Source: an optimization exercise on an open RTL-to-GDS flow (aim: small area and a short achievable clock period). Production flows keep margins and buffers that such runs may drop. At most, simulation tests tie the RTL to the original design; equivalence was not proved. Not every run is shown, and edits may drop behaviour that the tests do not exercise. The RTL of run 1 was laid out without a check of its function.

**Run 1: PDN straps and rails**

Scale: 2 px per um. Pins as bars on the die edge.
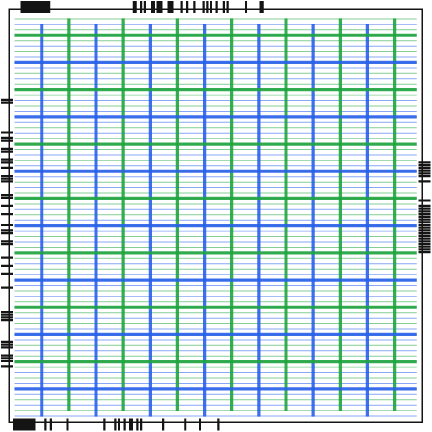
**Run 1: cell classes on the final placement**

Scale: 3 px per um. Fill, decap, tap and diode cells in gray.
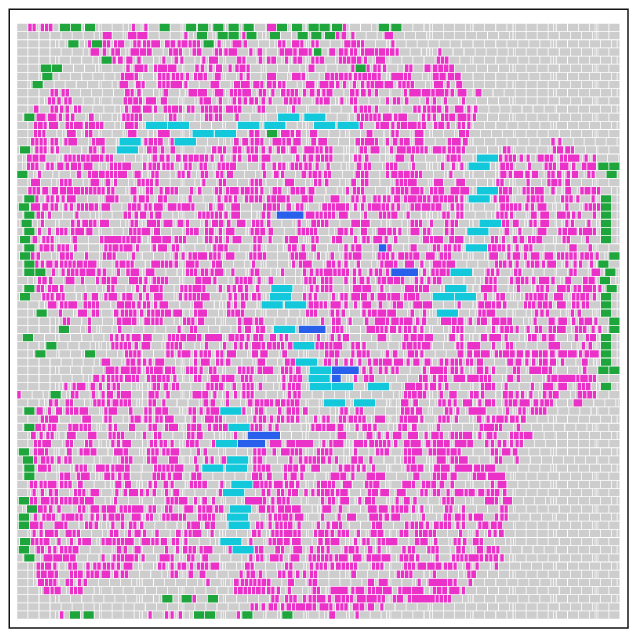
**Run 1: clock network drawn from the DEF**

Scale: 2 px per um.
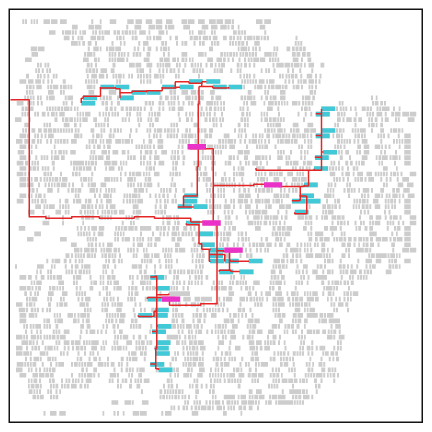
**Run 1: signal wires by layer**

Scale: 3 px per um.
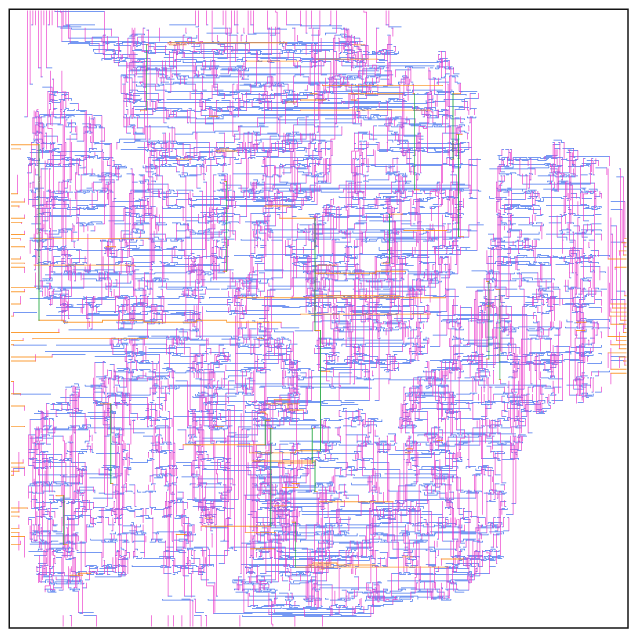
File: flow/flow/run.sh
#!/bin/bash
set -euo pipefail
bash standard.sh ADDER_MAP_FILE= finish > flow_make.log 2>&1
File: flow/standard.sh
#!/bin/bash
# synth_recipe.tcl (not shown) runs the flow's synth.tcl, then flattens the netlist and writes it again
# the make line also repeats each setting of config.mk as NAME=value (left out here)
make -C /OpenROAD-flow-scripts/flow DESIGN_CONFIG=/design/flow/config.mk WORK_HOME=/design/flow/orfs CLKGATE_MAP_FILE= SYNTH_SCRIPT=/design/flow/synth_recipe.tcl "${@:-finish}"
File: flow/config.mk
export PLATFORM = sky130hd
export DESIGN_NAME = ntt4point
export DESIGN_NICKNAME = ntt4point
export VERILOG_FILES = /design/flow/design.v
export SDC_FILE = /design/flow/constraint.sdc
export NUM_CORES = 4
export LEC_CHECK = 0
export ABC_AREA = 1
export CAP_MARGIN = 20
export CORE_MARGIN = 2
export CORE_UTILIZATION = 40
export SLEW_MARGIN = 20
File: flow/constraint.sdc
create_clock -name core_clock -period 65.0 [get_ports {clk}]
set_input_delay 13.0000 -clock core_clock [delete_from_list [all_inputs] [get_ports {clk}]]
set_output_delay 13.0000 -clock core_clock [all_outputs]
set_load 0.01 [all_outputs]
File: flow/design.v
module ntt4point(
    input clk, rst,
    input [15:0] in0, in1, in2, in3,
    output [15:0] out0, out1, out2, out3
);
  reg [12:0] ra;
  reg [12:0] rb;
  reg [12:0] rc;
  reg [12:0] rd;
  wire n1 = ~in2[1];
  wire n2 = ~in2[0];
  wire n3 = n1 ^ n2;
  wire n4 = n1 & n2;
  wire n5 = ~in2[2];
  wire n6 = n5 ^ n4;
  wire n7 = n5 & n4;
  wire n8 = ~in2[3];
  wire n9 = n8 ^ n7;
  wire n10 = n8 & n7;
  wire n11 = ~in2[4];
  wire n12 = n11 ^ n10;
  wire n13 = n11 & n10;
  wire n14 = ~in2[5];
  wire n15 = n14 ^ n13;
  wire n16 = n14 & n13;
  wire n17 = ~in2[6];
  wire n18 = n17 ^ n16;
  wire n19 = n17 & n16;
  wire n20 = ~in2[7];
  wire n21 = n20 ^ in2[0] ^ n19;
  wire n22 = (n20 & in2[0]) | (n20 & n19) | (in2[0] & n19);
  wire n23 = ~in2[8];
  wire n24 = n23 ^ in2[1] ^ n22;
  wire n25 = (n23 & in2[1]) | (n23 & n22) | (in2[1] & n22);
  wire n26 = ~in2[9];
  wire n27 = n26 ^ in2[2] ^ n25;
  wire n28 = (n26 & in2[2]) | (n26 & n25) | (in2[2] & n25);
  wire n29 = ~in2[10];
  wire n30 = n29 ^ in2[3] ^ n28;
  wire n31 = (n29 & in2[3]) | (n29 & n28) | (in2[3] & n28);
  wire n32 = ~in2[11];
  wire n33 = n32 ^ in2[4] ^ n31;
  wire n34 = (n32 & in2[4]) | (n32 & n31) | (in2[4] & n31);
  wire n35 = ~in2[12];
  wire n36 = n35 ^ in2[5] ^ n34;
  wire n37 = (n35 & in2[5]) | (n35 & n34) | (in2[5] & n34);
  wire n38 = ~n37;
  wire n39 = n17 ^ n38;
  wire n40 = n17 & n38;
  wire n41 = n20 ^ n40;
  wire n42 = n20 & n40;
  wire n43 = n23 ^ n42;
  wire n44 = n23 & n42;
  wire n45 = n26 ^ n44;
  wire n46 = n26 & n44;
  wire n47 = n29 ^ n46;
  wire n48 = n29 & n46;
  wire n49 = n32 ^ n48;
  wire n50 = n32 & n48;
  wire n51 = n35 ^ n50;
  wire n52 = n35 & n50;
  wire n53 = n39 ^ in2[0];
  wire n54 = n39 & in2[0];
  wire n55 = ~n15;
  wire n56 = n55 ^ n41 ^ n3;
  wire n57 = (n55 & n41) | (n55 & n3) | (n41 & n3);
  wire n58 = ~n18;
  wire n59 = n58 ^ n43 ^ n6;
  wire n60 = (n58 & n43) | (n58 & n6) | (n43 & n6);
  wire n61 = ~n21;
  wire n62 = n61 ^ n45 ^ n9;
  wire n63 = (n61 & n45) | (n61 & n9) | (n45 & n9);
  wire n64 = ~n24;
  wire n65 = n64 ^ n47 ^ n12;
  wire n66 = (n64 & n47) | (n64 & n12) | (n47 & n12);
  wire n67 = n49 ^ n15;
  wire n68 = n49 & n15;
  wire n69 = n51 ^ n18;
  wire n70 = n51 & n18;
  wire n71 = n70 ^ n21;
  wire n72 = n70 & n21;
  wire n73 = n72 ^ n24;
  wire n74 = n72 & n24;
  wire n75 = n27 ^ in2[0];
  wire n76 = n27 & in2[0];
  wire n77 = n30 ^ n3 ^ n76;
  wire n78 = (n30 & n3) | (n30 & n76) | (n3 & n76);
  wire n79 = n33 ^ n6 ^ n78;
  wire n80 = (n33 & n6) | (n33 & n78) | (n6 & n78);
  wire n81 = n36 ^ n9 ^ n80;
  wire n82 = (n36 & n9) | (n36 & n80) | (n9 & n80);
  wire n83 = ~n53;
  wire n84 = n83 ^ n12 ^ n82;
  wire n85 = (n83 & n12) | (n83 & n82) | (n12 & n82);
  wire n86 = ~n85;
  wire n87 = n54 ^ n56 ^ n86;
  wire n88 = (n54 & n56) | (n54 & n86) | (n56 & n86);
  wire n89 = n57 ^ n59 ^ n88;
  wire n90 = (n57 & n59) | (n57 & n88) | (n59 & n88);
  wire n91 = n60 ^ n62 ^ n90;
  wire n92 = (n60 & n62) | (n60 & n90) | (n62 & n90);
  wire n93 = n63 ^ n65 ^ n92;
  wire n94 = (n63 & n65) | (n63 & n92) | (n65 & n92);
  wire n95 = n66 ^ n67 ^ n94;
  wire n96 = (n66 & n67) | (n66 & n94) | (n67 & n94);
  wire n97 = n68 ^ n69 ^ n96;
  wire n98 = (n68 & n69) | (n68 & n96) | (n69 & n96);
  wire n99 = ~n71;
  wire n100 = ~n98;
  wire n101 = n99 ^ n100;
  wire n102 = n99 & n100;
  wire n103 = ~n73;
  wire n104 = n103 ^ n102;
  wire n105 = n103 & n102;
  wire n106 = ~n105;
  wire n107 = n74 ^ n106;
  wire n108 = n74 & n106;
  wire n109 = ~n75;
  wire n110 = n109 ^ n95;
  wire n111 = n109 & n95;
  wire n112 = ~n84;
  wire n113 = n112 ^ n107 ^ n75;
  wire n114 = (n112 & n107) | (n112 & n75) | (n107 & n75);
  wire n115 = ~n77;
  wire n116 = n115 ^ n111 ^ n97;
  wire n117 = (n115 & n111) | (n115 & n97) | (n111 & n97);
  wire n118 = n87 ^ n77 ^ n114;
  wire n119 = (n87 & n77) | (n87 & n114) | (n77 & n114);
  wire n120 = ~n117;
  wire n121 = n101 ^ n79 ^ n120;
  wire n122 = (n101 & n79) | (n101 & n120) | (n79 & n120);
  wire n123 = n89 ^ n79 ^ n119;
  wire n124 = (n89 & n79) | (n89 & n119) | (n79 & n119);
  wire n125 = n81 ^ n104 ^ n122;
  wire n126 = (n81 & n104) | (n81 & n122) | (n104 & n122);
  wire n127 = n91 ^ n81 ^ n124;
  wire n128 = (n91 & n81) | (n91 & n124) | (n81 & n124);
  wire n129 = ~n113;
  wire n130 = n126 ^ n129;
  wire n131 = n126 & n129;
  wire n132 = ~n118;
  wire n133 = n132 ^ n131;
  wire n134 = n132 & n131;
  wire n135 = ~n123;
  wire n136 = n135 ^ n134;
  wire n137 = n135 & n134;
  wire n138 = ~n127;
  wire n139 = n138 ^ n137;
  wire n140 = n138 & n137;
  wire n141 = ~n140;
  wire n142 = n128 ^ n84 ^ n141;
  wire n143 = (n128 & n84) | (n128 & n141) | (n84 & n141);
  wire n144 = ~n143;
  wire n145 = n87 ^ n144;
  wire n146 = n87 & n144;
  wire n147 = n89 ^ n146;
  wire n148 = n89 & n146;
  wire n149 = n91 ^ n148;
  wire n150 = n91 & n148;
  wire n151 = ~n110;
  wire n152 = ~n93;
  wire n153 = n151 ^ n152;
  wire n154 = n151 & n152;
  wire n155 = ~n116;
  wire n156 = n155 ^ n154;
  wire n157 = n155 & n154;
  wire n158 = n121 ^ n157;
  wire n159 = n121 & n157;
  wire n160 = n125 ^ n159;
  wire n161 = n125 & n159;
  wire n162 = n130 ^ n161;
  wire n163 = n130 & n161;
  wire n164 = n133 ^ n163;
  wire n165 = n133 & n163;
  wire n166 = n136 ^ n165;
  wire n167 = n136 & n165;
  wire n168 = n139 ^ n167;
  wire n169 = n139 & n167;
  wire n170 = ~n169;
  wire n171 = n142 ^ n170;
  wire n172 = n142 & n170;
  wire n173 = ~n145;
  wire n174 = n173 ^ n172;
  wire n175 = n173 & n172;
  wire n176 = ~n147;
  wire n177 = n176 ^ n175;
  wire n178 = n176 & n175;
  wire n179 = ~n149;
  wire n180 = n179 ^ n178;
  wire n181 = n179 & n178;
  wire n182 = n150 ? ~n93 : n93;
  wire n183 = n150 ? ~n110 : n153;
  wire n184 = n150 ? ~n116 : n156;
  wire n185 = n150 ? n121 : n158;
  wire n186 = n150 ? n125 : n160;
  wire n187 = n150 ? n130 : n162;
  wire n188 = n150 ? n133 : n164;
  wire n189 = n150 ? n136 : n166;
  wire n190 = n150 ? n139 : n168;
  wire n191 = n150 ? ~n142 : ~n171;
  wire n192 = n150 ? n145 : ~n174;
  wire n193 = n150 ? n147 : ~n177;
  wire n194 = n150 ? n149 : ~n180;
  wire n195 = in0[0] ^ n182;
  wire n196 = in0[0] & n182;
  wire n197 = in0[1] ^ n183 ^ n196;
  wire n198 = (in0[1] & n183) | (in0[1] & n196) | (n183 & n196);
  wire n199 = in0[2] ^ n184 ^ n198;
  wire n200 = (in0[2] & n184) | (in0[2] & n198) | (n184 & n198);
  wire n201 = in0[3] ^ n185 ^ n200;
  wire n202 = (in0[3] & n185) | (in0[3] & n200) | (n185 & n200);
  wire n203 = in0[4] ^ n186 ^ n202;
  wire n204 = (in0[4] & n186) | (in0[4] & n202) | (n186 & n202);
  wire n205 = in0[5] ^ n187 ^ n204;
  wire n206 = (in0[5] & n187) | (in0[5] & n204) | (n187 & n204);
  wire n207 = in0[6] ^ n188 ^ n206;
  wire n208 = (in0[6] & n188) | (in0[6] & n206) | (n188 & n206);
  wire n209 = in0[7] ^ n189 ^ n208;
  wire n210 = (in0[7] & n189) | (in0[7] & n208) | (n189 & n208);
  wire n211 = in0[8] ^ n190 ^ n210;
  wire n212 = (in0[8] & n190) | (in0[8] & n210) | (n190 & n210);
  wire n213 = in0[9] ^ n191 ^ n212;
  wire n214 = (in0[9] & n191) | (in0[9] & n212) | (n191 & n212);
  wire n215 = in0[10] ^ n192 ^ n214;
  wire n216 = (in0[10] & n192) | (in0[10] & n214) | (n192 & n214);
  wire n217 = in0[11] ^ n193 ^ n216;
  wire n218 = (in0[11] & n193) | (in0[11] & n216) | (n193 & n216);
  wire n219 = in0[12] ^ n194 ^ n218;
  wire n220 = (in0[12] & n194) | (in0[12] & n218) | (n194 & n218);
  wire n221 = ~in0[0];
  wire n222 = n221 ^ n182;
  wire n223 = n221 & n182;
  wire n224 = ~in0[1];
  wire n225 = n224 ^ n223 ^ n183;
  wire n226 = (n224 & n223) | (n224 & n183) | (n223 & n183);
  wire n227 = ~in0[2];
  wire n228 = n227 ^ n226 ^ n184;
  wire n229 = (n227 & n226) | (n227 & n184) | (n226 & n184);
  wire n230 = ~in0[3];
  wire n231 = n230 ^ n229 ^ n185;
  wire n232 = (n230 & n229) | (n230 & n185) | (n229 & n185);
  wire n233 = ~in0[4];
  wire n234 = n233 ^ n232 ^ n186;
  wire n235 = (n233 & n232) | (n233 & n186) | (n232 & n186);
  wire n236 = ~in0[5];
  wire n237 = n236 ^ n235 ^ n187;
  wire n238 = (n236 & n235) | (n236 & n187) | (n235 & n187);
  wire n239 = ~in0[6];
  wire n240 = n239 ^ n238 ^ n188;
  wire n241 = (n239 & n238) | (n239 & n188) | (n238 & n188);
  wire n242 = ~in0[7];
  wire n243 = n242 ^ n241 ^ n189;
  wire n244 = (n242 & n241) | (n242 & n189) | (n241 & n189);
  wire n245 = ~in0[8];
  wire n246 = n245 ^ n244 ^ n190;
  wire n247 = (n245 & n244) | (n245 & n190) | (n244 & n190);
  wire n248 = ~in0[9];
  wire n249 = n248 ^ n247 ^ n191;
  wire n250 = (n248 & n247) | (n248 & n191) | (n247 & n191);
  wire n251 = ~in0[10];
  wire n252 = n251 ^ n250 ^ n192;
  wire n253 = (n251 & n250) | (n251 & n192) | (n250 & n192);
  wire n254 = ~in0[11];
  wire n255 = n254 ^ n253 ^ n193;
  wire n256 = (n254 & n253) | (n254 & n193) | (n253 & n193);
  wire n257 = ~in0[12];
  wire n258 = n257 ^ n256 ^ n194;
  wire n259 = (n257 & n256) | (n257 & n194) | (n256 & n194);
  wire n260 = ~n197;
  wire n261 = ~n195;
  wire n262 = n260 ^ n261;
  wire n263 = n260 & n261;
  wire n264 = ~n199;
  wire n265 = n264 ^ n263;
  wire n266 = n264 & n263;
  wire n267 = ~n201;
  wire n268 = n267 ^ n266;
  wire n269 = n267 & n266;
  wire n270 = ~n203;
  wire n271 = n270 ^ n269;
  wire n272 = n270 & n269;
  wire n273 = ~n205;
  wire n274 = n273 ^ n272;
  wire n275 = n273 & n272;
  wire n276 = ~n207;
  wire n277 = n276 ^ n275;
  wire n278 = n276 & n275;
  wire n279 = ~n209;
  wire n280 = n279 ^ n278;
  wire n281 = n279 & n278;
  wire n282 = ~n211;
  wire n283 = n282 ^ n281;
  wire n284 = n282 & n281;
  wire n285 = ~n284;
  wire n286 = n213 ^ n285;
  wire n287 = n213 & n285;
  wire n288 = n215 ^ n287;
  wire n289 = n215 & n287;
  wire n290 = n217 ^ n289;
  wire n291 = n217 & n289;
  wire n292 = n219 ^ n291;
  wire n293 = n219 & n291;
  wire n294 = ~n220;
  wire n295 = ~n293;
  wire n296 = n294 ^ n295;
  wire n297 = n294 & n295;
  wire n298 = n296 ? ~n195 : n195;
  wire n299 = n296 ? ~n262 : n197;
  wire n300 = n296 ? ~n265 : n199;
  wire n301 = n296 ? ~n268 : n201;
  wire n302 = n296 ? ~n271 : n203;
  wire n303 = n296 ? ~n274 : n205;
  wire n304 = n296 ? ~n277 : n207;
  wire n305 = n296 ? ~n280 : n209;
  wire n306 = n296 ? ~n283 : n211;
  wire n307 = n296 ? n286 : n213;
  wire n308 = n296 ? n288 : n215;
  wire n309 = n296 ? n290 : n217;
  wire n310 = n296 ? n292 : n219;
  wire n311 = ~n225;
  wire n312 = ~n222;
  wire n313 = n311 ^ n312;
  wire n314 = n311 & n312;
  wire n315 = ~n228;
  wire n316 = n315 ^ n314;
  wire n317 = n315 & n314;
  wire n318 = ~n231;
  wire n319 = n318 ^ n317;
  wire n320 = n318 & n317;
  wire n321 = ~n234;
  wire n322 = n321 ^ n320;
  wire n323 = n321 & n320;
  wire n324 = ~n237;
  wire n325 = n324 ^ n323;
  wire n326 = n324 & n323;
  wire n327 = ~n240;
  wire n328 = n327 ^ n326;
  wire n329 = n327 & n326;
  wire n330 = ~n243;
  wire n331 = n330 ^ n329;
  wire n332 = n330 & n329;
  wire n333 = ~n246;
  wire n334 = n333 ^ n332;
  wire n335 = n333 & n332;
  wire n336 = ~n335;
  wire n337 = n249 ^ n336;
  wire n338 = n249 & n336;
  wire n339 = n252 ^ n338;
  wire n340 = n252 & n338;
  wire n341 = n255 ^ n340;
  wire n342 = n255 & n340;
  wire n343 = n258 ^ n342;
  wire n344 = n258 & n342;
  wire n345 = ~n259 ? ~n222 : n222;
  wire n346 = ~n259 ? ~n225 : n313;
  wire n347 = ~n259 ? ~n228 : n316;
  wire n348 = ~n259 ? ~n231 : n319;
  wire n349 = ~n259 ? ~n234 : n322;
  wire n350 = ~n259 ? ~n237 : n325;
  wire n351 = ~n259 ? ~n240 : n328;
  wire n352 = ~n259 ? ~n243 : n331;
  wire n353 = ~n259 ? ~n246 : n334;
  wire n354 = ~n259 ? ~n249 : ~n337;
  wire n355 = ~n259 ? ~n252 : ~n339;
  wire n356 = ~n259 ? ~n255 : ~n341;
  wire n357 = ~n259 ? ~n258 : ~n343;
  wire n358 = ~in3[1];
  wire n359 = ~in3[0];
  wire n360 = n358 ^ n359;
  wire n361 = n358 & n359;
  wire n362 = ~in3[2];
  wire n363 = n362 ^ n361;
  wire n364 = n362 & n361;
  wire n365 = ~in3[3];
  wire n366 = n365 ^ n364;
  wire n367 = n365 & n364;
  wire n368 = ~in3[4];
  wire n369 = n368 ^ n367;
  wire n370 = n368 & n367;
  wire n371 = ~in3[5];
  wire n372 = n371 ^ n370;
  wire n373 = n371 & n370;
  wire n374 = ~in3[6];
  wire n375 = n374 ^ n373;
  wire n376 = n374 & n373;
  wire n377 = ~in3[7];
  wire n378 = n377 ^ in3[0] ^ n376;
  wire n379 = (n377 & in3[0]) | (n377 & n376) | (in3[0] & n376);
  wire n380 = ~in3[8];
  wire n381 = n380 ^ in3[1] ^ n379;
  wire n382 = (n380 & in3[1]) | (n380 & n379) | (in3[1] & n379);
  wire n383 = ~in3[9];
  wire n384 = n383 ^ in3[2] ^ n382;
  wire n385 = (n383 & in3[2]) | (n383 & n382) | (in3[2] & n382);
  wire n386 = ~in3[10];
  wire n387 = n386 ^ in3[3] ^ n385;
  wire n388 = (n386 & in3[3]) | (n386 & n385) | (in3[3] & n385);
  wire n389 = ~in3[11];
  wire n390 = n389 ^ in3[4] ^ n388;
  wire n391 = (n389 & in3[4]) | (n389 & n388) | (in3[4] & n388);
  wire n392 = ~in3[12];
  wire n393 = n392 ^ in3[5] ^ n391;
  wire n394 = (n392 & in3[5]) | (n392 & n391) | (in3[5] & n391);
  wire n395 = ~n394;
  wire n396 = n374 ^ n395;
  wire n397 = n374 & n395;
  wire n398 = n377 ^ n397;
  wire n399 = n377 & n397;
  wire n400 = n380 ^ n399;
  wire n401 = n380 & n399;
  wire n402 = n383 ^ n401;
  wire n403 = n383 & n401;
  wire n404 = n386 ^ n403;
  wire n405 = n386 & n403;
  wire n406 = n389 ^ n405;
  wire n407 = n389 & n405;
  wire n408 = n392 ^ n407;
  wire n409 = n392 & n407;
  wire n410 = n396 ^ in3[0];
  wire n411 = n396 & in3[0];
  wire n412 = ~n372;
  wire n413 = n412 ^ n398 ^ n360;
  wire n414 = (n412 & n398) | (n412 & n360) | (n398 & n360);
  wire n415 = ~n375;
  wire n416 = n415 ^ n400 ^ n363;
  wire n417 = (n415 & n400) | (n415 & n363) | (n400 & n363);
  wire n418 = ~n378;
  wire n419 = n418 ^ n402 ^ n366;
  wire n420 = (n418 & n402) | (n418 & n366) | (n402 & n366);
  wire n421 = ~n381;
  wire n422 = n421 ^ n404 ^ n369;
  wire n423 = (n421 & n404) | (n421 & n369) | (n404 & n369);
  wire n424 = n406 ^ n372;
  wire n425 = n406 & n372;
  wire n426 = n408 ^ n375;
  wire n427 = n408 & n375;
  wire n428 = n427 ^ n378;
  wire n429 = n427 & n378;
  wire n430 = n429 ^ n381;
  wire n431 = n429 & n381;
  wire n432 = n384 ^ in3[0];
  wire n433 = n384 & in3[0];
  wire n434 = n387 ^ n360 ^ n433;
  wire n435 = (n387 & n360) | (n387 & n433) | (n360 & n433);
  wire n436 = n390 ^ n363 ^ n435;
  wire n437 = (n390 & n363) | (n390 & n435) | (n363 & n435);
  wire n438 = n393 ^ n366 ^ n437;
  wire n439 = (n393 & n366) | (n393 & n437) | (n366 & n437);
  wire n440 = ~n410;
  wire n441 = n440 ^ n369 ^ n439;
  wire n442 = (n440 & n369) | (n440 & n439) | (n369 & n439);
  wire n443 = ~n442;
  wire n444 = n411 ^ n413 ^ n443;
  wire n445 = (n411 & n413) | (n411 & n443) | (n413 & n443);
  wire n446 = n414 ^ n416 ^ n445;
  wire n447 = (n414 & n416) | (n414 & n445) | (n416 & n445);
  wire n448 = n417 ^ n419 ^ n447;
  wire n449 = (n417 & n419) | (n417 & n447) | (n419 & n447);
  wire n450 = n420 ^ n422 ^ n449;
  wire n451 = (n420 & n422) | (n420 & n449) | (n422 & n449);
  wire n452 = n423 ^ n424 ^ n451;
  wire n453 = (n423 & n424) | (n423 & n451) | (n424 & n451);
  wire n454 = n425 ^ n426 ^ n453;
  wire n455 = (n425 & n426) | (n425 & n453) | (n426 & n453);
  wire n456 = ~n428;
  wire n457 = ~n455;
  wire n458 = n456 ^ n457;
  wire n459 = n456 & n457;
  wire n460 = ~n430;
  wire n461 = n460 ^ n459;
  wire n462 = n460 & n459;
  wire n463 = ~n462;
  wire n464 = n431 ^ n463;
  wire n465 = n431 & n463;
  wire n466 = ~n432;
  wire n467 = n466 ^ n452;
  wire n468 = n466 & n452;
  wire n469 = ~n441;
  wire n470 = n469 ^ n464 ^ n432;
  wire n471 = (n469 & n464) | (n469 & n432) | (n464 & n432);
  wire n472 = ~n434;
  wire n473 = n472 ^ n468 ^ n454;
  wire n474 = (n472 & n468) | (n472 & n454) | (n468 & n454);
  wire n475 = n444 ^ n434 ^ n471;
  wire n476 = (n444 & n434) | (n444 & n471) | (n434 & n471);
  wire n477 = ~n474;
  wire n478 = n458 ^ n436 ^ n477;
  wire n479 = (n458 & n436) | (n458 & n477) | (n436 & n477);
  wire n480 = n446 ^ n436 ^ n476;
  wire n481 = (n446 & n436) | (n446 & n476) | (n436 & n476);
  wire n482 = n438 ^ n461 ^ n479;
  wire n483 = (n438 & n461) | (n438 & n479) | (n461 & n479);
  wire n484 = n448 ^ n438 ^ n481;
  wire n485 = (n448 & n438) | (n448 & n481) | (n438 & n481);
  wire n486 = ~n470;
  wire n487 = n483 ^ n486;
  wire n488 = n483 & n486;
  wire n489 = ~n475;
  wire n490 = n489 ^ n488;
  wire n491 = n489 & n488;
  wire n492 = ~n480;
  wire n493 = n492 ^ n491;
  wire n494 = n492 & n491;
  wire n495 = ~n484;
  wire n496 = n495 ^ n494;
  wire n497 = n495 & n494;
  wire n498 = ~n497;
  wire n499 = n485 ^ n441 ^ n498;
  wire n500 = (n485 & n441) | (n485 & n498) | (n441 & n498);
  wire n501 = ~n500;
  wire n502 = n444 ^ n501;
  wire n503 = n444 & n501;
  wire n504 = n446 ^ n503;
  wire n505 = n446 & n503;
  wire n506 = n448 ^ n505;
  wire n507 = n448 & n505;
  wire n508 = ~n467;
  wire n509 = ~n450;
  wire n510 = n508 ^ n509;
  wire n511 = n508 & n509;
  wire n512 = ~n473;
  wire n513 = n512 ^ n511;
  wire n514 = n512 & n511;
  wire n515 = n478 ^ n514;
  wire n516 = n478 & n514;
  wire n517 = n482 ^ n516;
  wire n518 = n482 & n516;
  wire n519 = n487 ^ n518;
  wire n520 = n487 & n518;
  wire n521 = n490 ^ n520;
  wire n522 = n490 & n520;
  wire n523 = n493 ^ n522;
  wire n524 = n493 & n522;
  wire n525 = n496 ^ n524;
  wire n526 = n496 & n524;
  wire n527 = ~n526;
  wire n528 = n499 ^ n527;
  wire n529 = n499 & n527;
  wire n530 = ~n502;
  wire n531 = n530 ^ n529;
  wire n532 = n530 & n529;
  wire n533 = ~n504;
  wire n534 = n533 ^ n532;
  wire n535 = n533 & n532;
  wire n536 = ~n506;
  wire n537 = n536 ^ n535;
  wire n538 = n536 & n535;
  wire n539 = n507 ? ~n450 : n450;
  wire n540 = n507 ? ~n467 : n510;
  wire n541 = n507 ? ~n473 : n513;
  wire n542 = n507 ? n478 : n515;
  wire n543 = n507 ? n482 : n517;
  wire n544 = n507 ? n487 : n519;
  wire n545 = n507 ? n490 : n521;
  wire n546 = n507 ? n493 : n523;
  wire n547 = n507 ? n496 : n525;
  wire n548 = n507 ? ~n499 : ~n528;
  wire n549 = n507 ? n502 : ~n531;
  wire n550 = n507 ? n504 : ~n534;
  wire n551 = n507 ? n506 : ~n537;
  wire n552 = in1[0] ^ n539;
  wire n553 = in1[0] & n539;
  wire n554 = in1[1] ^ n540 ^ n553;
  wire n555 = (in1[1] & n540) | (in1[1] & n553) | (n540 & n553);
  wire n556 = in1[2] ^ n541 ^ n555;
  wire n557 = (in1[2] & n541) | (in1[2] & n555) | (n541 & n555);
  wire n558 = in1[3] ^ n542 ^ n557;
  wire n559 = (in1[3] & n542) | (in1[3] & n557) | (n542 & n557);
  wire n560 = in1[4] ^ n543 ^ n559;
  wire n561 = (in1[4] & n543) | (in1[4] & n559) | (n543 & n559);
  wire n562 = in1[5] ^ n544 ^ n561;
  wire n563 = (in1[5] & n544) | (in1[5] & n561) | (n544 & n561);
  wire n564 = in1[6] ^ n545 ^ n563;
  wire n565 = (in1[6] & n545) | (in1[6] & n563) | (n545 & n563);
  wire n566 = in1[7] ^ n546 ^ n565;
  wire n567 = (in1[7] & n546) | (in1[7] & n565) | (n546 & n565);
  wire n568 = in1[8] ^ n547 ^ n567;
  wire n569 = (in1[8] & n547) | (in1[8] & n567) | (n547 & n567);
  wire n570 = in1[9] ^ n548 ^ n569;
  wire n571 = (in1[9] & n548) | (in1[9] & n569) | (n548 & n569);
  wire n572 = in1[10] ^ n549 ^ n571;
  wire n573 = (in1[10] & n549) | (in1[10] & n571) | (n549 & n571);
  wire n574 = in1[11] ^ n550 ^ n573;
  wire n575 = (in1[11] & n550) | (in1[11] & n573) | (n550 & n573);
  wire n576 = in1[12] ^ n551 ^ n575;
  wire n577 = (in1[12] & n551) | (in1[12] & n575) | (n551 & n575);
  wire n578 = ~in1[0];
  wire n579 = n578 ^ n539;
  wire n580 = n578 & n539;
  wire n581 = ~in1[1];
  wire n582 = n581 ^ n580 ^ n540;
  wire n583 = (n581 & n580) | (n581 & n540) | (n580 & n540);
  wire n584 = ~in1[2];
  wire n585 = n584 ^ n583 ^ n541;
  wire n586 = (n584 & n583) | (n584 & n541) | (n583 & n541);
  wire n587 = ~in1[3];
  wire n588 = n587 ^ n586 ^ n542;
  wire n589 = (n587 & n586) | (n587 & n542) | (n586 & n542);
  wire n590 = ~in1[4];
  wire n591 = n590 ^ n589 ^ n543;
  wire n592 = (n590 & n589) | (n590 & n543) | (n589 & n543);
  wire n593 = ~in1[5];
  wire n594 = n593 ^ n592 ^ n544;
  wire n595 = (n593 & n592) | (n593 & n544) | (n592 & n544);
  wire n596 = ~in1[6];
  wire n597 = n596 ^ n595 ^ n545;
  wire n598 = (n596 & n595) | (n596 & n545) | (n595 & n545);
  wire n599 = ~in1[7];
  wire n600 = n599 ^ n598 ^ n546;
  wire n601 = (n599 & n598) | (n599 & n546) | (n598 & n546);
  wire n602 = ~in1[8];
  wire n603 = n602 ^ n601 ^ n547;
  wire n604 = (n602 & n601) | (n602 & n547) | (n601 & n547);
  wire n605 = ~in1[9];
  wire n606 = n605 ^ n604 ^ n548;
  wire n607 = (n605 & n604) | (n605 & n548) | (n604 & n548);
  wire n608 = ~in1[10];
  wire n609 = n608 ^ n607 ^ n549;
  wire n610 = (n608 & n607) | (n608 & n549) | (n607 & n549);
  wire n611 = ~in1[11];
  wire n612 = n611 ^ n610 ^ n550;
  wire n613 = (n611 & n610) | (n611 & n550) | (n610 & n550);
  wire n614 = ~in1[12];
  wire n615 = n614 ^ n613 ^ n551;
  wire n616 = (n614 & n613) | (n614 & n551) | (n613 & n551);
  wire n617 = ~n554;
  wire n618 = ~n552;
  wire n619 = n617 ^ n618;
  wire n620 = n617 & n618;
  wire n621 = ~n556;
  wire n622 = n621 ^ n620;
  wire n623 = n621 & n620;
  wire n624 = ~n558;
  wire n625 = n624 ^ n623;
  wire n626 = n624 & n623;
  wire n627 = ~n560;
  wire n628 = n627 ^ n626;
  wire n629 = n627 & n626;
  wire n630 = ~n562;
  wire n631 = n630 ^ n629;
  wire n632 = n630 & n629;
  wire n633 = ~n564;
  wire n634 = n633 ^ n632;
  wire n635 = n633 & n632;
  wire n636 = ~n566;
  wire n637 = n636 ^ n635;
  wire n638 = n636 & n635;
  wire n639 = ~n568;
  wire n640 = n639 ^ n638;
  wire n641 = n639 & n638;
  wire n642 = ~n641;
  wire n643 = n570 ^ n642;
  wire n644 = n570 & n642;
  wire n645 = n572 ^ n644;
  wire n646 = n572 & n644;
  wire n647 = n574 ^ n646;
  wire n648 = n574 & n646;
  wire n649 = n576 ^ n648;
  wire n650 = n576 & n648;
  wire n651 = ~n577;
  wire n652 = ~n650;
  wire n653 = n651 ^ n652;
  wire n654 = n651 & n652;
  wire n655 = n653 ? ~n552 : n552;
  wire n656 = n653 ? ~n619 : n554;
  wire n657 = n653 ? ~n622 : n556;
  wire n658 = n653 ? ~n625 : n558;
  wire n659 = n653 ? ~n628 : n560;
  wire n660 = n653 ? ~n631 : n562;
  wire n661 = n653 ? ~n634 : n564;
  wire n662 = n653 ? ~n637 : n566;
  wire n663 = n653 ? ~n640 : n568;
  wire n664 = n653 ? n643 : n570;
  wire n665 = n653 ? n645 : n572;
  wire n666 = n653 ? n647 : n574;
  wire n667 = n653 ? n649 : n576;
  wire n668 = ~n582;
  wire n669 = ~n579;
  wire n670 = n668 ^ n669;
  wire n671 = n668 & n669;
  wire n672 = ~n585;
  wire n673 = n672 ^ n671;
  wire n674 = n672 & n671;
  wire n675 = ~n588;
  wire n676 = n675 ^ n674;
  wire n677 = n675 & n674;
  wire n678 = ~n591;
  wire n679 = n678 ^ n677;
  wire n680 = n678 & n677;
  wire n681 = ~n594;
  wire n682 = n681 ^ n680;
  wire n683 = n681 & n680;
  wire n684 = ~n597;
  wire n685 = n684 ^ n683;
  wire n686 = n684 & n683;
  wire n687 = ~n600;
  wire n688 = n687 ^ n686;
  wire n689 = n687 & n686;
  wire n690 = ~n603;
  wire n691 = n690 ^ n689;
  wire n692 = n690 & n689;
  wire n693 = ~n692;
  wire n694 = n606 ^ n693;
  wire n695 = n606 & n693;
  wire n696 = n609 ^ n695;
  wire n697 = n609 & n695;
  wire n698 = n612 ^ n697;
  wire n699 = n612 & n697;
  wire n700 = n615 ^ n699;
  wire n701 = n615 & n699;
  wire n702 = ~n616 ? ~n579 : n579;
  wire n703 = ~n616 ? ~n582 : n670;
  wire n704 = ~n616 ? ~n585 : n673;
  wire n705 = ~n616 ? ~n588 : n676;
  wire n706 = ~n616 ? ~n591 : n679;
  wire n707 = ~n616 ? ~n594 : n682;
  wire n708 = ~n616 ? ~n597 : n685;
  wire n709 = ~n616 ? ~n600 : n688;
  wire n710 = ~n616 ? ~n603 : n691;
  wire n711 = ~n616 ? ~n606 : ~n694;
  wire n712 = ~n616 ? ~n609 : ~n696;
  wire n713 = ~n616 ? ~n612 : ~n698;
  wire n714 = ~n616 ? ~n615 : ~n700;
  always @(posedge clk) begin
    if (rst) begin
      ra[0] <= 1'b0;
      ra[1] <= 1'b0;
      ra[2] <= 1'b0;
      ra[3] <= 1'b0;
      ra[4] <= 1'b0;
      ra[5] <= 1'b0;
      ra[6] <= 1'b0;
      ra[7] <= 1'b0;
      ra[8] <= 1'b0;
      ra[9] <= 1'b0;
      ra[10] <= 1'b0;
      ra[11] <= 1'b0;
      ra[12] <= 1'b0;
      rb[0] <= 1'b0;
      rb[1] <= 1'b0;
      rb[2] <= 1'b0;
      rb[3] <= 1'b0;
      rb[4] <= 1'b0;
      rb[5] <= 1'b0;
      rb[6] <= 1'b0;
      rb[7] <= 1'b0;
      rb[8] <= 1'b0;
      rb[9] <= 1'b0;
      rb[10] <= 1'b0;
      rb[11] <= 1'b0;
      rb[12] <= 1'b0;
      rc[0] <= 1'b0;
      rc[1] <= 1'b0;
      rc[2] <= 1'b0;
      rc[3] <= 1'b0;
      rc[4] <= 1'b0;
      rc[5] <= 1'b0;
      rc[6] <= 1'b0;
      rc[7] <= 1'b0;
      rc[8] <= 1'b0;
      rc[9] <= 1'b0;
      rc[10] <= 1'b0;
      rc[11] <= 1'b0;
      rc[12] <= 1'b0;
      rd[0] <= 1'b0;
      rd[1] <= 1'b0;
      rd[2] <= 1'b0;
      rd[3] <= 1'b0;
      rd[4] <= 1'b0;
      rd[5] <= 1'b0;
      rd[6] <= 1'b0;
      rd[7] <= 1'b0;
      rd[8] <= 1'b0;
      rd[9] <= 1'b0;
      rd[10] <= 1'b0;
      rd[11] <= 1'b0;
      rd[12] <= 1'b0;
    end else begin
      ra[0] <= n298;
      ra[1] <= n299;
      ra[2] <= n300;
      ra[3] <= n301;
      ra[4] <= n302;
      ra[5] <= n303;
      ra[6] <= n304;
      ra[7] <= n305;
      ra[8] <= n306;
      ra[9] <= n307;
      ra[10] <= n308;
      ra[11] <= n309;
      ra[12] <= n310;
      rb[0] <= n345;
      rb[1] <= n346;
      rb[2] <= n347;
      rb[3] <= n348;
      rb[4] <= n349;
      rb[5] <= n350;
      rb[6] <= n351;
      rb[7] <= n352;
      rb[8] <= n353;
      rb[9] <= n354;
      rb[10] <= n355;
      rb[11] <= n356;
      rb[12] <= n357;
      rc[0] <= n655;
      rc[1] <= n656;
      rc[2] <= n657;
      rc[3] <= n658;
      rc[4] <= n659;
      rc[5] <= n660;
      rc[6] <= n661;
      rc[7] <= n662;
      rc[8] <= n663;
      rc[9] <= n664;
      rc[10] <= n665;
      rc[11] <= n666;
      rc[12] <= n667;
      rd[0] <= n702;
      rd[1] <= n703;
      rd[2] <= n704;
      rd[3] <= n705;
      rd[4] <= n706;
      rd[5] <= n707;
      rd[6] <= n708;
      rd[7] <= n709;
      rd[8] <= n710;
      rd[9] <= n711;
      rd[10] <= n712;
      rd[11] <= n713;
      rd[12] <= n714;
    end
  end
  wire n715 = rc[4] ^ rc[0];
  wire n716 = rc[4] & rc[0];
  wire n717 = rc[0] ^ rc[2] ^ rc[6];
  wire n718 = (rc[0] & rc[2]) | (rc[0] & rc[6]) | (rc[2] & rc[6]);
  wire n719 = rc[1] ^ rc[3] ^ rc[7];
  wire n720 = (rc[1] & rc[3]) | (rc[1] & rc[7]) | (rc[3] & rc[7]);
  wire n721 = rc[2] ^ rc[4] ^ rc[8];
  wire n722 = (rc[2] & rc[4]) | (rc[2] & rc[8]) | (rc[4] & rc[8]);
  wire n723 = rc[3] ^ rc[5] ^ rc[9];
  wire n724 = (rc[3] & rc[5]) | (rc[3] & rc[9]) | (rc[5] & rc[9]);
  wire n725 = rc[4] ^ rc[6] ^ rc[10];
  wire n726 = (rc[4] & rc[6]) | (rc[4] & rc[10]) | (rc[6] & rc[10]);
  wire n727 = rc[5] ^ rc[7] ^ rc[11];
  wire n728 = (rc[5] & rc[7]) | (rc[5] & rc[11]) | (rc[7] & rc[11]);
  wire n729 = rc[6] ^ rc[8] ^ rc[12];
  wire n730 = (rc[6] & rc[8]) | (rc[6] & rc[12]) | (rc[8] & rc[12]);
  wire n731 = rc[9] ^ rc[7];
  wire n732 = rc[9] & rc[7];
  wire n733 = rc[10] ^ rc[8];
  wire n734 = rc[10] & rc[8];
  wire n735 = rc[11] ^ rc[9];
  wire n736 = rc[11] & rc[9];
  wire n737 = rc[12] ^ rc[10];
  wire n738 = rc[12] & rc[10];
  wire n739 = ~rc[9];
  wire n740 = n739 ^ rc[12];
  wire n741 = n739 & rc[12];
  wire n742 = rc[1] ^ rc[5] ^ n716;
  wire n743 = (rc[1] & rc[5]) | (rc[1] & n716) | (rc[5] & n716);
  wire n744 = ~rc[0];
  wire n745 = n744 ^ n722 ^ n723;
  wire n746 = (n744 & n722) | (n744 & n723) | (n722 & n723);
  wire n747 = ~rc[1];
  wire n748 = n747 ^ n724 ^ n725;
  wire n749 = (n747 & n724) | (n747 & n725) | (n724 & n725);
  wire n750 = ~rc[2];
  wire n751 = n750 ^ n726 ^ n727;
  wire n752 = (n750 & n726) | (n750 & n727) | (n726 & n727);
  wire n753 = ~rc[3];
  wire n754 = n753 ^ n728 ^ n729;
  wire n755 = (n753 & n728) | (n753 & n729) | (n728 & n729);
  wire n756 = ~rc[4];
  wire n757 = n756 ^ n730 ^ n731;
  wire n758 = (n756 & n730) | (n756 & n731) | (n730 & n731);
  wire n759 = ~rc[5];
  wire n760 = n759 ^ n732 ^ n733;
  wire n761 = (n759 & n732) | (n759 & n733) | (n732 & n733);
  wire n762 = ~rc[6];
  wire n763 = n762 ^ n734 ^ n735;
  wire n764 = (n762 & n734) | (n762 & n735) | (n734 & n735);
  wire n765 = ~rc[7];
  wire n766 = n765 ^ n736 ^ n737;
  wire n767 = (n765 & n736) | (n765 & n737) | (n736 & n737);
  wire n768 = ~rc[8];
  wire n769 = n768 ^ n738 ^ rc[11];
  wire n770 = (n768 & n738) | (n768 & rc[11]) | (n738 & rc[11]);
  wire n771 = n743 ^ n717;
  wire n772 = n743 & n717;
  wire n773 = n719 ^ n718 ^ n772;
  wire n774 = (n719 & n718) | (n719 & n772) | (n718 & n772);
  wire n775 = n721 ^ n720 ^ n774;
  wire n776 = (n721 & n720) | (n721 & n774) | (n720 & n774);
  wire n777 = n747 ^ n744;
  wire n778 = n747 & n744;
  wire n779 = n750 ^ n778;
  wire n780 = n750 & n778;
  wire n781 = n753 ^ n780;
  wire n782 = n753 & n780;
  wire n783 = ~n715;
  wire n784 = n783 ^ n782;
  wire n785 = n783 & n782;
  wire n786 = ~n742;
  wire n787 = n786 ^ n785;
  wire n788 = n786 & n785;
  wire n789 = ~n771;
  wire n790 = n789 ^ n788;
  wire n791 = n789 & n788;
  wire n792 = ~n773;
  wire n793 = n792 ^ n791;
  wire n794 = n792 & n791;
  wire n795 = ~n775;
  wire n796 = n795 ^ n794;
  wire n797 = n795 & n794;
  wire n798 = ~n797;
  wire n799 = n776 ^ n745 ^ n798;
  wire n800 = (n776 & n745) | (n776 & n798) | (n745 & n798);
  wire n801 = n746 ^ n748 ^ n800;
  wire n802 = (n746 & n748) | (n746 & n800) | (n748 & n800);
  wire n803 = n749 ^ n751 ^ n802;
  wire n804 = (n749 & n751) | (n749 & n802) | (n751 & n802);
  wire n805 = n752 ^ n754 ^ n804;
  wire n806 = (n752 & n754) | (n752 & n804) | (n754 & n804);
  wire n807 = n755 ^ n757 ^ n806;
  wire n808 = (n755 & n757) | (n755 & n806) | (n757 & n806);
  wire n809 = n758 ^ n760 ^ n808;
  wire n810 = (n758 & n760) | (n758 & n808) | (n760 & n808);
  wire n811 = n761 ^ n763 ^ n810;
  wire n812 = (n761 & n763) | (n761 & n810) | (n763 & n810);
  wire n813 = n764 ^ n766 ^ n812;
  wire n814 = (n764 & n766) | (n764 & n812) | (n766 & n812);
  wire n815 = n767 ^ n769 ^ n814;
  wire n816 = (n767 & n769) | (n767 & n814) | (n769 & n814);
  wire n817 = n770 ^ n740 ^ n816;
  wire n818 = (n770 & n740) | (n770 & n816) | (n740 & n816);
  wire n819 = ~rc[10];
  wire n820 = n741 ^ n819 ^ n818;
  wire n821 = (n741 & n819) | (n741 & n818) | (n819 & n818);
  wire n822 = ~rc[11];
  wire n823 = n822 ^ n821;
  wire n824 = n822 & n821;
  wire n825 = ~rc[12];
  wire n826 = n825 ^ n824;
  wire n827 = n825 & n824;
  wire n828 = n807 ^ rc[0];
  wire n829 = n807 & rc[0];
  wire n830 = ~n787;
  wire n831 = n830 ^ n809 ^ n777;
  wire n832 = (n830 & n809) | (n830 & n777) | (n809 & n777);
  wire n833 = ~n790;
  wire n834 = n833 ^ n811 ^ n779;
  wire n835 = (n833 & n811) | (n833 & n779) | (n811 & n779);
  wire n836 = ~n793;
  wire n837 = n836 ^ n813 ^ n781;
  wire n838 = (n836 & n813) | (n836 & n781) | (n813 & n781);
  wire n839 = ~n796;
  wire n840 = n839 ^ n815 ^ n784;
  wire n841 = (n839 & n815) | (n839 & n784) | (n815 & n784);
  wire n842 = n817 ^ n787;
  wire n843 = n817 & n787;
  wire n844 = n820 ^ n790;
  wire n845 = n820 & n790;
  wire n846 = n823 ^ n793;
  wire n847 = n823 & n793;
  wire n848 = n826 ^ n796;
  wire n849 = n826 & n796;
  wire n850 = ~n799;
  wire n851 = n850 ^ rc[0];
  wire n852 = n850 & rc[0];
  wire n853 = ~n801;
  wire n854 = n853 ^ n777 ^ n852;
  wire n855 = (n853 & n777) | (n853 & n852) | (n777 & n852);
  wire n856 = ~n803;
  wire n857 = n856 ^ n779 ^ n855;
  wire n858 = (n856 & n779) | (n856 & n855) | (n779 & n855);
  wire n859 = ~n805;
  wire n860 = n859 ^ n781 ^ n858;
  wire n861 = (n859 & n781) | (n859 & n858) | (n781 & n858);
  wire n862 = ~n828;
  wire n863 = n862 ^ n784 ^ n861;
  wire n864 = (n862 & n784) | (n862 & n861) | (n784 & n861);
  wire n865 = ~n864;
  wire n866 = n829 ^ n831 ^ n865;
  wire n867 = (n829 & n831) | (n829 & n865) | (n831 & n865);
  wire n868 = n832 ^ n834 ^ n867;
  wire n869 = (n832 & n834) | (n832 & n867) | (n834 & n867);
  wire n870 = n835 ^ n837 ^ n869;
  wire n871 = (n835 & n837) | (n835 & n869) | (n837 & n869);
  wire n872 = n838 ^ n840 ^ n871;
  wire n873 = (n838 & n840) | (n838 & n871) | (n840 & n871);
  wire n874 = n841 ^ n842 ^ n873;
  wire n875 = (n841 & n842) | (n841 & n873) | (n842 & n873);
  wire n876 = n843 ^ n844 ^ n875;
  wire n877 = (n843 & n844) | (n843 & n875) | (n844 & n875);
  wire n878 = n845 ^ n846 ^ n877;
  wire n879 = (n845 & n846) | (n845 & n877) | (n846 & n877);
  wire n880 = n847 ^ n848 ^ n879;
  wire n881 = (n847 & n848) | (n847 & n879) | (n848 & n879);
  wire n882 = n849 ^ n881;
  wire n883 = n849 & n881;
  wire n884 = ~n851;
  wire n885 = n884 ^ n874;
  wire n886 = n884 & n874;
  wire n887 = ~n863;
  wire n888 = n887 ^ n882 ^ n851;
  wire n889 = (n887 & n882) | (n887 & n851) | (n882 & n851);
  wire n890 = ~n854;
  wire n891 = n890 ^ n886 ^ n876;
  wire n892 = (n890 & n886) | (n890 & n876) | (n886 & n876);
  wire n893 = n866 ^ n854 ^ n889;
  wire n894 = (n866 & n854) | (n866 & n889) | (n854 & n889);
  wire n895 = ~n857;
  wire n896 = n895 ^ n892 ^ n878;
  wire n897 = (n895 & n892) | (n895 & n878) | (n892 & n878);
  wire n898 = n868 ^ n857 ^ n894;
  wire n899 = (n868 & n857) | (n868 & n894) | (n857 & n894);
  wire n900 = ~n860;
  wire n901 = n900 ^ n897 ^ n880;
  wire n902 = (n900 & n897) | (n900 & n880) | (n897 & n880);
  wire n903 = n870 ^ n860 ^ n899;
  wire n904 = (n870 & n860) | (n870 & n899) | (n860 & n899);
  wire n905 = ~n902;
  wire n906 = ~n888;
  wire n907 = n905 ^ n906;
  wire n908 = n905 & n906;
  wire n909 = ~n893;
  wire n910 = n909 ^ n908;
  wire n911 = n909 & n908;
  wire n912 = ~n898;
  wire n913 = n912 ^ n911;
  wire n914 = n912 & n911;
  wire n915 = ~n903;
  wire n916 = n915 ^ n914;
  wire n917 = n915 & n914;
  wire n918 = ~n917;
  wire n919 = n904 ^ n863 ^ n918;
  wire n920 = (n904 & n863) | (n904 & n918) | (n863 & n918);
  wire n921 = ~n920;
  wire n922 = n866 ^ n921;
  wire n923 = n866 & n921;
  wire n924 = n868 ^ n923;
  wire n925 = n868 & n923;
  wire n926 = n870 ^ n925;
  wire n927 = n870 & n925;
  wire n928 = ~n885;
  wire n929 = ~n872;
  wire n930 = n928 ^ n929;
  wire n931 = n928 & n929;
  wire n932 = ~n891;
  wire n933 = n932 ^ n931;
  wire n934 = n932 & n931;
  wire n935 = ~n896;
  wire n936 = n935 ^ n934;
  wire n937 = n935 & n934;
  wire n938 = ~n901;
  wire n939 = n938 ^ n937;
  wire n940 = n938 & n937;
  wire n941 = n907 ^ n940;
  wire n942 = n907 & n940;
  wire n943 = n910 ^ n942;
  wire n944 = n910 & n942;
  wire n945 = n913 ^ n944;
  wire n946 = n913 & n944;
  wire n947 = n916 ^ n946;
  wire n948 = n916 & n946;
  wire n949 = ~n948;
  wire n950 = n919 ^ n949;
  wire n951 = n919 & n949;
  wire n952 = ~n922;
  wire n953 = n952 ^ n951;
  wire n954 = n952 & n951;
  wire n955 = ~n924;
  wire n956 = n955 ^ n954;
  wire n957 = n955 & n954;
  wire n958 = ~n926;
  wire n959 = n958 ^ n957;
  wire n960 = n958 & n957;
  wire n961 = n927 ? ~n872 : n872;
  wire n962 = n927 ? ~n885 : n930;
  wire n963 = n927 ? ~n891 : n933;
  wire n964 = n927 ? ~n896 : n936;
  wire n965 = n927 ? ~n901 : n939;
  wire n966 = n927 ? n907 : n941;
  wire n967 = n927 ? n910 : n943;
  wire n968 = n927 ? n913 : n945;
  wire n969 = n927 ? n916 : n947;
  wire n970 = n927 ? ~n919 : ~n950;
  wire n971 = n927 ? n922 : ~n953;
  wire n972 = n927 ? n924 : ~n956;
  wire n973 = n927 ? n926 : ~n959;
  wire n974 = ra[0] ^ n961;
  wire n975 = ra[0] & n961;
  wire n976 = ra[1] ^ n962 ^ n975;
  wire n977 = (ra[1] & n962) | (ra[1] & n975) | (n962 & n975);
  wire n978 = ra[2] ^ n963 ^ n977;
  wire n979 = (ra[2] & n963) | (ra[2] & n977) | (n963 & n977);
  wire n980 = ra[3] ^ n964 ^ n979;
  wire n981 = (ra[3] & n964) | (ra[3] & n979) | (n964 & n979);
  wire n982 = ra[4] ^ n965 ^ n981;
  wire n983 = (ra[4] & n965) | (ra[4] & n981) | (n965 & n981);
  wire n984 = ra[5] ^ n966 ^ n983;
  wire n985 = (ra[5] & n966) | (ra[5] & n983) | (n966 & n983);
  wire n986 = ra[6] ^ n967 ^ n985;
  wire n987 = (ra[6] & n967) | (ra[6] & n985) | (n967 & n985);
  wire n988 = ra[7] ^ n968 ^ n987;
  wire n989 = (ra[7] & n968) | (ra[7] & n987) | (n968 & n987);
  wire n990 = ra[8] ^ n969 ^ n989;
  wire n991 = (ra[8] & n969) | (ra[8] & n989) | (n969 & n989);
  wire n992 = ra[9] ^ n970 ^ n991;
  wire n993 = (ra[9] & n970) | (ra[9] & n991) | (n970 & n991);
  wire n994 = ra[10] ^ n971 ^ n993;
  wire n995 = (ra[10] & n971) | (ra[10] & n993) | (n971 & n993);
  wire n996 = ra[11] ^ n972 ^ n995;
  wire n997 = (ra[11] & n972) | (ra[11] & n995) | (n972 & n995);
  wire n998 = ra[12] ^ n973 ^ n997;
  wire n999 = (ra[12] & n973) | (ra[12] & n997) | (n973 & n997);
  wire n1000 = ~ra[0];
  wire n1001 = n1000 ^ n961;
  wire n1002 = n1000 & n961;
  wire n1003 = ~ra[1];
  wire n1004 = n1003 ^ n1002 ^ n962;
  wire n1005 = (n1003 & n1002) | (n1003 & n962) | (n1002 & n962);
  wire n1006 = ~ra[2];
  wire n1007 = n1006 ^ n1005 ^ n963;
  wire n1008 = (n1006 & n1005) | (n1006 & n963) | (n1005 & n963);
  wire n1009 = ~ra[3];
  wire n1010 = n1009 ^ n1008 ^ n964;
  wire n1011 = (n1009 & n1008) | (n1009 & n964) | (n1008 & n964);
  wire n1012 = ~ra[4];
  wire n1013 = n1012 ^ n1011 ^ n965;
  wire n1014 = (n1012 & n1011) | (n1012 & n965) | (n1011 & n965);
  wire n1015 = ~ra[5];
  wire n1016 = n1015 ^ n1014 ^ n966;
  wire n1017 = (n1015 & n1014) | (n1015 & n966) | (n1014 & n966);
  wire n1018 = ~ra[6];
  wire n1019 = n1018 ^ n1017 ^ n967;
  wire n1020 = (n1018 & n1017) | (n1018 & n967) | (n1017 & n967);
  wire n1021 = ~ra[7];
  wire n1022 = n1021 ^ n1020 ^ n968;
  wire n1023 = (n1021 & n1020) | (n1021 & n968) | (n1020 & n968);
  wire n1024 = ~ra[8];
  wire n1025 = n1024 ^ n1023 ^ n969;
  wire n1026 = (n1024 & n1023) | (n1024 & n969) | (n1023 & n969);
  wire n1027 = ~ra[9];
  wire n1028 = n1027 ^ n1026 ^ n970;
  wire n1029 = (n1027 & n1026) | (n1027 & n970) | (n1026 & n970);
  wire n1030 = ~ra[10];
  wire n1031 = n1030 ^ n1029 ^ n971;
  wire n1032 = (n1030 & n1029) | (n1030 & n971) | (n1029 & n971);
  wire n1033 = ~ra[11];
  wire n1034 = n1033 ^ n1032 ^ n972;
  wire n1035 = (n1033 & n1032) | (n1033 & n972) | (n1032 & n972);
  wire n1036 = ~ra[12];
  wire n1037 = n1036 ^ n1035 ^ n973;
  wire n1038 = (n1036 & n1035) | (n1036 & n973) | (n1035 & n973);
  wire n1039 = ~n976;
  wire n1040 = ~n974;
  wire n1041 = n1039 ^ n1040;
  wire n1042 = n1039 & n1040;
  wire n1043 = ~n978;
  wire n1044 = n1043 ^ n1042;
  wire n1045 = n1043 & n1042;
  wire n1046 = ~n980;
  wire n1047 = n1046 ^ n1045;
  wire n1048 = n1046 & n1045;
  wire n1049 = ~n982;
  wire n1050 = n1049 ^ n1048;
  wire n1051 = n1049 & n1048;
  wire n1052 = ~n984;
  wire n1053 = n1052 ^ n1051;
  wire n1054 = n1052 & n1051;
  wire n1055 = ~n986;
  wire n1056 = n1055 ^ n1054;
  wire n1057 = n1055 & n1054;
  wire n1058 = ~n988;
  wire n1059 = n1058 ^ n1057;
  wire n1060 = n1058 & n1057;
  wire n1061 = ~n990;
  wire n1062 = n1061 ^ n1060;
  wire n1063 = n1061 & n1060;
  wire n1064 = ~n1063;
  wire n1065 = n992 ^ n1064;
  wire n1066 = n992 & n1064;
  wire n1067 = n994 ^ n1066;
  wire n1068 = n994 & n1066;
  wire n1069 = n996 ^ n1068;
  wire n1070 = n996 & n1068;
  wire n1071 = n998 ^ n1070;
  wire n1072 = n998 & n1070;
  wire n1073 = ~n999;
  wire n1074 = ~n1072;
  wire n1075 = n1073 ^ n1074;
  wire n1076 = n1073 & n1074;
  wire n1077 = ~n1004;
  wire n1078 = ~n1001;
  wire n1079 = n1077 ^ n1078;
  wire n1080 = n1077 & n1078;
  wire n1081 = ~n1007;
  wire n1082 = n1081 ^ n1080;
  wire n1083 = n1081 & n1080;
  wire n1084 = ~n1010;
  wire n1085 = n1084 ^ n1083;
  wire n1086 = n1084 & n1083;
  wire n1087 = ~n1013;
  wire n1088 = n1087 ^ n1086;
  wire n1089 = n1087 & n1086;
  wire n1090 = ~n1016;
  wire n1091 = n1090 ^ n1089;
  wire n1092 = n1090 & n1089;
  wire n1093 = ~n1019;
  wire n1094 = n1093 ^ n1092;
  wire n1095 = n1093 & n1092;
  wire n1096 = ~n1022;
  wire n1097 = n1096 ^ n1095;
  wire n1098 = n1096 & n1095;
  wire n1099 = ~n1025;
  wire n1100 = n1099 ^ n1098;
  wire n1101 = n1099 & n1098;
  wire n1102 = ~n1101;
  wire n1103 = n1028 ^ n1102;
  wire n1104 = n1028 & n1102;
  wire n1105 = n1031 ^ n1104;
  wire n1106 = n1031 & n1104;
  wire n1107 = n1034 ^ n1106;
  wire n1108 = n1034 & n1106;
  wire n1109 = n1037 ^ n1108;
  wire n1110 = n1037 & n1108;
  wire n1111 = rd[2] ^ rd[0];
  wire n1112 = rd[2] & rd[0];
  wire n1113 = rd[0] ^ rd[3] ^ rd[5];
  wire n1114 = (rd[0] & rd[3]) | (rd[0] & rd[5]) | (rd[3] & rd[5]);
  wire n1115 = rd[1] ^ rd[4] ^ rd[6];
  wire n1116 = (rd[1] & rd[4]) | (rd[1] & rd[6]) | (rd[4] & rd[6]);
  wire n1117 = rd[2] ^ rd[5] ^ rd[7];
  wire n1118 = (rd[2] & rd[5]) | (rd[2] & rd[7]) | (rd[5] & rd[7]);
  wire n1119 = rd[0] ^ rd[3] ^ rd[6];
  wire n1120 = (rd[0] & rd[3]) | (rd[0] & rd[6]) | (rd[3] & rd[6]);
  wire n1121 = rd[1] ^ rd[4] ^ rd[7];
  wire n1122 = (rd[1] & rd[4]) | (rd[1] & rd[7]) | (rd[4] & rd[7]);
  wire n1123 = rd[0] ^ rd[2] ^ rd[5];
  wire n1124 = (rd[0] & rd[2]) | (rd[0] & rd[5]) | (rd[2] & rd[5]);
  wire n1125 = ~rd[10];
  wire n1126 = ~rd[8];
  wire n1127 = n1125 ^ n1126;
  wire n1128 = n1125 & n1126;
  wire n1129 = rd[1] ^ rd[3] ^ rd[6];
  wire n1130 = (rd[1] & rd[3]) | (rd[1] & rd[6]) | (rd[3] & rd[6]);
  wire n1131 = rd[11] ^ rd[9];
  wire n1132 = rd[11] & rd[9];
  wire n1133 = rd[2] ^ rd[4] ^ rd[7];
  wire n1134 = (rd[2] & rd[4]) | (rd[2] & rd[7]) | (rd[4] & rd[7]);
  wire n1135 = rd[12] ^ rd[10];
  wire n1136 = rd[12] & rd[10];
  wire n1137 = rd[3] ^ rd[5] ^ rd[8];
  wire n1138 = (rd[3] & rd[5]) | (rd[3] & rd[8]) | (rd[5] & rd[8]);
  wire n1139 = rd[4] ^ rd[6] ^ rd[9];
  wire n1140 = (rd[4] & rd[6]) | (rd[4] & rd[9]) | (rd[6] & rd[9]);
  wire n1141 = rd[5] ^ rd[7] ^ rd[10];
  wire n1142 = (rd[5] & rd[7]) | (rd[5] & rd[10]) | (rd[7] & rd[10]);
  wire n1143 = rd[6] ^ rd[8] ^ rd[11];
  wire n1144 = (rd[6] & rd[8]) | (rd[6] & rd[11]) | (rd[8] & rd[11]);
  wire n1145 = rd[7] ^ rd[9] ^ rd[12];
  wire n1146 = (rd[7] & rd[9]) | (rd[7] & rd[12]) | (rd[9] & rd[12]);
  wire n1147 = rd[10] ^ rd[8];
  wire n1148 = rd[10] & rd[8];
  wire n1149 = rd[12] ^ rd[10];
  wire n1150 = rd[12] & rd[10];
  wire n1151 = rd[1] ^ rd[3] ^ n1112;
  wire n1152 = (rd[1] & rd[3]) | (rd[1] & n1112) | (rd[3] & n1112);
  wire n1153 = rd[8] ^ n1119 ^ n1118;
  wire n1154 = (rd[8] & n1119) | (rd[8] & n1118) | (n1119 & n1118);
  wire n1155 = rd[9] ^ n1121 ^ n1120;
  wire n1156 = (rd[9] & n1121) | (rd[9] & n1120) | (n1121 & n1120);
  wire n1157 = ~n1127;
  wire n1158 = n1157 ^ n1122 ^ n1123;
  wire n1159 = (n1157 & n1122) | (n1157 & n1123) | (n1122 & n1123);
  wire n1160 = n1131 ^ n1129 ^ n1124;
  wire n1161 = (n1131 & n1129) | (n1131 & n1124) | (n1129 & n1124);
  wire n1162 = n1135 ^ n1133 ^ n1132;
  wire n1163 = (n1135 & n1133) | (n1135 & n1132) | (n1133 & n1132);
  wire n1164 = rd[11] ^ n1137 ^ n1136;
  wire n1165 = (rd[11] & n1137) | (rd[11] & n1136) | (n1137 & n1136);
  wire n1166 = rd[12] ^ n1139 ^ n1138;
  wire n1167 = (rd[12] & n1139) | (rd[12] & n1138) | (n1139 & n1138);
  wire n1168 = n1140 ^ n1141;
  wire n1169 = n1140 & n1141;
  wire n1170 = n1142 ^ n1143;
  wire n1171 = n1142 & n1143;
  wire n1172 = rd[9] ^ rd[11] ^ n1148;
  wire n1173 = (rd[9] & rd[11]) | (rd[9] & n1148) | (rd[11] & n1148);
  wire n1174 = n1150 ^ rd[11];
  wire n1175 = n1150 & rd[11];
  wire n1176 = rd[2] ^ rd[4] ^ n1152;
  wire n1177 = (rd[2] & rd[4]) | (rd[2] & n1152) | (rd[4] & n1152);
  wire n1178 = n1154 ^ n1155;
  wire n1179 = n1154 & n1155;
  wire n1180 = ~n1128;
  wire n1181 = n1180 ^ n1159 ^ n1160;
  wire n1182 = (n1180 & n1159) | (n1180 & n1160) | (n1159 & n1160);
  wire n1183 = n1130 ^ n1162 ^ n1161;
  wire n1184 = (n1130 & n1162) | (n1130 & n1161) | (n1162 & n1161);
  wire n1185 = n1134 ^ n1164 ^ n1163;
  wire n1186 = (n1134 & n1164) | (n1134 & n1163) | (n1164 & n1163);
  wire n1187 = n1145 ^ n1144 ^ n1171;
  wire n1188 = (n1145 & n1144) | (n1145 & n1171) | (n1144 & n1171);
  wire n1189 = n1175 ^ rd[12];
  wire n1190 = n1175 & rd[12];
  wire n1191 = n1177 ^ n1113;
  wire n1192 = n1177 & n1113;
  wire n1193 = n1158 ^ n1156 ^ n1179;
  wire n1194 = (n1158 & n1156) | (n1158 & n1179) | (n1156 & n1179);
  wire n1195 = n1184 ^ n1185;
  wire n1196 = n1184 & n1185;
  wire n1197 = n1166 ^ n1165 ^ n1186;
  wire n1198 = (n1166 & n1165) | (n1166 & n1186) | (n1165 & n1186);
  wire n1199 = n1147 ^ n1146 ^ n1188;
  wire n1200 = (n1147 & n1146) | (n1147 & n1188) | (n1146 & n1188);
  wire n1201 = n1115 ^ n1114 ^ n1192;
  wire n1202 = (n1115 & n1114) | (n1115 & n1192) | (n1114 & n1192);
  wire n1203 = n1168 ^ n1167 ^ n1198;
  wire n1204 = (n1168 & n1167) | (n1168 & n1198) | (n1167 & n1198);
  wire n1205 = n1117 ^ n1116 ^ n1202;
  wire n1206 = (n1117 & n1116) | (n1117 & n1202) | (n1116 & n1202);
  wire n1207 = n1170 ^ n1169 ^ n1204;
  wire n1208 = (n1170 & n1169) | (n1170 & n1204) | (n1169 & n1204);
  wire n1209 = n1206 ^ n1153;
  wire n1210 = n1206 & n1153;
  wire n1211 = ~rd[1];
  wire n1212 = ~rd[0];
  wire n1213 = n1211 ^ n1212;
  wire n1214 = n1211 & n1212;
  wire n1215 = ~n1111;
  wire n1216 = n1215 ^ n1214;
  wire n1217 = n1215 & n1214;
  wire n1218 = ~n1151;
  wire n1219 = n1218 ^ n1217;
  wire n1220 = n1218 & n1217;
  wire n1221 = ~n1176;
  wire n1222 = n1221 ^ n1220;
  wire n1223 = n1221 & n1220;
  wire n1224 = ~n1191;
  wire n1225 = n1224 ^ n1223;
  wire n1226 = n1224 & n1223;
  wire n1227 = ~n1201;
  wire n1228 = n1227 ^ n1226;
  wire n1229 = n1227 & n1226;
  wire n1230 = ~n1205;
  wire n1231 = n1230 ^ n1229;
  wire n1232 = n1230 & n1229;
  wire n1233 = ~n1209;
  wire n1234 = n1233 ^ n1232;
  wire n1235 = n1233 & n1232;
  wire n1236 = ~n1235;
  wire n1237 = n1210 ^ n1178 ^ n1236;
  wire n1238 = (n1210 & n1178) | (n1210 & n1236) | (n1178 & n1236);
  wire n1239 = ~n1193;
  wire n1240 = ~n1238;
  wire n1241 = n1239 ^ n1240;
  wire n1242 = n1239 & n1240;
  wire n1243 = ~n1242;
  wire n1244 = n1194 ^ n1181 ^ n1243;
  wire n1245 = (n1194 & n1181) | (n1194 & n1243) | (n1181 & n1243);
  wire n1246 = n1182 ^ n1183 ^ n1245;
  wire n1247 = (n1182 & n1183) | (n1182 & n1245) | (n1183 & n1245);
  wire n1248 = ~n1195;
  wire n1249 = ~n1247;
  wire n1250 = n1248 ^ n1249;
  wire n1251 = n1248 & n1249;
  wire n1252 = ~n1251;
  wire n1253 = n1196 ^ n1197 ^ n1252;
  wire n1254 = (n1196 & n1197) | (n1196 & n1252) | (n1197 & n1252);
  wire n1255 = ~n1203;
  wire n1256 = ~n1254;
  wire n1257 = n1255 ^ n1256;
  wire n1258 = n1255 & n1256;
  wire n1259 = ~n1207;
  wire n1260 = n1259 ^ n1258;
  wire n1261 = n1259 & n1258;
  wire n1262 = ~n1261;
  wire n1263 = n1208 ^ n1187 ^ n1262;
  wire n1264 = (n1208 & n1187) | (n1208 & n1262) | (n1187 & n1262);
  wire n1265 = ~n1199;
  wire n1266 = ~n1264;
  wire n1267 = n1265 ^ n1266;
  wire n1268 = n1265 & n1266;
  wire n1269 = ~n1268;
  wire n1270 = n1200 ^ n1172 ^ n1269;
  wire n1271 = (n1200 & n1172) | (n1200 & n1269) | (n1172 & n1269);
  wire n1272 = n1173 ^ n1149 ^ n1271;
  wire n1273 = (n1173 & n1149) | (n1173 & n1271) | (n1149 & n1271);
  wire n1274 = ~n1174;
  wire n1275 = ~n1273;
  wire n1276 = n1274 ^ n1275;
  wire n1277 = n1274 & n1275;
  wire n1278 = ~n1189;
  wire n1279 = n1278 ^ n1277;
  wire n1280 = n1278 & n1277;
  wire n1281 = ~n1280;
  wire n1282 = n1190 ^ n1281;
  wire n1283 = n1190 & n1281;
  wire n1284 = n1212 ^ n1237;
  wire n1285 = n1212 & n1237;
  wire n1286 = ~n1216;
  wire n1287 = n1286 ^ n1244;
  wire n1288 = n1286 & n1244;
  wire n1289 = n1250 ^ n1222 ^ n1212;
  wire n1290 = (n1250 & n1222) | (n1250 & n1212) | (n1222 & n1212);
  wire n1291 = n1253 ^ n1213;
  wire n1292 = n1253 & n1213;
  wire n1293 = n1257 ^ n1228 ^ n1286;
  wire n1294 = (n1257 & n1228) | (n1257 & n1286) | (n1228 & n1286);
  wire n1295 = ~n1219;
  wire n1296 = n1260 ^ n1231 ^ n1295;
  wire n1297 = (n1260 & n1231) | (n1260 & n1295) | (n1231 & n1295);
  wire n1298 = ~n1234;
  wire n1299 = n1298 ^ n1263 ^ n1222;
  wire n1300 = (n1298 & n1263) | (n1298 & n1222) | (n1263 & n1222);
  wire n1301 = n1270 ^ n1228;
  wire n1302 = n1270 & n1228;
  wire n1303 = n1272 ^ n1231;
  wire n1304 = n1272 & n1231;
  wire n1305 = ~n1276;
  wire n1306 = n1305 ^ n1234;
  wire n1307 = n1305 & n1234;
  wire n1308 = ~n1285;
  wire n1309 = n1241 ^ n1213 ^ n1308;
  wire n1310 = (n1241 & n1213) | (n1241 & n1308) | (n1213 & n1308);
  wire n1311 = n1295 ^ n1288 ^ n1246;
  wire n1312 = (n1295 & n1288) | (n1295 & n1246) | (n1288 & n1246);
  wire n1313 = ~n1291;
  wire n1314 = n1290 ^ n1225 ^ n1313;
  wire n1315 = (n1290 & n1225) | (n1290 & n1313) | (n1225 & n1313);
  wire n1316 = ~n1293;
  wire n1317 = n1316 ^ n1292;
  wire n1318 = n1316 & n1292;
  wire n1319 = ~n1294;
  wire n1320 = ~n1296;
  wire n1321 = n1319 ^ n1320;
  wire n1322 = n1319 & n1320;
  wire n1323 = ~n1267;
  wire n1324 = n1323 ^ n1300 ^ n1225;
  wire n1325 = (n1323 & n1300) | (n1323 & n1225) | (n1300 & n1225);
  wire n1326 = ~n1279;
  wire n1327 = n1326 ^ n1307;
  wire n1328 = n1326 & n1307;
  wire n1329 = ~n1297;
  wire n1330 = n1329 ^ n1322 ^ n1299;
  wire n1331 = (n1329 & n1322) | (n1329 & n1299) | (n1322 & n1299);
  wire n1332 = n1328 ^ n1282;
  wire n1333 = n1328 & n1282;
  wire n1334 = ~n1287;
  wire n1335 = n1310 ^ n1334;
  wire n1336 = n1310 & n1334;
  wire n1337 = ~n1311;
  wire n1338 = n1337 ^ n1336;
  wire n1339 = n1337 & n1336;
  wire n1340 = ~n1312;
  wire n1341 = n1340 ^ n1289 ^ n1339;
  wire n1342 = (n1340 & n1289) | (n1340 & n1339) | (n1289 & n1339);
  wire n1343 = n1314 ^ n1342;
  wire n1344 = n1314 & n1342;
  wire n1345 = ~n1317;
  wire n1346 = n1315 ^ n1345 ^ n1344;
  wire n1347 = (n1315 & n1345) | (n1315 & n1344) | (n1345 & n1344);
  wire n1348 = ~n1347;
  wire n1349 = n1318 ^ n1321 ^ n1348;
  wire n1350 = (n1318 & n1321) | (n1318 & n1348) | (n1321 & n1348);
  wire n1351 = ~n1330;
  wire n1352 = ~n1350;
  wire n1353 = n1351 ^ n1352;
  wire n1354 = n1351 & n1352;
  wire n1355 = ~n1354;
  wire n1356 = n1331 ^ n1324 ^ n1355;
  wire n1357 = (n1331 & n1324) | (n1331 & n1355) | (n1324 & n1355);
  wire n1358 = n1325 ^ n1301 ^ n1357;
  wire n1359 = (n1325 & n1301) | (n1325 & n1357) | (n1301 & n1357);
  wire n1360 = n1302 ^ n1303 ^ n1359;
  wire n1361 = (n1302 & n1303) | (n1302 & n1359) | (n1303 & n1359);
  wire n1362 = n1304 ^ n1306 ^ n1361;
  wire n1363 = (n1304 & n1306) | (n1304 & n1361) | (n1306 & n1361);
  wire n1364 = ~n1327;
  wire n1365 = ~n1363;
  wire n1366 = n1364 ^ n1365;
  wire n1367 = n1364 & n1365;
  wire n1368 = ~n1332;
  wire n1369 = n1368 ^ n1367;
  wire n1370 = n1368 & n1367;
  wire n1371 = n1356 ^ n1284;
  wire n1372 = n1356 & n1284;
  wire n1373 = ~n1309;
  wire n1374 = n1373 ^ n1358;
  wire n1375 = n1373 & n1358;
  wire n1376 = ~n1338;
  wire n1377 = n1376 ^ n1362;
  wire n1378 = n1376 & n1362;
  wire n1379 = n1341 ^ n1284 ^ n1366;
  wire n1380 = (n1341 & n1284) | (n1341 & n1366) | (n1284 & n1366);
  wire n1381 = n1369 ^ n1343 ^ n1373;
  wire n1382 = (n1369 & n1343) | (n1369 & n1373) | (n1343 & n1373);
  wire n1383 = ~n1346;
  wire n1384 = n1383 ^ n1335;
  wire n1385 = n1383 & n1335;
  wire n1386 = n1338 ^ n1349;
  wire n1387 = n1338 & n1349;
  wire n1388 = ~n1335;
  wire n1389 = n1388 ^ n1375 ^ n1360;
  wire n1390 = (n1388 & n1375) | (n1388 & n1360) | (n1375 & n1360);
  wire n1391 = ~n1379;
  wire n1392 = n1391 ^ n1378;
  wire n1393 = n1391 & n1378;
  wire n1394 = n1387 ^ n1341;
  wire n1395 = n1387 & n1341;
  wire n1396 = ~n1393;
  wire n1397 = n1380 ^ n1381 ^ n1396;
  wire n1398 = (n1380 & n1381) | (n1380 & n1396) | (n1381 & n1396);
  wire n1399 = n1395 ^ n1343;
  wire n1400 = n1395 & n1343;
  wire n1401 = ~n1384;
  wire n1402 = n1398 ^ n1382 ^ n1401;
  wire n1403 = (n1398 & n1382) | (n1398 & n1401) | (n1382 & n1401);
  wire n1404 = n1400 ^ n1346;
  wire n1405 = n1400 & n1346;
  wire n1406 = ~n1403;
  wire n1407 = n1406 ^ n1385 ^ n1386;
  wire n1408 = (n1406 & n1385) | (n1406 & n1386) | (n1385 & n1386);
  wire n1409 = ~n1349;
  wire n1410 = n1409 ^ n1405;
  wire n1411 = n1409 & n1405;
  wire n1412 = ~n1372;
  wire n1413 = ~n1374;
  wire n1414 = n1412 ^ n1413;
  wire n1415 = n1412 & n1413;
  wire n1416 = ~n1389;
  wire n1417 = n1416 ^ n1415;
  wire n1418 = n1416 & n1415;
  wire n1419 = ~n1418;
  wire n1420 = n1390 ^ n1377 ^ n1419;
  wire n1421 = (n1390 & n1377) | (n1390 & n1419) | (n1377 & n1419);
  wire n1422 = ~n1392;
  wire n1423 = ~n1421;
  wire n1424 = n1422 ^ n1423;
  wire n1425 = n1422 & n1423;
  wire n1426 = n1397 ^ n1425;
  wire n1427 = n1397 & n1425;
  wire n1428 = n1402 ^ n1427;
  wire n1429 = n1402 & n1427;
  wire n1430 = ~n1407;
  wire n1431 = n1430 ^ n1429;
  wire n1432 = n1430 & n1429;
  wire n1433 = ~n1432;
  wire n1434 = n1408 ^ n1394 ^ n1433;
  wire n1435 = (n1408 & n1394) | (n1408 & n1433) | (n1394 & n1433);
  wire n1436 = ~n1399;
  wire n1437 = ~n1435;
  wire n1438 = n1436 ^ n1437;
  wire n1439 = n1436 & n1437;
  wire n1440 = ~n1404;
  wire n1441 = n1440 ^ n1439;
  wire n1442 = n1440 & n1439;
  wire n1443 = ~n1410;
  wire n1444 = n1443 ^ n1442;
  wire n1445 = n1443 & n1442;
  wire n1446 = ~n1445;
  wire n1447 = n1411 ^ n1446;
  wire n1448 = n1411 & n1446;
  wire n1449 = ~n1371;
  wire n1450 = n1414 ^ n1449;
  wire n1451 = n1414 & n1449;
  wire n1452 = n1417 ^ n1451;
  wire n1453 = n1417 & n1451;
  wire n1454 = ~n1420;
  wire n1455 = n1454 ^ n1453;
  wire n1456 = n1454 & n1453;
  wire n1457 = n1424 ^ n1456;
  wire n1458 = n1424 & n1456;
  wire n1459 = n1426 ^ n1458;
  wire n1460 = n1426 & n1458;
  wire n1461 = n1428 ^ n1460;
  wire n1462 = n1428 & n1460;
  wire n1463 = n1431 ^ n1462;
  wire n1464 = n1431 & n1462;
  wire n1465 = ~n1434;
  wire n1466 = n1465 ^ n1464;
  wire n1467 = n1465 & n1464;
  wire n1468 = ~n1438;
  wire n1469 = ~n1467;
  wire n1470 = n1468 ^ n1469;
  wire n1471 = n1468 & n1469;
  wire n1472 = ~n1441;
  wire n1473 = n1472 ^ n1471;
  wire n1474 = n1472 & n1471;
  wire n1475 = ~n1444;
  wire n1476 = n1475 ^ n1474;
  wire n1477 = n1475 & n1474;
  wire n1478 = n1449 ^ n1353;
  wire n1479 = n1449 & n1353;
  wire n1480 = n1414 ^ n1479;
  wire n1481 = n1414 & n1479;
  wire n1482 = n1417 ^ n1481;
  wire n1483 = n1417 & n1481;
  wire n1484 = n1454 ^ n1483;
  wire n1485 = n1454 & n1483;
  wire n1486 = n1424 ^ n1485;
  wire n1487 = n1424 & n1485;
  wire n1488 = n1426 ^ n1487;
  wire n1489 = n1426 & n1487;
  wire n1490 = n1428 ^ n1489;
  wire n1491 = n1428 & n1489;
  wire n1492 = n1431 ^ n1491;
  wire n1493 = n1431 & n1491;
  wire n1494 = ~n1493;
  wire n1495 = n1434 ^ n1494;
  wire n1496 = n1434 & n1494;
  wire n1497 = n1468 ^ n1496;
  wire n1498 = n1468 & n1496;
  wire n1499 = n1472 ^ n1498;
  wire n1500 = n1472 & n1498;
  wire n1501 = n1475 ^ n1500;
  wire n1502 = n1475 & n1500;
  wire n1503 = n1447 ^ n1502;
  wire n1504 = n1447 & n1502;
  wire n1505 = n1503 ? ~n1353 : n1353;
  wire n1506 = n1503 ? n1478 : n1371;
  wire n1507 = n1503 ? n1480 : n1450;
  wire n1508 = n1503 ? n1482 : n1452;
  wire n1509 = n1503 ? n1484 : n1455;
  wire n1510 = n1503 ? n1486 : n1457;
  wire n1511 = n1503 ? n1488 : n1459;
  wire n1512 = n1503 ? n1490 : n1461;
  wire n1513 = n1503 ? n1492 : n1463;
  wire n1514 = n1503 ? ~n1495 : n1466;
  wire n1515 = n1503 ? ~n1497 : ~n1470;
  wire n1516 = n1503 ? ~n1499 : ~n1473;
  wire n1517 = n1503 ? ~n1501 : ~n1476;
  wire n1518 = ~n1447 ? n1353 : n1505;
  wire n1519 = ~n1447 ? ~n1371 : n1506;
  wire n1520 = ~n1447 ? n1414 : n1507;
  wire n1521 = ~n1447 ? n1417 : n1508;
  wire n1522 = ~n1447 ? ~n1420 : n1509;
  wire n1523 = ~n1447 ? n1424 : n1510;
  wire n1524 = ~n1447 ? n1426 : n1511;
  wire n1525 = ~n1447 ? n1428 : n1512;
  wire n1526 = ~n1447 ? n1431 : n1513;
  wire n1527 = ~n1447 ? ~n1434 : n1514;
  wire n1528 = ~n1447 ? n1438 : n1515;
  wire n1529 = ~n1447 ? n1441 : n1516;
  wire n1530 = ~n1447 ? n1444 : n1517;
  wire n1531 = rb[0] ^ n1518;
  wire n1532 = rb[0] & n1518;
  wire n1533 = rb[1] ^ n1519 ^ n1532;
  wire n1534 = (rb[1] & n1519) | (rb[1] & n1532) | (n1519 & n1532);
  wire n1535 = rb[2] ^ n1520 ^ n1534;
  wire n1536 = (rb[2] & n1520) | (rb[2] & n1534) | (n1520 & n1534);
  wire n1537 = rb[3] ^ n1521 ^ n1536;
  wire n1538 = (rb[3] & n1521) | (rb[3] & n1536) | (n1521 & n1536);
  wire n1539 = rb[4] ^ n1522 ^ n1538;
  wire n1540 = (rb[4] & n1522) | (rb[4] & n1538) | (n1522 & n1538);
  wire n1541 = rb[5] ^ n1523 ^ n1540;
  wire n1542 = (rb[5] & n1523) | (rb[5] & n1540) | (n1523 & n1540);
  wire n1543 = rb[6] ^ n1524 ^ n1542;
  wire n1544 = (rb[6] & n1524) | (rb[6] & n1542) | (n1524 & n1542);
  wire n1545 = rb[7] ^ n1525 ^ n1544;
  wire n1546 = (rb[7] & n1525) | (rb[7] & n1544) | (n1525 & n1544);
  wire n1547 = rb[8] ^ n1526 ^ n1546;
  wire n1548 = (rb[8] & n1526) | (rb[8] & n1546) | (n1526 & n1546);
  wire n1549 = rb[9] ^ n1527 ^ n1548;
  wire n1550 = (rb[9] & n1527) | (rb[9] & n1548) | (n1527 & n1548);
  wire n1551 = rb[10] ^ n1528 ^ n1550;
  wire n1552 = (rb[10] & n1528) | (rb[10] & n1550) | (n1528 & n1550);
  wire n1553 = rb[11] ^ n1529 ^ n1552;
  wire n1554 = (rb[11] & n1529) | (rb[11] & n1552) | (n1529 & n1552);
  wire n1555 = rb[12] ^ n1530 ^ n1554;
  wire n1556 = (rb[12] & n1530) | (rb[12] & n1554) | (n1530 & n1554);
  wire n1557 = ~rb[0];
  wire n1558 = n1557 ^ n1518;
  wire n1559 = n1557 & n1518;
  wire n1560 = ~rb[1];
  wire n1561 = n1560 ^ n1559 ^ n1519;
  wire n1562 = (n1560 & n1559) | (n1560 & n1519) | (n1559 & n1519);
  wire n1563 = ~rb[2];
  wire n1564 = n1563 ^ n1562 ^ n1520;
  wire n1565 = (n1563 & n1562) | (n1563 & n1520) | (n1562 & n1520);
  wire n1566 = ~rb[3];
  wire n1567 = n1566 ^ n1565 ^ n1521;
  wire n1568 = (n1566 & n1565) | (n1566 & n1521) | (n1565 & n1521);
  wire n1569 = ~rb[4];
  wire n1570 = n1569 ^ n1568 ^ n1522;
  wire n1571 = (n1569 & n1568) | (n1569 & n1522) | (n1568 & n1522);
  wire n1572 = ~rb[5];
  wire n1573 = n1572 ^ n1571 ^ n1523;
  wire n1574 = (n1572 & n1571) | (n1572 & n1523) | (n1571 & n1523);
  wire n1575 = ~rb[6];
  wire n1576 = n1575 ^ n1574 ^ n1524;
  wire n1577 = (n1575 & n1574) | (n1575 & n1524) | (n1574 & n1524);
  wire n1578 = ~rb[7];
  wire n1579 = n1578 ^ n1577 ^ n1525;
  wire n1580 = (n1578 & n1577) | (n1578 & n1525) | (n1577 & n1525);
  wire n1581 = ~rb[8];
  wire n1582 = n1581 ^ n1580 ^ n1526;
  wire n1583 = (n1581 & n1580) | (n1581 & n1526) | (n1580 & n1526);
  wire n1584 = ~rb[9];
  wire n1585 = n1584 ^ n1583 ^ n1527;
  wire n1586 = (n1584 & n1583) | (n1584 & n1527) | (n1583 & n1527);
  wire n1587 = ~rb[10];
  wire n1588 = n1587 ^ n1586 ^ n1528;
  wire n1589 = (n1587 & n1586) | (n1587 & n1528) | (n1586 & n1528);
  wire n1590 = ~rb[11];
  wire n1591 = n1590 ^ n1589 ^ n1529;
  wire n1592 = (n1590 & n1589) | (n1590 & n1529) | (n1589 & n1529);
  wire n1593 = ~rb[12];
  wire n1594 = n1593 ^ n1592 ^ n1530;
  wire n1595 = (n1593 & n1592) | (n1593 & n1530) | (n1592 & n1530);
  wire n1596 = ~n1533;
  wire n1597 = ~n1531;
  wire n1598 = n1596 ^ n1597;
  wire n1599 = n1596 & n1597;
  wire n1600 = ~n1535;
  wire n1601 = n1600 ^ n1599;
  wire n1602 = n1600 & n1599;
  wire n1603 = ~n1537;
  wire n1604 = n1603 ^ n1602;
  wire n1605 = n1603 & n1602;
  wire n1606 = ~n1539;
  wire n1607 = n1606 ^ n1605;
  wire n1608 = n1606 & n1605;
  wire n1609 = ~n1541;
  wire n1610 = n1609 ^ n1608;
  wire n1611 = n1609 & n1608;
  wire n1612 = ~n1543;
  wire n1613 = n1612 ^ n1611;
  wire n1614 = n1612 & n1611;
  wire n1615 = ~n1545;
  wire n1616 = n1615 ^ n1614;
  wire n1617 = n1615 & n1614;
  wire n1618 = ~n1547;
  wire n1619 = n1618 ^ n1617;
  wire n1620 = n1618 & n1617;
  wire n1621 = ~n1620;
  wire n1622 = n1549 ^ n1621;
  wire n1623 = n1549 & n1621;
  wire n1624 = n1551 ^ n1623;
  wire n1625 = n1551 & n1623;
  wire n1626 = n1553 ^ n1625;
  wire n1627 = n1553 & n1625;
  wire n1628 = n1555 ^ n1627;
  wire n1629 = n1555 & n1627;
  wire n1630 = ~n1556;
  wire n1631 = ~n1629;
  wire n1632 = n1630 ^ n1631;
  wire n1633 = n1630 & n1631;
  wire n1634 = ~n1561;
  wire n1635 = ~n1558;
  wire n1636 = n1634 ^ n1635;
  wire n1637 = n1634 & n1635;
  wire n1638 = ~n1564;
  wire n1639 = n1638 ^ n1637;
  wire n1640 = n1638 & n1637;
  wire n1641 = ~n1567;
  wire n1642 = n1641 ^ n1640;
  wire n1643 = n1641 & n1640;
  wire n1644 = ~n1570;
  wire n1645 = n1644 ^ n1643;
  wire n1646 = n1644 & n1643;
  wire n1647 = ~n1573;
  wire n1648 = n1647 ^ n1646;
  wire n1649 = n1647 & n1646;
  wire n1650 = ~n1576;
  wire n1651 = n1650 ^ n1649;
  wire n1652 = n1650 & n1649;
  wire n1653 = ~n1579;
  wire n1654 = n1653 ^ n1652;
  wire n1655 = n1653 & n1652;
  wire n1656 = ~n1582;
  wire n1657 = n1656 ^ n1655;
  wire n1658 = n1656 & n1655;
  wire n1659 = ~n1658;
  wire n1660 = n1585 ^ n1659;
  wire n1661 = n1585 & n1659;
  wire n1662 = n1588 ^ n1661;
  wire n1663 = n1588 & n1661;
  wire n1664 = n1591 ^ n1663;
  wire n1665 = n1591 & n1663;
  wire n1666 = n1594 ^ n1665;
  wire n1667 = n1594 & n1665;
  assign out0[15:13] = 3'b000;
  assign out0[0] = (n1075 ? ~n974 : n974);
  assign out0[1] = (n1075 ? ~n1041 : n976);
  assign out0[2] = (n1075 ? ~n1044 : n978);
  assign out0[3] = (n1075 ? ~n1047 : n980);
  assign out0[4] = (n1075 ? ~n1050 : n982);
  assign out0[5] = (n1075 ? ~n1053 : n984);
  assign out0[6] = (n1075 ? ~n1056 : n986);
  assign out0[7] = (n1075 ? ~n1059 : n988);
  assign out0[8] = (n1075 ? ~n1062 : n990);
  assign out0[9] = (n1075 ? n1065 : n992);
  assign out0[10] = (n1075 ? n1067 : n994);
  assign out0[11] = (n1075 ? n1069 : n996);
  assign out0[12] = (n1075 ? n1071 : n998);
  assign out1[15:13] = 3'b000;
  assign out1[0] = (n1632 ? ~n1531 : n1531);
  assign out1[1] = (n1632 ? ~n1598 : n1533);
  assign out1[2] = (n1632 ? ~n1601 : n1535);
  assign out1[3] = (n1632 ? ~n1604 : n1537);
  assign out1[4] = (n1632 ? ~n1607 : n1539);
  assign out1[5] = (n1632 ? ~n1610 : n1541);
  assign out1[6] = (n1632 ? ~n1613 : n1543);
  assign out1[7] = (n1632 ? ~n1616 : n1545);
  assign out1[8] = (n1632 ? ~n1619 : n1547);
  assign out1[9] = (n1632 ? n1622 : n1549);
  assign out1[10] = (n1632 ? n1624 : n1551);
  assign out1[11] = (n1632 ? n1626 : n1553);
  assign out1[12] = (n1632 ? n1628 : n1555);
  assign out2[15:13] = 3'b000;
  assign out2[0] = (~n1038 ? ~n1001 : n1001);
  assign out2[1] = (~n1038 ? ~n1004 : n1079);
  assign out2[2] = (~n1038 ? ~n1007 : n1082);
  assign out2[3] = (~n1038 ? ~n1010 : n1085);
  assign out2[4] = (~n1038 ? ~n1013 : n1088);
  assign out2[5] = (~n1038 ? ~n1016 : n1091);
  assign out2[6] = (~n1038 ? ~n1019 : n1094);
  assign out2[7] = (~n1038 ? ~n1022 : n1097);
  assign out2[8] = (~n1038 ? ~n1025 : n1100);
  assign out2[9] = (~n1038 ? ~n1028 : ~n1103);
  assign out2[10] = (~n1038 ? ~n1031 : ~n1105);
  assign out2[11] = (~n1038 ? ~n1034 : ~n1107);
  assign out2[12] = (~n1038 ? ~n1037 : ~n1109);
  assign out3[15:13] = 3'b000;
  assign out3[0] = (~n1595 ? ~n1558 : n1558);
  assign out3[1] = (~n1595 ? ~n1561 : n1636);
  assign out3[2] = (~n1595 ? ~n1564 : n1639);
  assign out3[3] = (~n1595 ? ~n1567 : n1642);
  assign out3[4] = (~n1595 ? ~n1570 : n1645);
  assign out3[5] = (~n1595 ? ~n1573 : n1648);
  assign out3[6] = (~n1595 ? ~n1576 : n1651);
  assign out3[7] = (~n1595 ? ~n1579 : n1654);
  assign out3[8] = (~n1595 ? ~n1582 : n1657);
  assign out3[9] = (~n1595 ? ~n1585 : ~n1660);
  assign out3[10] = (~n1595 ? ~n1588 : ~n1662);
  assign out3[11] = (~n1595 ? ~n1591 : ~n1664);
  assign out3[12] = (~n1595 ? ~n1594 : ~n1666);
endmodule
==> key figures, run 1 <==
Run status
  – Outcome: no timing/DRC/antenna violations

Global routing
  – Global-route wire length before repair: 69700 um
  – GRT met3 Usage: 1.68%
  – M2 GR Usage: 35.9%
  – GRT busiest layer: met2
  – Met1 usage: 24.9%
  – Initial antenna violation count: 1
  – Gr ovfl total: 0
  – Vias in the first global route: 16200
  – Largest net degree at the start of global routing: 33

Routing
  – Initial DRC Count: 768
  – DRT Pass-1 Iters: 6
  – DRC Markers: 0
  – Post-route antenna net violation count: 0
  – Via count: 17500
  – WL per Instance: 10.5 um
  – Via-per-instance ratio: 4.58
  – Metal2 WL: 18800 um
  – Met3 routed WL: 1220 um
  – Highest metal used: met4
  – Met1 Wirelength: 19600 um

Timing
  – Slack of the critical path: 42.62 ns
  – Worst-margin pin slew: 0.818 ns
  – Max frequency: 44.7 MHz
  – Setup_tns: 0 ns
  – Slew HR: 45.3%
  – Final setup fails: 0
  – Worst hold slack: 13.52 ns
  – Final hold vios: 0
  – Unrepaired setup endpoints after global routing: no
  – Tcrit/Tclk final: 34.4%
  – Tmin final: 22.38 ns
  – Final Max Slew Viols: 0

Worst setup path
  – Worst EP required: 52.00 ns
  – Worst setup startpoint: rd[0]$_SDFF_PP0_
  – Worst setup EP type: primary output
  – Critical path class: flop to primary output
  – CP delay by family, top: simple AND/OR/NAND/NOR gates
  – Critical Path AT: 9.38 ns
  – Crit path capture: out1[11]
  – Stages on worst setup path: 69
  – CP Buf/Inv Count: 9
  – CP max stage cell: dfxtp_1
  – Most used cell, CP: nand2_1
  – Max incr delay on CP: 0.61 ns
  – Worst Path Max Fanout: 12
  – Startpoint types: flop

Layout
  – Commonest non-fill, non-tap cell in the layout: nand2_1
  – Post-Layout Inst Area: 17900 um2
  – Non-Clock Buffer Area Fraction: 5.91%
  – Seq cells: 52
  – Antenna diode count: 0
  – Fillers: 4411
  – FF/Latch Area: 1040 um2
  – Area of the multi-input gates: 12900 um2
  – Multi-input combinational area share: 71.8%
  – Nonclk buf count: 106
  – Nonclk inv count: 563
  – Most frequent cells in the layout: nand2_1 (1285), inv_1 (511), nor2_1 (262), xor2_1 (199), nand3_1 (175)
  – Nets@finish: 3365
  – Clock buf count: 5
  – Fin cells: 3825
  – Clock buffers and inverters, area share: 0.957%
  – Fraction of layout cells with a size suffix above 1: 9.85%
  – Multi-input gates: 2571
  – Top cell category: multi-input gates
  – Layout area overhead: 10.0%

Die
  – Initial Util: 40.8%
  – Full die area: 42300 um2
  – Die W: 206 um
  – Die height: 206 um
  – Tapcell Cnt: 525
  – Boundary Pins: 130

Placed design
  – Gp weighted congestion: 0.876
  – Detailed Place HPWL: 36000 um
  – Dpl cell area: 17700 um2
  – Setup WS pre-CTS: 42.91 ns
  – Placed Cells: 3817
  – I/O Buffers: 105

Synthesis
  – Compound-Gate Fraction of Synth Area: 7.25%
  – Main combinational cell family by area after synthesis: simple AND/OR/NAND/NOR gates
  – Ys flop type: dfxtp_1
  – Mapped Area: 16300 um2
  – Post-synthesis simple-gate area fraction: 54.8%
  – Number of synthesized flops with an enable pin: 0
  – Top cells by count, synth: nand2_1 (1285), inv_1 (511), nor2_1 (262)
  – Xor and xnor area share after synthesis: 16.5%
  – Mapped Cells: 3211
  – Synthesis Warnings: 1
  – Synth top area cells: nand2_1 (30%), inv_1 (12%), xor2_1 (11%)
  – Post-synth cell types: 56
  – Fraction of post-synthesis cell area in the top cell type by area: 29.6%
  – Count leader, synth: nand2_1
  – Avg Cell Area, Syn: 5.07 um2
  – Synth Area in Adders: 0.131%
  – Sequential-to-total area share from yosys stat: 6.39%
  – Mux cell area share after synthesis: 0.0692%
  – Async set or reset register ratio after synthesis: 0%
  – Seq cells post-synth: 52
  – Synth area leader: nand2_1

Clocking
  – Root Buffer: clkbuf_16
  – Setup bufs post-CTS: 0
  – CTS buffer count: 5
  – CTS H-tree lvls: 2
  – Max clock buf depth: 2
  – Post-cts resize count: 0
  – Clock transition at path regs: 0.08 ns
  – CTS sink cnt: 52
  – CTS Hold Bufs: 0
  – CTS tree: yes

Worst hold path
  – Hold EP: ra[1]$_SDFF_PP0_
  – HP Class: input port to flop
  – Hold Path Origin: rst
  – Hold Path Depth: 3

Job
  – Number of max-cap violations: 0
-- 'PDN straps and rails' (at the start) --
legend:
  blue:
    net: VSS
  green:
    net: VDD
rows: 73
met1 rails: 74

-- 'cell classes on the final placement' (at the start) --
legend:
  cyan:
    class: flops
    cells: 52
  blue:
    class: clock drivers and dummy loads
    cells: 8
  magenta:
    class: combinational and other logic
    cells: 3134
  green:
    class: other buffers and delay cells
    cells: 106
post-layout util: 44.9%
Rows: 73
Placeable Area: 39900 um2
fraction of area in registers: 5.81%

-- 'clock network drawn from the DEF' (at the start) --
legend:
  magenta:
    item: clock drivers
    count: 5
  cyan:
    item: flip-flops
    count: 52
  red:
    item: clock wires
    length: 806 um
routed clock nets: 6

-- 'signal wires by layer' (at the start) --
legend:
  magenta:
    layer: metal 2
    wire_length: 18800 um
  orange:
    layer: metal 3
    wire_length: 1220 um
  blue:
    layer: metal 1
    wire_length: 19600 um
  green:
    layer: metal 4
    wire_length: 468 um
total wire length: 40100 um
Total GRT Usage: 19.5%

**Run 1: the worst timing path**

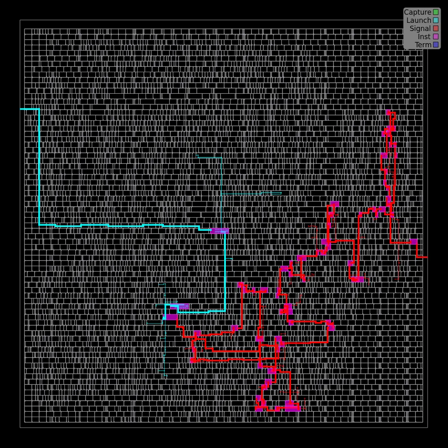

==> run 2: too many edits to list; what changed since run 1 <==
flow/design.v: 1842 -> 1675 lines; modules unchanged: 0
  ntt4point: edited, 1842 -> 1675 lines
==> flow/flow/run.sh (replaced) <==
#!/bin/bash
set -euo pipefail
bash standard.sh ADDER_MAP_FILE= BUFFER_PORTS_ARGS="-buffer_cell sky130_fd_sc_hd__buf_1" finish > flow_make.log 2>&1
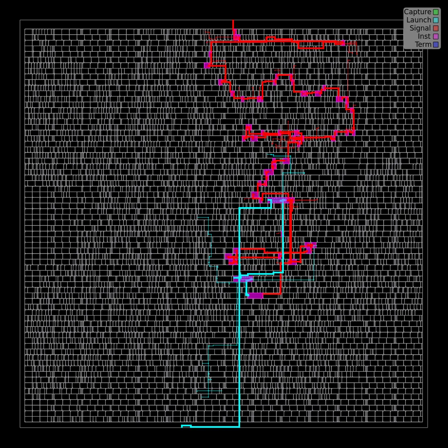
**Above:** run 2 (the worst timing path).
setup_tns: 0 ns
slack of the critical path: 44.06 ns
Tmin final: 20.94 ns
post-layout util: 43.1%
fin cells: 3426

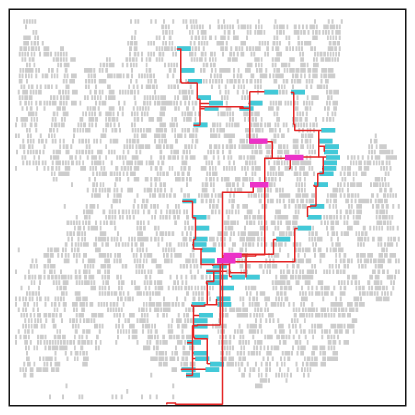
**Above:** run 2 (clock network drawn from the DEF).
Scale: 2 px per um.
legend:
  magenta:
    item: clock drivers
    count: 5
  cyan:
    item: flip-flops
    count: 52
  red:
    item: clock wires
    length: 846 um
routed clock nets: 6

==> key figures, run 2 <==
Synthesis
  – Async set or reset register ratio after synthesis: 0%
  – Post-synthesis simple-gate area fraction: 56.4%
  – Seq cells post-synth: 52
  – Synth top area cells: nand2_1 (29%), inv_1 (10%), xor2_1 (9.8%)
  – Fraction of post-synthesis cell area in the top cell type by area: 29.3%
  – Compound-Gate Fraction of Synth Area: 6.92%
  – Avg Cell Area, Syn: 5.22 um2
  – Synth area leader: nand2_1
  – Top cells by count, synth: nand2_1 (1167), inv_1 (405), nand3_1 (229)
  – Mux cell area share after synthesis: 0%
  – Ys flop type: dfxtp_1
  – Sequential-to-total area share from yosys stat: 6.95%
  – Mapped Cells: 2869

Placed design
  – Gp weighted congestion: 0.862
  – Detailed Place HPWL: 32500 um
  – Placed Cells: 3416
  – Dpl cell area: 15700 um2
  – I/O Buffers: 105

Worst setup path
  – Max incr delay on CP: 0.45 ns
  – Stages on worst setup path: 59
  – Worst setup startpoint: rd[2]$_SDFF_PP0_
  – Startpoint types: flop
  – Critical path class: flop to primary output
  – Most used cell, CP: nand2_1
  – Worst Path Max Fanout: 14
  – Worst EP required: 52.00 ns
  – CP max stage cell: dfxtp_1

Layout
  – Clock buf count: 5
  – Antenna diode count: 2
  – Nets@finish: 3021
  – Post-Layout Inst Area: 15800 um2
  – Most frequent cells in the layout: nand2_1 (1167), inv_1 (405), nand3_1 (229), nor2_1 (204), xor2_1 (168)
  – Commonest non-fill, non-tap cell in the layout: nand2_1
  – Seq cells: 52
  – Layout area overhead: 5.72%
  – Multi-input combinational area share: 75.5%
  – Fraction of layout cells with a size suffix above 1: 11.2%
  – Multi-input gates: 2337
  – Fillers: 4062
  – Non-Clock Buffer Area Fraction: 2.50%

Timing
  – Final setup fails: 0
  – Unrepaired setup endpoints after global routing: no
  – Tcrit/Tclk final: 32.2%
  – Final hold vios: 0
  – Worst-margin pin slew: 0.861 ns
  – Worst hold slack: 13.11 ns

Clocking
  – CTS buffer count: 5
  – CTS tree: yes
  – Post-cts resize count: 0
  – CTS H-tree lvls: 2
  – Root Buffer: clkbuf_16
  – Setup bufs post-CTS: 0

Die
  – Boundary Pins: 130
  – Tapcell Cnt: 468
  – Full die area: 39000 um2
  – Die height: 197 um
  – Initial Util: 40.8%

Global routing
  – Gr ovfl total: 0
  – Largest net degree at the start of global routing: 40
  – Initial antenna violation count: 10
  – Met1 usage: 23.3%
  – GRT met3 Usage: 1.67%
  – GRT busiest layer: met2

Worst hold path
  – Hold Path Origin: in0[12]
  – Hold Path Depth: 5
  – Hold EP: rb[12]$_SDFF_PP0_
  – HP Class: input port to flop

Routing
  – Met1 Wirelength: 17200 um
  – Via-per-instance ratio: 4.62
  – Via count: 15800
  – DRT Pass-1 Iters: 5
  – Highest metal used: met5
  – Total wire length: 36500 um
  – Post-route antenna net violation count: 0
  – WL per Instance: 10.7 um
  – DRC Markers: 0

Job
  – Number of max-cap violations: 0

Run status
  – Outcome: no timing/DRC/antenna violations
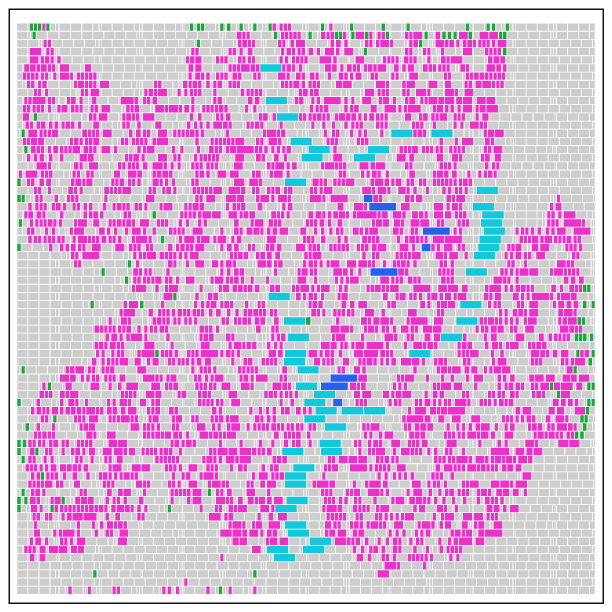
**Above:** run 2 (cell classes on the final placement).
Scale: 3 px per um. Fill, decap, tap and diode cells in gray.
legend:
  blue:
    class: clock drivers and dummy loads
    cells: 8
  cyan:
    class: flops
    cells: 52
  green:
    class: other buffers and delay cells
    cells: 105
  magenta:
    class: combinational and other logic
    cells: 2791

**Run 2: PDN straps and rails**

Scale: 2 px per um. Pins as bars on the die edge.
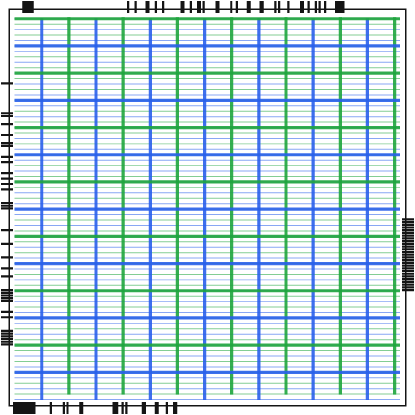

--- run 3 (diff from run 2) ---
--- a/flow/config.mk
+++ b/flow/config.mk
@@ -10,3 +10,3 @@
 export CORE_MARGIN = 2
-export CORE_UTILIZATION = 40
+export CORE_UTILIZATION = 75
 export SLEW_MARGIN = 20
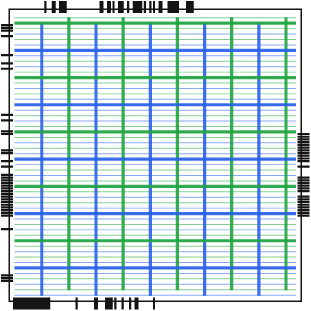
**Above:** run 3 (PDN straps and rails).
Scale: 2 px per um. Pins as bars on the die edge.
legend:
  blue:
    net: VSS
  green:
    net: VDD
met4 straps: 10
rows: 51
met1 rails: 52
met5 straps: 10
signal pins: 130
Die W: 145 um
die height: 145 um

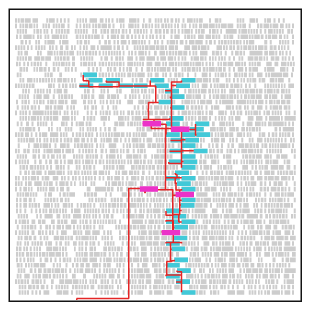
**Above:** run 3 (clock network drawn from the DEF).
Scale: 2 px per um.
legend:
  cyan:
    item: flip-flops
    count: 52
  red:
    item: clock wires
    length: 520 um
  magenta:
    item: clock drivers
    count: 5
routed clock nets: 6

==> key figures, run 3 <==
Run status
  – Outcome: no timing/DRC/antenna violations

Synthesis
  – Post-synth cell types: 58
  – Count leader, synth: nand2_1
  – Top cells by count, synth: nand2_1 (1167), inv_1 (405), nand3_1 (229)
  – Ys flop type: dfxtp_1
  – Mapped Area: 15000 um2
  – Number of synthesized flops with an enable pin: 0
  – Mux cell area share after synthesis: 0%
  – Synthesis Warnings: 1
  – Async set or reset register ratio after synthesis: 0%
  – Synth area leader: nand2_1
  – Synth Area in Adders: 0%
  – Seq cells post-synth: 52
  – Compound-Gate Fraction of Synth Area: 6.92%
  – Main combinational cell family by area after synthesis: simple AND/OR/NAND/NOR gates

Die
  – Initial Util: 76.7%
  – Tapcell Cnt: 265
  – Full die area: 21100 um2
  – Boundary Pins: 130

Timing
  – Worst hold slack: 13.19 ns
  – Slew HR: 53.4%
  – Final Max Slew Viols: 0
  – Max frequency: 47.4 MHz
  – Final setup fails: 0
  – Tmin final: 21.09 ns
  – Worst-margin pin slew: 0.700 ns
  – Tcrit/Tclk final: 32.5%
  – Unrepaired setup endpoints after global routing: no
  – Setup_tns: 0 ns

Worst setup path
  – Startpoint types: flop
  – Stages on worst setup path: 63
  – Worst setup startpoint: rd[3]$_SDFF_PP0_
  – CP max stage cell: dfxtp_1
  – Critical path class: flop to primary output
  – Max incr delay on CP: 0.49 ns
  – CP delay by family, top: simple AND/OR/NAND/NOR gates
  – Most used cell, CP: nand2_1
  – CP Buf/Inv Count: 8
  – Crit path capture: out1[3]
  – Worst Path Max Fanout: 14

Job
  – Number of max-cap violations: 0

Layout
  – Seq cells: 52
  – Multi-input gates: 2337
  – Nonclk inv count: 454
  – Clock buffers and inverters, area share: 0.964%
  – Multi-input combinational area share: 76.7%
  – Most frequent cells in the layout: nand2_1 (1167), inv_1 (405), nand3_1 (229), nor2_1 (204), xor2_1 (168)
  – Post-layout util: 79.8%
  – Nets@finish: 3022
  – Nonclk buf count: 106
  – Commonest non-fill, non-tap cell in the layout: nand2_1
  – Antenna diode count: 1

Routing
  – DRC Markers: 0
  – Highest metal used: met5
  – DRT Pass-1 Iters: 5
  – Metal2 WL: 17500 um
  – Met1 Wirelength: 16000 um
  – Post-route antenna net violation count: 0
  – Initial DRC Count: 978
  – WL per Instance: 11.3 um
  – Total wire length: 36400 um
  – Via count: 16800

Placed design
  – Placed Cells: 3214
  – Setup WS pre-CTS: 44.39 ns
  – Detailed Place HPWL: 31400 um
  – Gp weighted congestion: 0.944
  – Dpl cell area: 15400 um2

Global routing
  – M2 GR Usage: 61.8%
  – Global-route wire length before repair: 62100 um
  – GRT met3 Usage: 2.33%
  – GRT busiest layer: met2
  – Met1 usage: 41.6%
  – Vias in the first global route: 15000
  – Largest net degree at the start of global routing: 40
  – Total GRT Usage: 33.4%

Clocking
  – CTS buffer count: 5
  – CTS H-tree lvls: 2
  – CTS sink cnt: 52
  – Root Buffer: clkbuf_16
  – Max clock buf depth: 2

Worst hold path
  – Hold EP: rb[12]$_SDFF_PP0_
  – HP Class: input port to flop
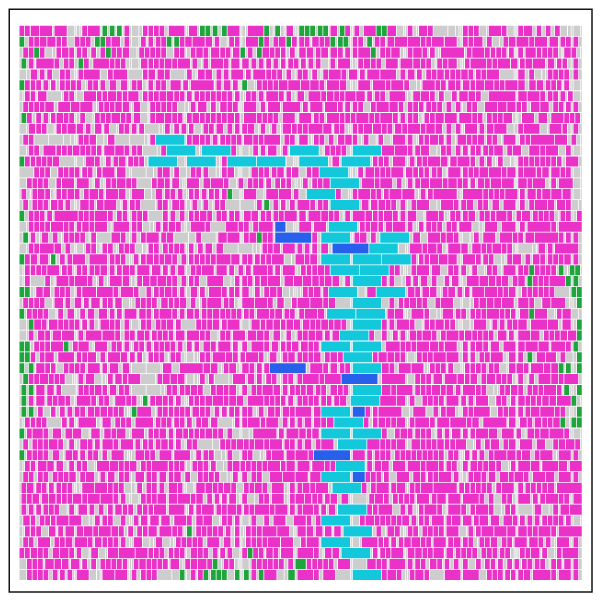
**Above:** run 3 (cell classes on the final placement).
Scale: 4 px per um. Fill, decap, tap and diode cells in gray.
legend:
  blue:
    class: clock drivers and dummy loads
    cells: 8
  green:
    class: other buffers and delay cells
    cells: 106
  cyan:
    class: flops
    cells: 52
  magenta:
    class: combinational and other logic
    cells: 2791
fraction of area in registers: 6.68%
Rows: 51
Placeable Area: 19500 um2
Post-Layout Inst Area: 15600 um2

**Run 3: the worst timing path**

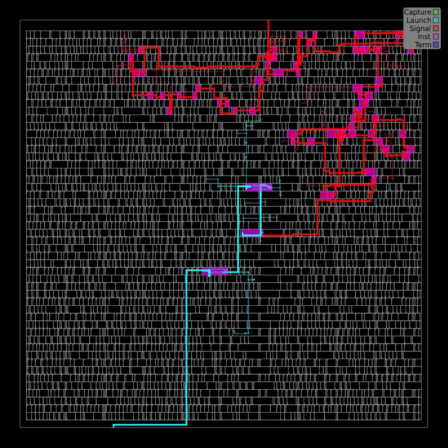

--- run 4 (diff from run 3) ---
--- a/flow/config.mk
+++ b/flow/config.mk
@@ -10,3 +10,3 @@
 export CORE_MARGIN = 2
-export CORE_UTILIZATION = 75
+export CORE_UTILIZATION = 60
 export SLEW_MARGIN = 20
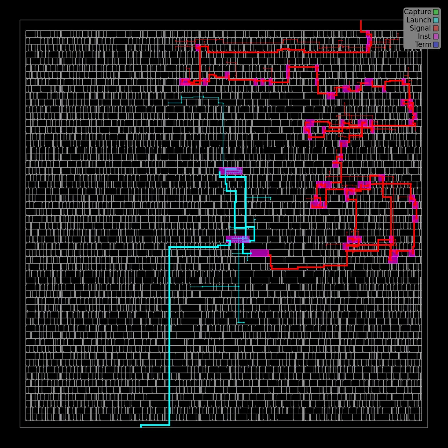
**Above:** run 4 (the worst timing path).
fin cells: 3280
slack of the critical path: 43.95 ns

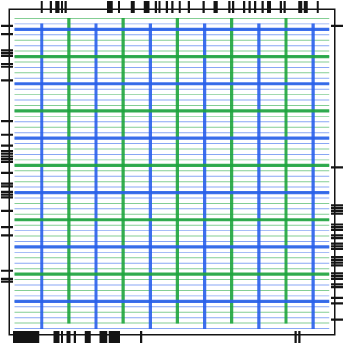
**Above:** run 4 (PDN straps and rails).
Scale: 2 px per um. Pins as bars on the die edge.
legend:
  blue:
    net: VSS
  green:
    net: VDD
met4 straps: 11
rows: 57
met1 rails: 58
signal pins: 130
met5 straps: 11
Placeable Area: 24400 um2
die height: 162 um
Die W: 162 um

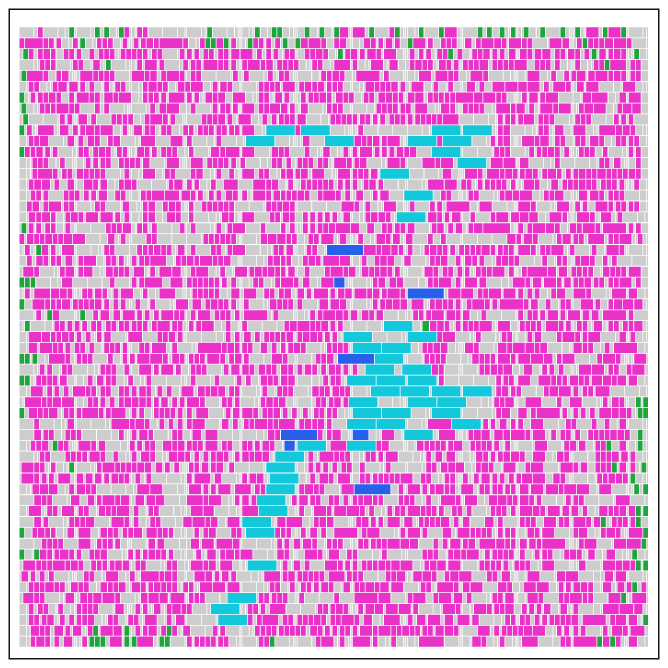
**Above:** run 4 (cell classes on the final placement).
Scale: 4 px per um. Fill, decap, tap and diode cells in gray.
legend:
  green:
    class: other buffers and delay cells
    cells: 105
  cyan:
    class: flops
    cells: 52
  blue:
    class: clock drivers and dummy loads
    cells: 8
  magenta:
    class: combinational and other logic
    cells: 2791

==> key figures, run 4 <==
Global routing
  – Vias in the first global route: 13800
  – Gr ovfl total: 0
  – Total GRT Usage: 26.3%
  – GRT met3 Usage: 1.12%
  – Global-route wire length before repair: 59600 um
  – Largest net degree at the start of global routing: 40
  – M2 GR Usage: 47.4%
  – GRT busiest layer: met2
  – Initial antenna violation count: 0
  – Met1 usage: 35.7%

Synthesis
  – Xor and xnor area share after synthesis: 16.2%
  – Number of synthesized flops with an enable pin: 0
  – Synth Area in Adders: 0%
  – Ys flop type: dfxtp_1
  – Post-synth cell types: 58
  – Sequential-to-total area share from yosys stat: 6.95%
  – Count leader, synth: nand2_1
  – Post-synthesis simple-gate area fraction: 56.4%
  – Async set or reset register ratio after synthesis: 0%
  – Seq cells post-synth: 52
  – Compound-Gate Fraction of Synth Area: 6.92%
  – Mapped Cells: 2869
  – Top cells by count, synth: nand2_1 (1167), inv_1 (405), nand3_1 (229)
  – Synth area leader: nand2_1
  – Mapped Area: 15000 um2
  – Avg Cell Area, Syn: 5.22 um2
  – Main combinational cell family by area after synthesis: simple AND/OR/NAND/NOR gates
  – Synth top area cells: nand2_1 (29%), inv_1 (10%), xor2_1 (9.8%)

Layout
  – Nonclk buf count: 105
  – Antenna diode count: 0
  – Most frequent cells in the layout: nand2_1 (1167), inv_1 (405), nand3_1 (229), nor2_1 (204), xor2_1 (168)
  – Clock buffers and inverters, area share: 0.968%
  – Area of the multi-input gates: 11900 um2
  – Post-Layout Inst Area: 15600 um2
  – Commonest non-fill, non-tap cell in the layout: nand2_1
  – Post-layout util: 64.2%
  – FF/Latch Area: 1040 um2
  – Multi-input gates: 2337
  – Fraction of area in registers: 6.65%
  – Fraction of layout cells with a size suffix above 1: 11.2%
  – Fillers: 2558

Clocking
  – CTS Hold Bufs: 0
  – CTS sink cnt: 52
  – Root Buffer: clkbuf_16
  – CTS H-tree lvls: 2
  – Clock transition at path regs: 0.07 ns
  – Max clock buf depth: 2
  – CTS buffer count: 5
  – Setup bufs post-CTS: 0

Worst hold path
  – Hold Path Depth: 5
  – Hold Path Origin: in0[12]
  – Hold EP: rb[12]$_SDFF_PP0_
  – HP Class: input port to flop

Timing
  – Setup_tns: 0 ns
  – Final Max Slew Viols: 0
  – Tmin final: 21.05 ns
  – Final hold vios: 0
  – Unrepaired setup endpoints after global routing: no
  – Final setup fails: 0
  – Worst-margin pin slew: 0.878 ns
  – Tcrit/Tclk final: 32.4%
  – Slew HR: 41.4%

Worst setup path
  – Stages on worst setup path: 63
  – Critical path class: flop to primary output
  – Worst setup startpoint: rd[3]$_SDFF_PP0_
  – Worst EP required: 52.00 ns
  – Crit path capture: out1[3]
  – Max incr delay on CP: 0.48 ns
  – CP Buf/Inv Count: 8
  – Critical Path AT: 8.05 ns
  – CP delay by family, top: simple AND/OR/NAND/NOR gates

Routing
  – DRT Pass-1 Iters: 6
  – Post-route antenna net violation count: 0
  – Via-per-instance ratio: 4.87
  – Met3 routed WL: 1090 um
  – WL per Instance: 10.5 um
  – Via count: 16000
  – Met1 Wirelength: 17100 um
  – Initial DRC Count: 816
  – Metal2 WL: 16000 um
  – Total wire length: 34400 um

Placed design
  – Gp weighted congestion: 0.905
  – Placed Cells: 3272
  – Detailed Place HPWL: 30200 um
  – I/O Buffers: 105
  – Dpl cell area: 15500 um2

Run status
  – Outcome: no timing/DRC/antenna violations

Die
  – Full die area: 26200 um2
  – Boundary Pins: 130
  – Tapcell Cnt: 324
**Run 4: signal wires by layer**

Scale: 4 px per um.
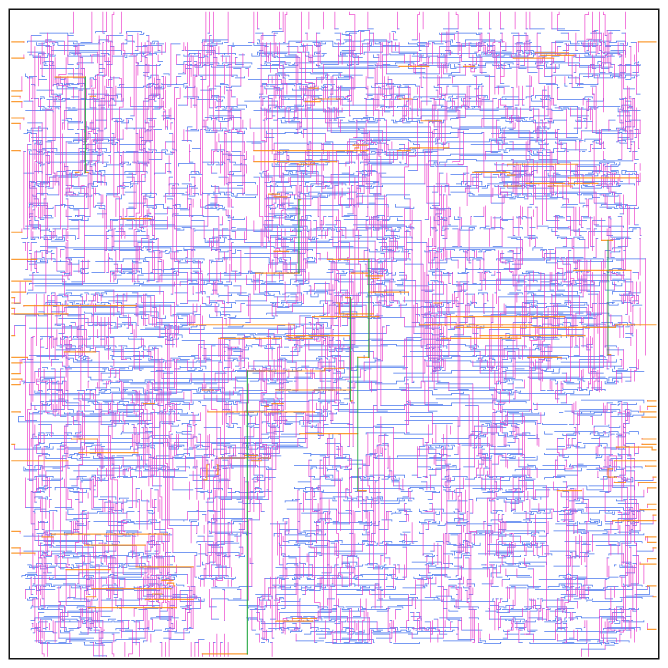

--- run 5 (diff from run 4) ---
==> flow/flow/run.sh (replaced) <==
#!/bin/bash
set -euo pipefail
bash standard.sh ADDER_MAP_FILE= BUFFER_PORTS_ARGS="-buffer_cell sky130_fd_sc_hd__buf_2" finish > flow_make.log 2>&1
--- a/flow/config.mk
+++ b/flow/config.mk
@@ -10,3 +10,3 @@
 export CORE_MARGIN = 2
-export CORE_UTILIZATION = 60
+export CORE_UTILIZATION = 40
 export SLEW_MARGIN = 20
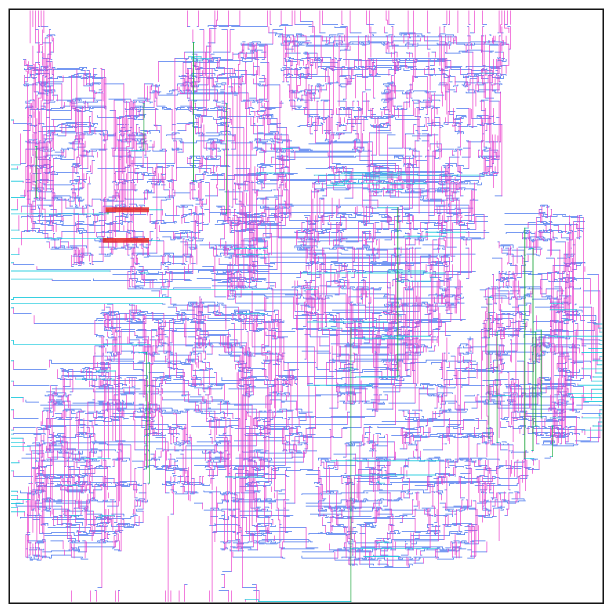
**Above:** run 5 (signal wires by layer).
Scale: 3 px per um.
legend:
  blue:
    layer: metal 1
    wire_length: 17200 um
  red:
    layer: metal 5
    wire_length: 26.7 um
  magenta:
    layer: metal 2
    wire_length: 17200 um
  green:
    layer: metal 4
    wire_length: 643 um
  cyan:
    layer: metal 3
    wire_length: 1190 um
WL per Instance: 10.6 um
via count: 15800
total wire length: 36200 um
Total GRT Usage: 18.9%

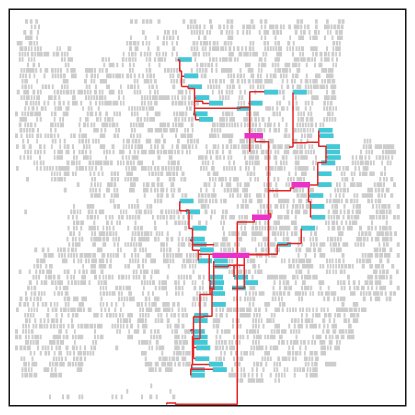
**Above:** run 5 (clock network drawn from the DEF).
Scale: 2 px per um.
legend:
  magenta:
    item: clock drivers
    count: 5
  cyan:
    item: flip-flops
    count: 52
  red:
    item: clock wires
    length: 792 um
routed clock nets: 6

==> key figures, run 5 <==
Timing
  – Slack of the critical path: 44.16 ns
  – Setup_tns: 0 ns
  – Worst-margin pin slew: 0.783 ns
  – Final setup fails: 0
  – Tmin final: 20.84 ns
  – Slew HR: 47.8%
  – Worst hold slack: 13.12 ns
  – Max frequency: 48.0 MHz
  – Final Max Slew Viols: 0
  – Unrepaired setup endpoints after global routing: no
  – Final hold vios: 0
  – Tcrit/Tclk final: 32.1%

Synthesis
  – Synth Area in Adders: 0%
  – Fraction of post-synthesis cell area in the top cell type by area: 29.3%
  – Post-synth cell types: 58
  – Number of synthesized flops with an enable pin: 0
  – Async set or reset register ratio after synthesis: 0%
  – Synth area leader: nand2_1
  – Synth top area cells: nand2_1 (29%), inv_1 (10%), xor2_1 (9.8%)
  – Top cells by count, synth: nand2_1 (1167), inv_1 (405), nand3_1 (229)
  – Mapped Cells: 2869
  – Count leader, synth: nand2_1
  – Compound-Gate Fraction of Synth Area: 6.92%
  – Main combinational cell family by area after synthesis: simple AND/OR/NAND/NOR gates
  – Mux cell area share after synthesis: 0%
  – Avg Cell Area, Syn: 5.22 um2
  – Mapped Area: 15000 um2
  – Seq cells post-synth: 52
  – Xor and xnor area share after synthesis: 16.2%
  – Ys flop type: dfxtp_1
  – Post-synthesis simple-gate area fraction: 56.4%
  – Sequential-to-total area share from yosys stat: 6.95%
  – Synthesis Warnings: 1

Clocking
  – Post-cts resize count: 0
  – Root Buffer: clkbuf_16
  – CTS H-tree lvls: 2
  – Max clock buf depth: 2
  – CTS sink cnt: 52
  – Clock transition at path regs: 0.07 ns
  – CTS Hold Bufs: 0
  – CTS tree: yes
  – Setup bufs post-CTS: 0
  – CTS buffer count: 5

Layout
  – Top cell category: multi-input gates
  – Fin cells: 3427
  – Nets@finish: 3021
  – Most frequent cells in the layout: nand2_1 (1167), inv_1 (405), nand3_1 (229), nor2_1 (204), xor2_1 (168)
  – Fraction of area in registers: 6.52%
  – Non-Clock Buffer Area Fraction: 3.29%
  – Clock buffers and inverters, area share: 0.948%
  – Nonclk inv count: 454
  – Multi-input gates: 2337
  – FF/Latch Area: 1040 um2
  – Fillers: 4016
  – Seq cells: 52
  – Nonclk buf count: 105
  – Post-layout util: 43.5%
  – Fraction of layout cells with a size suffix above 1: 14.7%
  – Area of the multi-input gates: 11900 um2
  – Clock buf count: 5
  – Commonest non-fill, non-tap cell in the layout: nand2_1
  – Antenna diode count: 3
  – Layout area overhead: 6.61%
  – Multi-input combinational area share: 74.8%
  – Post-Layout Inst Area: 16000 um2

Worst setup path
  – Worst Path Max Fanout: 14
  – Max incr delay on CP: 0.46 ns
  – Worst EP required: 52.00 ns
  – Worst setup startpoint: rd[2]$_SDFF_PP0_
  – CP Buf/Inv Count: 8
  – CP max stage cell: dfxtp_1
  – CP delay by family, top: simple AND/OR/NAND/NOR gates
  – Startpoint types: flop
  – Critical Path AT: 7.84 ns
  – Most used cell, CP: nand2_1
  – Critical path class: flop to primary output
  – Worst setup EP type: primary output
  – Stages on worst setup path: 63
  – Crit path capture: out1[10]

Placed design
  – Dpl cell area: 15800 um2
  – Setup WS pre-CTS: 44.48 ns
  – Gp weighted congestion: 0.885
  – Detailed Place HPWL: 32300 um
  – I/O Buffers: 105
  – Placed Cells: 3416

Routing
  – Initial DRC Count: 614
  – Via-per-instance ratio: 4.61
  – DRC Markers: 0
  – Post-route antenna net violation count: 0
  – Metal2 WL: 17200 um
  – Met3 routed WL: 1190 um
  – Highest metal used: met5
  – DRT Pass-1 Iters: 5
  – Met1 Wirelength: 17200 um

Die
  – Die height: 197 um
  – Boundary Pins: 130
  – Placeable Area: 36700 um2
  – Tapcell Cnt: 468
  – Initial Util: 40.8%
  – Rows: 70
  – Die W: 197 um
  – Full die area: 39000 um2

Global routing
  – Met1 usage: 23.7%
  – Gr ovfl total: 0
  – GRT busiest layer: met2
  – Initial antenna violation count: 9
  – GRT met3 Usage: 1.59%
  – Global-route wire length before repair: 62300 um
  – Largest net degree at the start of global routing: 40
  – M2 GR Usage: 34.8%
  – Vias in the first global route: 14200

Run status
  – Outcome: no timing/DRC/antenna violations

Job
  – Number of max-cap violations: 0

Worst hold path
  – Hold EP: rd[9]$_SDFF_PP0_
  – Hold Path Origin: in1[12]
  – HP Class: input port to flop
  – Hold Path Depth: 4
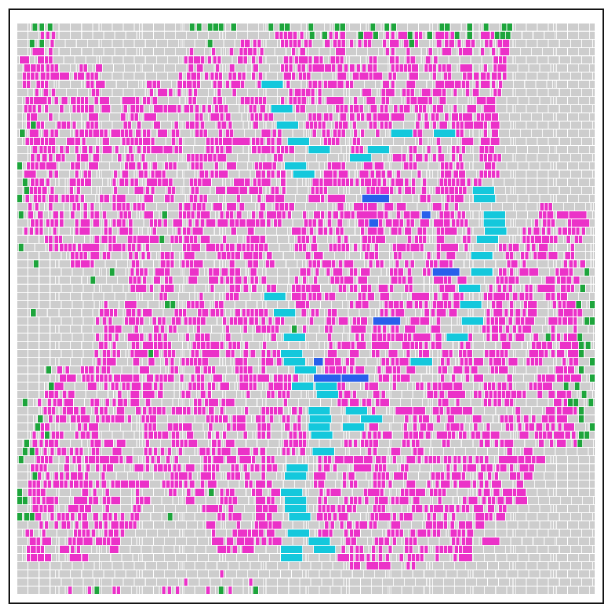
**Above:** run 5 (cell classes on the final placement).
Scale: 3 px per um. Fill, decap, tap and diode cells in gray.
legend:
  blue:
    class: clock drivers and dummy loads
    cells: 8
  magenta:
    class: combinational and other logic
    cells: 2791
  green:
    class: other buffers and delay cells
    cells: 105
  cyan:
    class: flops
    cells: 52

**Run 5: the worst timing path**

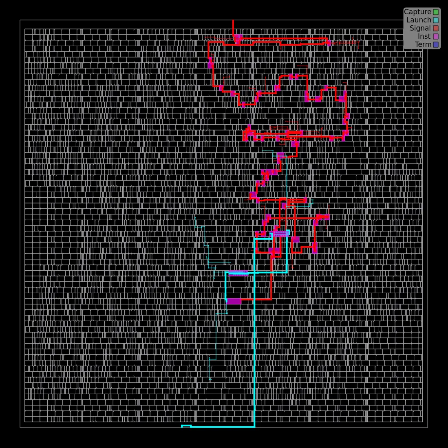

--- run 6 (diff from run 5) ---
==> flow/flow/run.sh (replaced) <==
#!/bin/bash
set -euo pipefail
bash standard.sh ADDER_MAP_FILE= finish > flow_make.log 2>&1
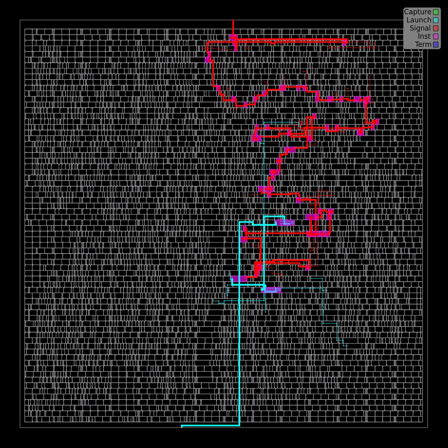
**Above:** run 6 (the worst timing path).
Tmin final: 21.36 ns
slack of the critical path: 43.64 ns
fin cells: 3425
post-layout util: 44.9%

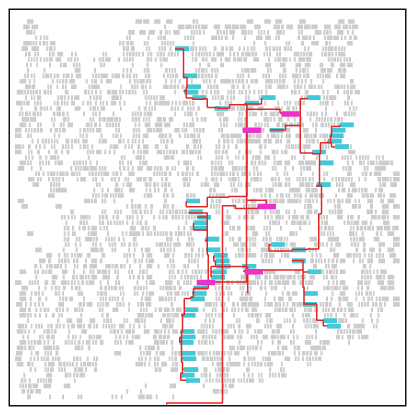
**Above:** run 6 (clock network drawn from the DEF).
Scale: 2 px per um.
legend:
  cyan:
    item: flip-flops
    count: 52
  magenta:
    item: clock drivers
    count: 5
  red:
    item: clock wires
    length: 904 um
routed clock nets: 6

==> key figures, run 6 <==
Run status
  – Outcome: no timing/DRC/antenna violations

Routing
  – Total wire length: 36900 um
  – Via-per-instance ratio: 4.61
  – WL per Instance: 10.8 um
  – DRC Markers: 0
  – Metal2 WL: 18100 um
  – Met1 Wirelength: 17600 um

Global routing
  – Gr ovfl total: 0
  – M2 GR Usage: 36.6%
  – GRT met3 Usage: 0.990%
  – Total GRT Usage: 19.1%
  – Global-route wire length before repair: 63000 um
  – GRT busiest layer: met2
  – Largest net degree at the start of global routing: 40
  – Vias in the first global route: 14300
  – Initial antenna violation count: 3
  – Met1 usage: 23.7%

Layout
  – Clock buf count: 5
  – Post-Layout Inst Area: 16500 um2
  – Fraction of area in registers: 6.31%
  – Most frequent cells in the layout: nand2_1 (1167), inv_1 (405), nand3_1 (229), nor2_1 (204), xor2_1 (168)
  – Multi-input combinational area share: 72.4%
  – Fillers: 4066
  – Area of the multi-input gates: 11900 um2
  – Fraction of layout cells with a size suffix above 1: 11.2%
  – Clock buffers and inverters, area share: 0.933%
  – Commonest non-fill, non-tap cell in the layout: nand2_1
  – Nets@finish: 3022
  – Layout area overhead: 10.1%

Synthesis
  – Main combinational cell family by area after synthesis: simple AND/OR/NAND/NOR gates
  – Compound-Gate Fraction of Synth Area: 6.92%
  – Top cells by count, synth: nand2_1 (1167), inv_1 (405), nand3_1 (229)
  – Mapped Area: 15000 um2
  – Number of synthesized flops with an enable pin: 0
  – Synthesis Warnings: 1
  – Ys flop type: dfxtp_1
  – Mux cell area share after synthesis: 0%
  – Post-synth cell types: 58
  – Count leader, synth: nand2_1
  – Synth Area in Adders: 0%
  – Xor and xnor area share after synthesis: 16.2%
  – Mapped Cells: 2869
  – Async set or reset register ratio after synthesis: 0%
  – Synth top area cells: nand2_1 (29%), inv_1 (10%), xor2_1 (9.8%)
  – Avg Cell Area, Syn: 5.22 um2

Worst setup path
  – Startpoint types: flop
  – CP delay by family, top: simple AND/OR/NAND/NOR gates
  – Max incr delay on CP: 0.56 ns
  – Most used cell, CP: nand2_1
  – Critical path class: flop to primary output
  – Worst Path Max Fanout: 14
  – Worst setup startpoint: rd[1]$_SDFF_PP0_
  – Stages on worst setup path: 61

Die
  – Tapcell Cnt: 468
  – Die height: 197 um
  – Placeable Area: 36700 um2
  – Boundary Pins: 130
  – Initial Util: 40.8%

Clocking
  – CTS Hold Bufs: 0
  – CTS sink cnt: 52
  – CTS H-tree lvls: 2
  – CTS tree: yes
  – Max clock buf depth: 2

Timing
  – Final Max Slew Viols: 0
  – Final setup fails: 0
  – Final hold vios: 0
  – Worst-margin pin slew: 0.712 ns
  – Max frequency: 46.8 MHz
  – Unrepaired setup endpoints after global routing: no
  – Setup_tns: 0 ns
  – Worst hold slack: 13.45 ns

Job
  – Number of max-cap violations: 0

Worst hold path
  – Hold Path Origin: in0[12]

Placed design
  – Dpl cell area: 16300 um2
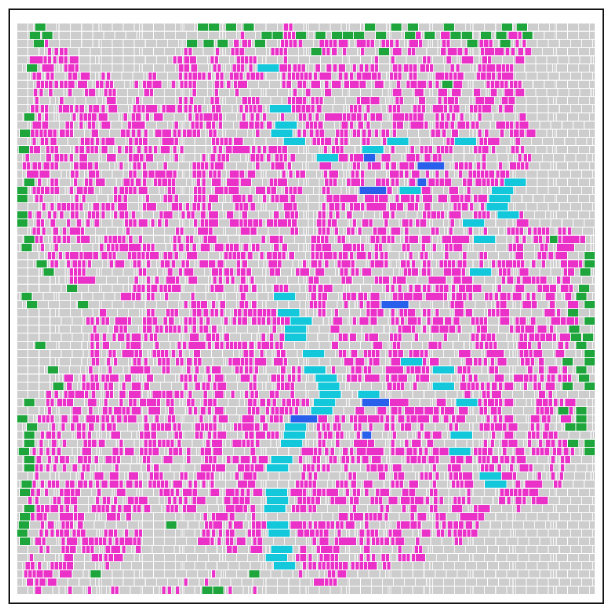
**Above:** run 6 (cell classes on the final placement).
Scale: 3 px per um. Fill, decap, tap and diode cells in gray.
legend:
  magenta:
    class: combinational and other logic
    cells: 2791
  blue:
    class: clock drivers and dummy loads
    cells: 8
  cyan:
    class: flops
    cells: 52
  green:
    class: other buffers and delay cells
    cells: 106

-- what the ideal ports hide --
How much do the figures lean on ideal ports? The routed layouts below were timed once more, with nothing changed but the port constraints.
Step 1, drivers: a clkbuf_16 drives clk and a buf_2 each remaining input, both assumed.
Step 2, shift: input delay + t, output delay - t, t = (earliest + latest rising clock arrival at the registers) / 2. This alone moves slack from input paths to output paths.
Three values: ideal, step 1, step 2; two values: the first two.
run | t (ns) | setup slack, ns | worst hold slack (ns) | worst setup path after step 2 | worst data-port slew with drivers (ns)
run 1 | 0.354 | 42.621 / 42.571 / 42.925 | 13.516 / 13.491 / 13.845 | register to output | 0.05
run 2 | 0.346 | 44.062 / 44.016 / 44.362 | 13.112 / 13.097 / 13.443 | register to output | 0.10
run 3 | 0.329 | 43.906 / 43.866 / 44.195 | 13.190 / 13.170 / 13.499 | register to output | 0.07
run 4 | 0.337 | 43.951 / 43.908 / 44.245 | 13.158 / 13.137 / 13.474 | register to output | 0.07
run 5 | 0.344 | 44.162 / 44.117 / 44.460 | 13.121 / 13.097 / 13.441 | register to output | 0.11
run 6 | 0.354 | 43.637 / 43.591 / 43.945 | 13.449 / 13.432 / 13.786 | register to output | 0.04
After both steps every run listed still meets setup and hold.
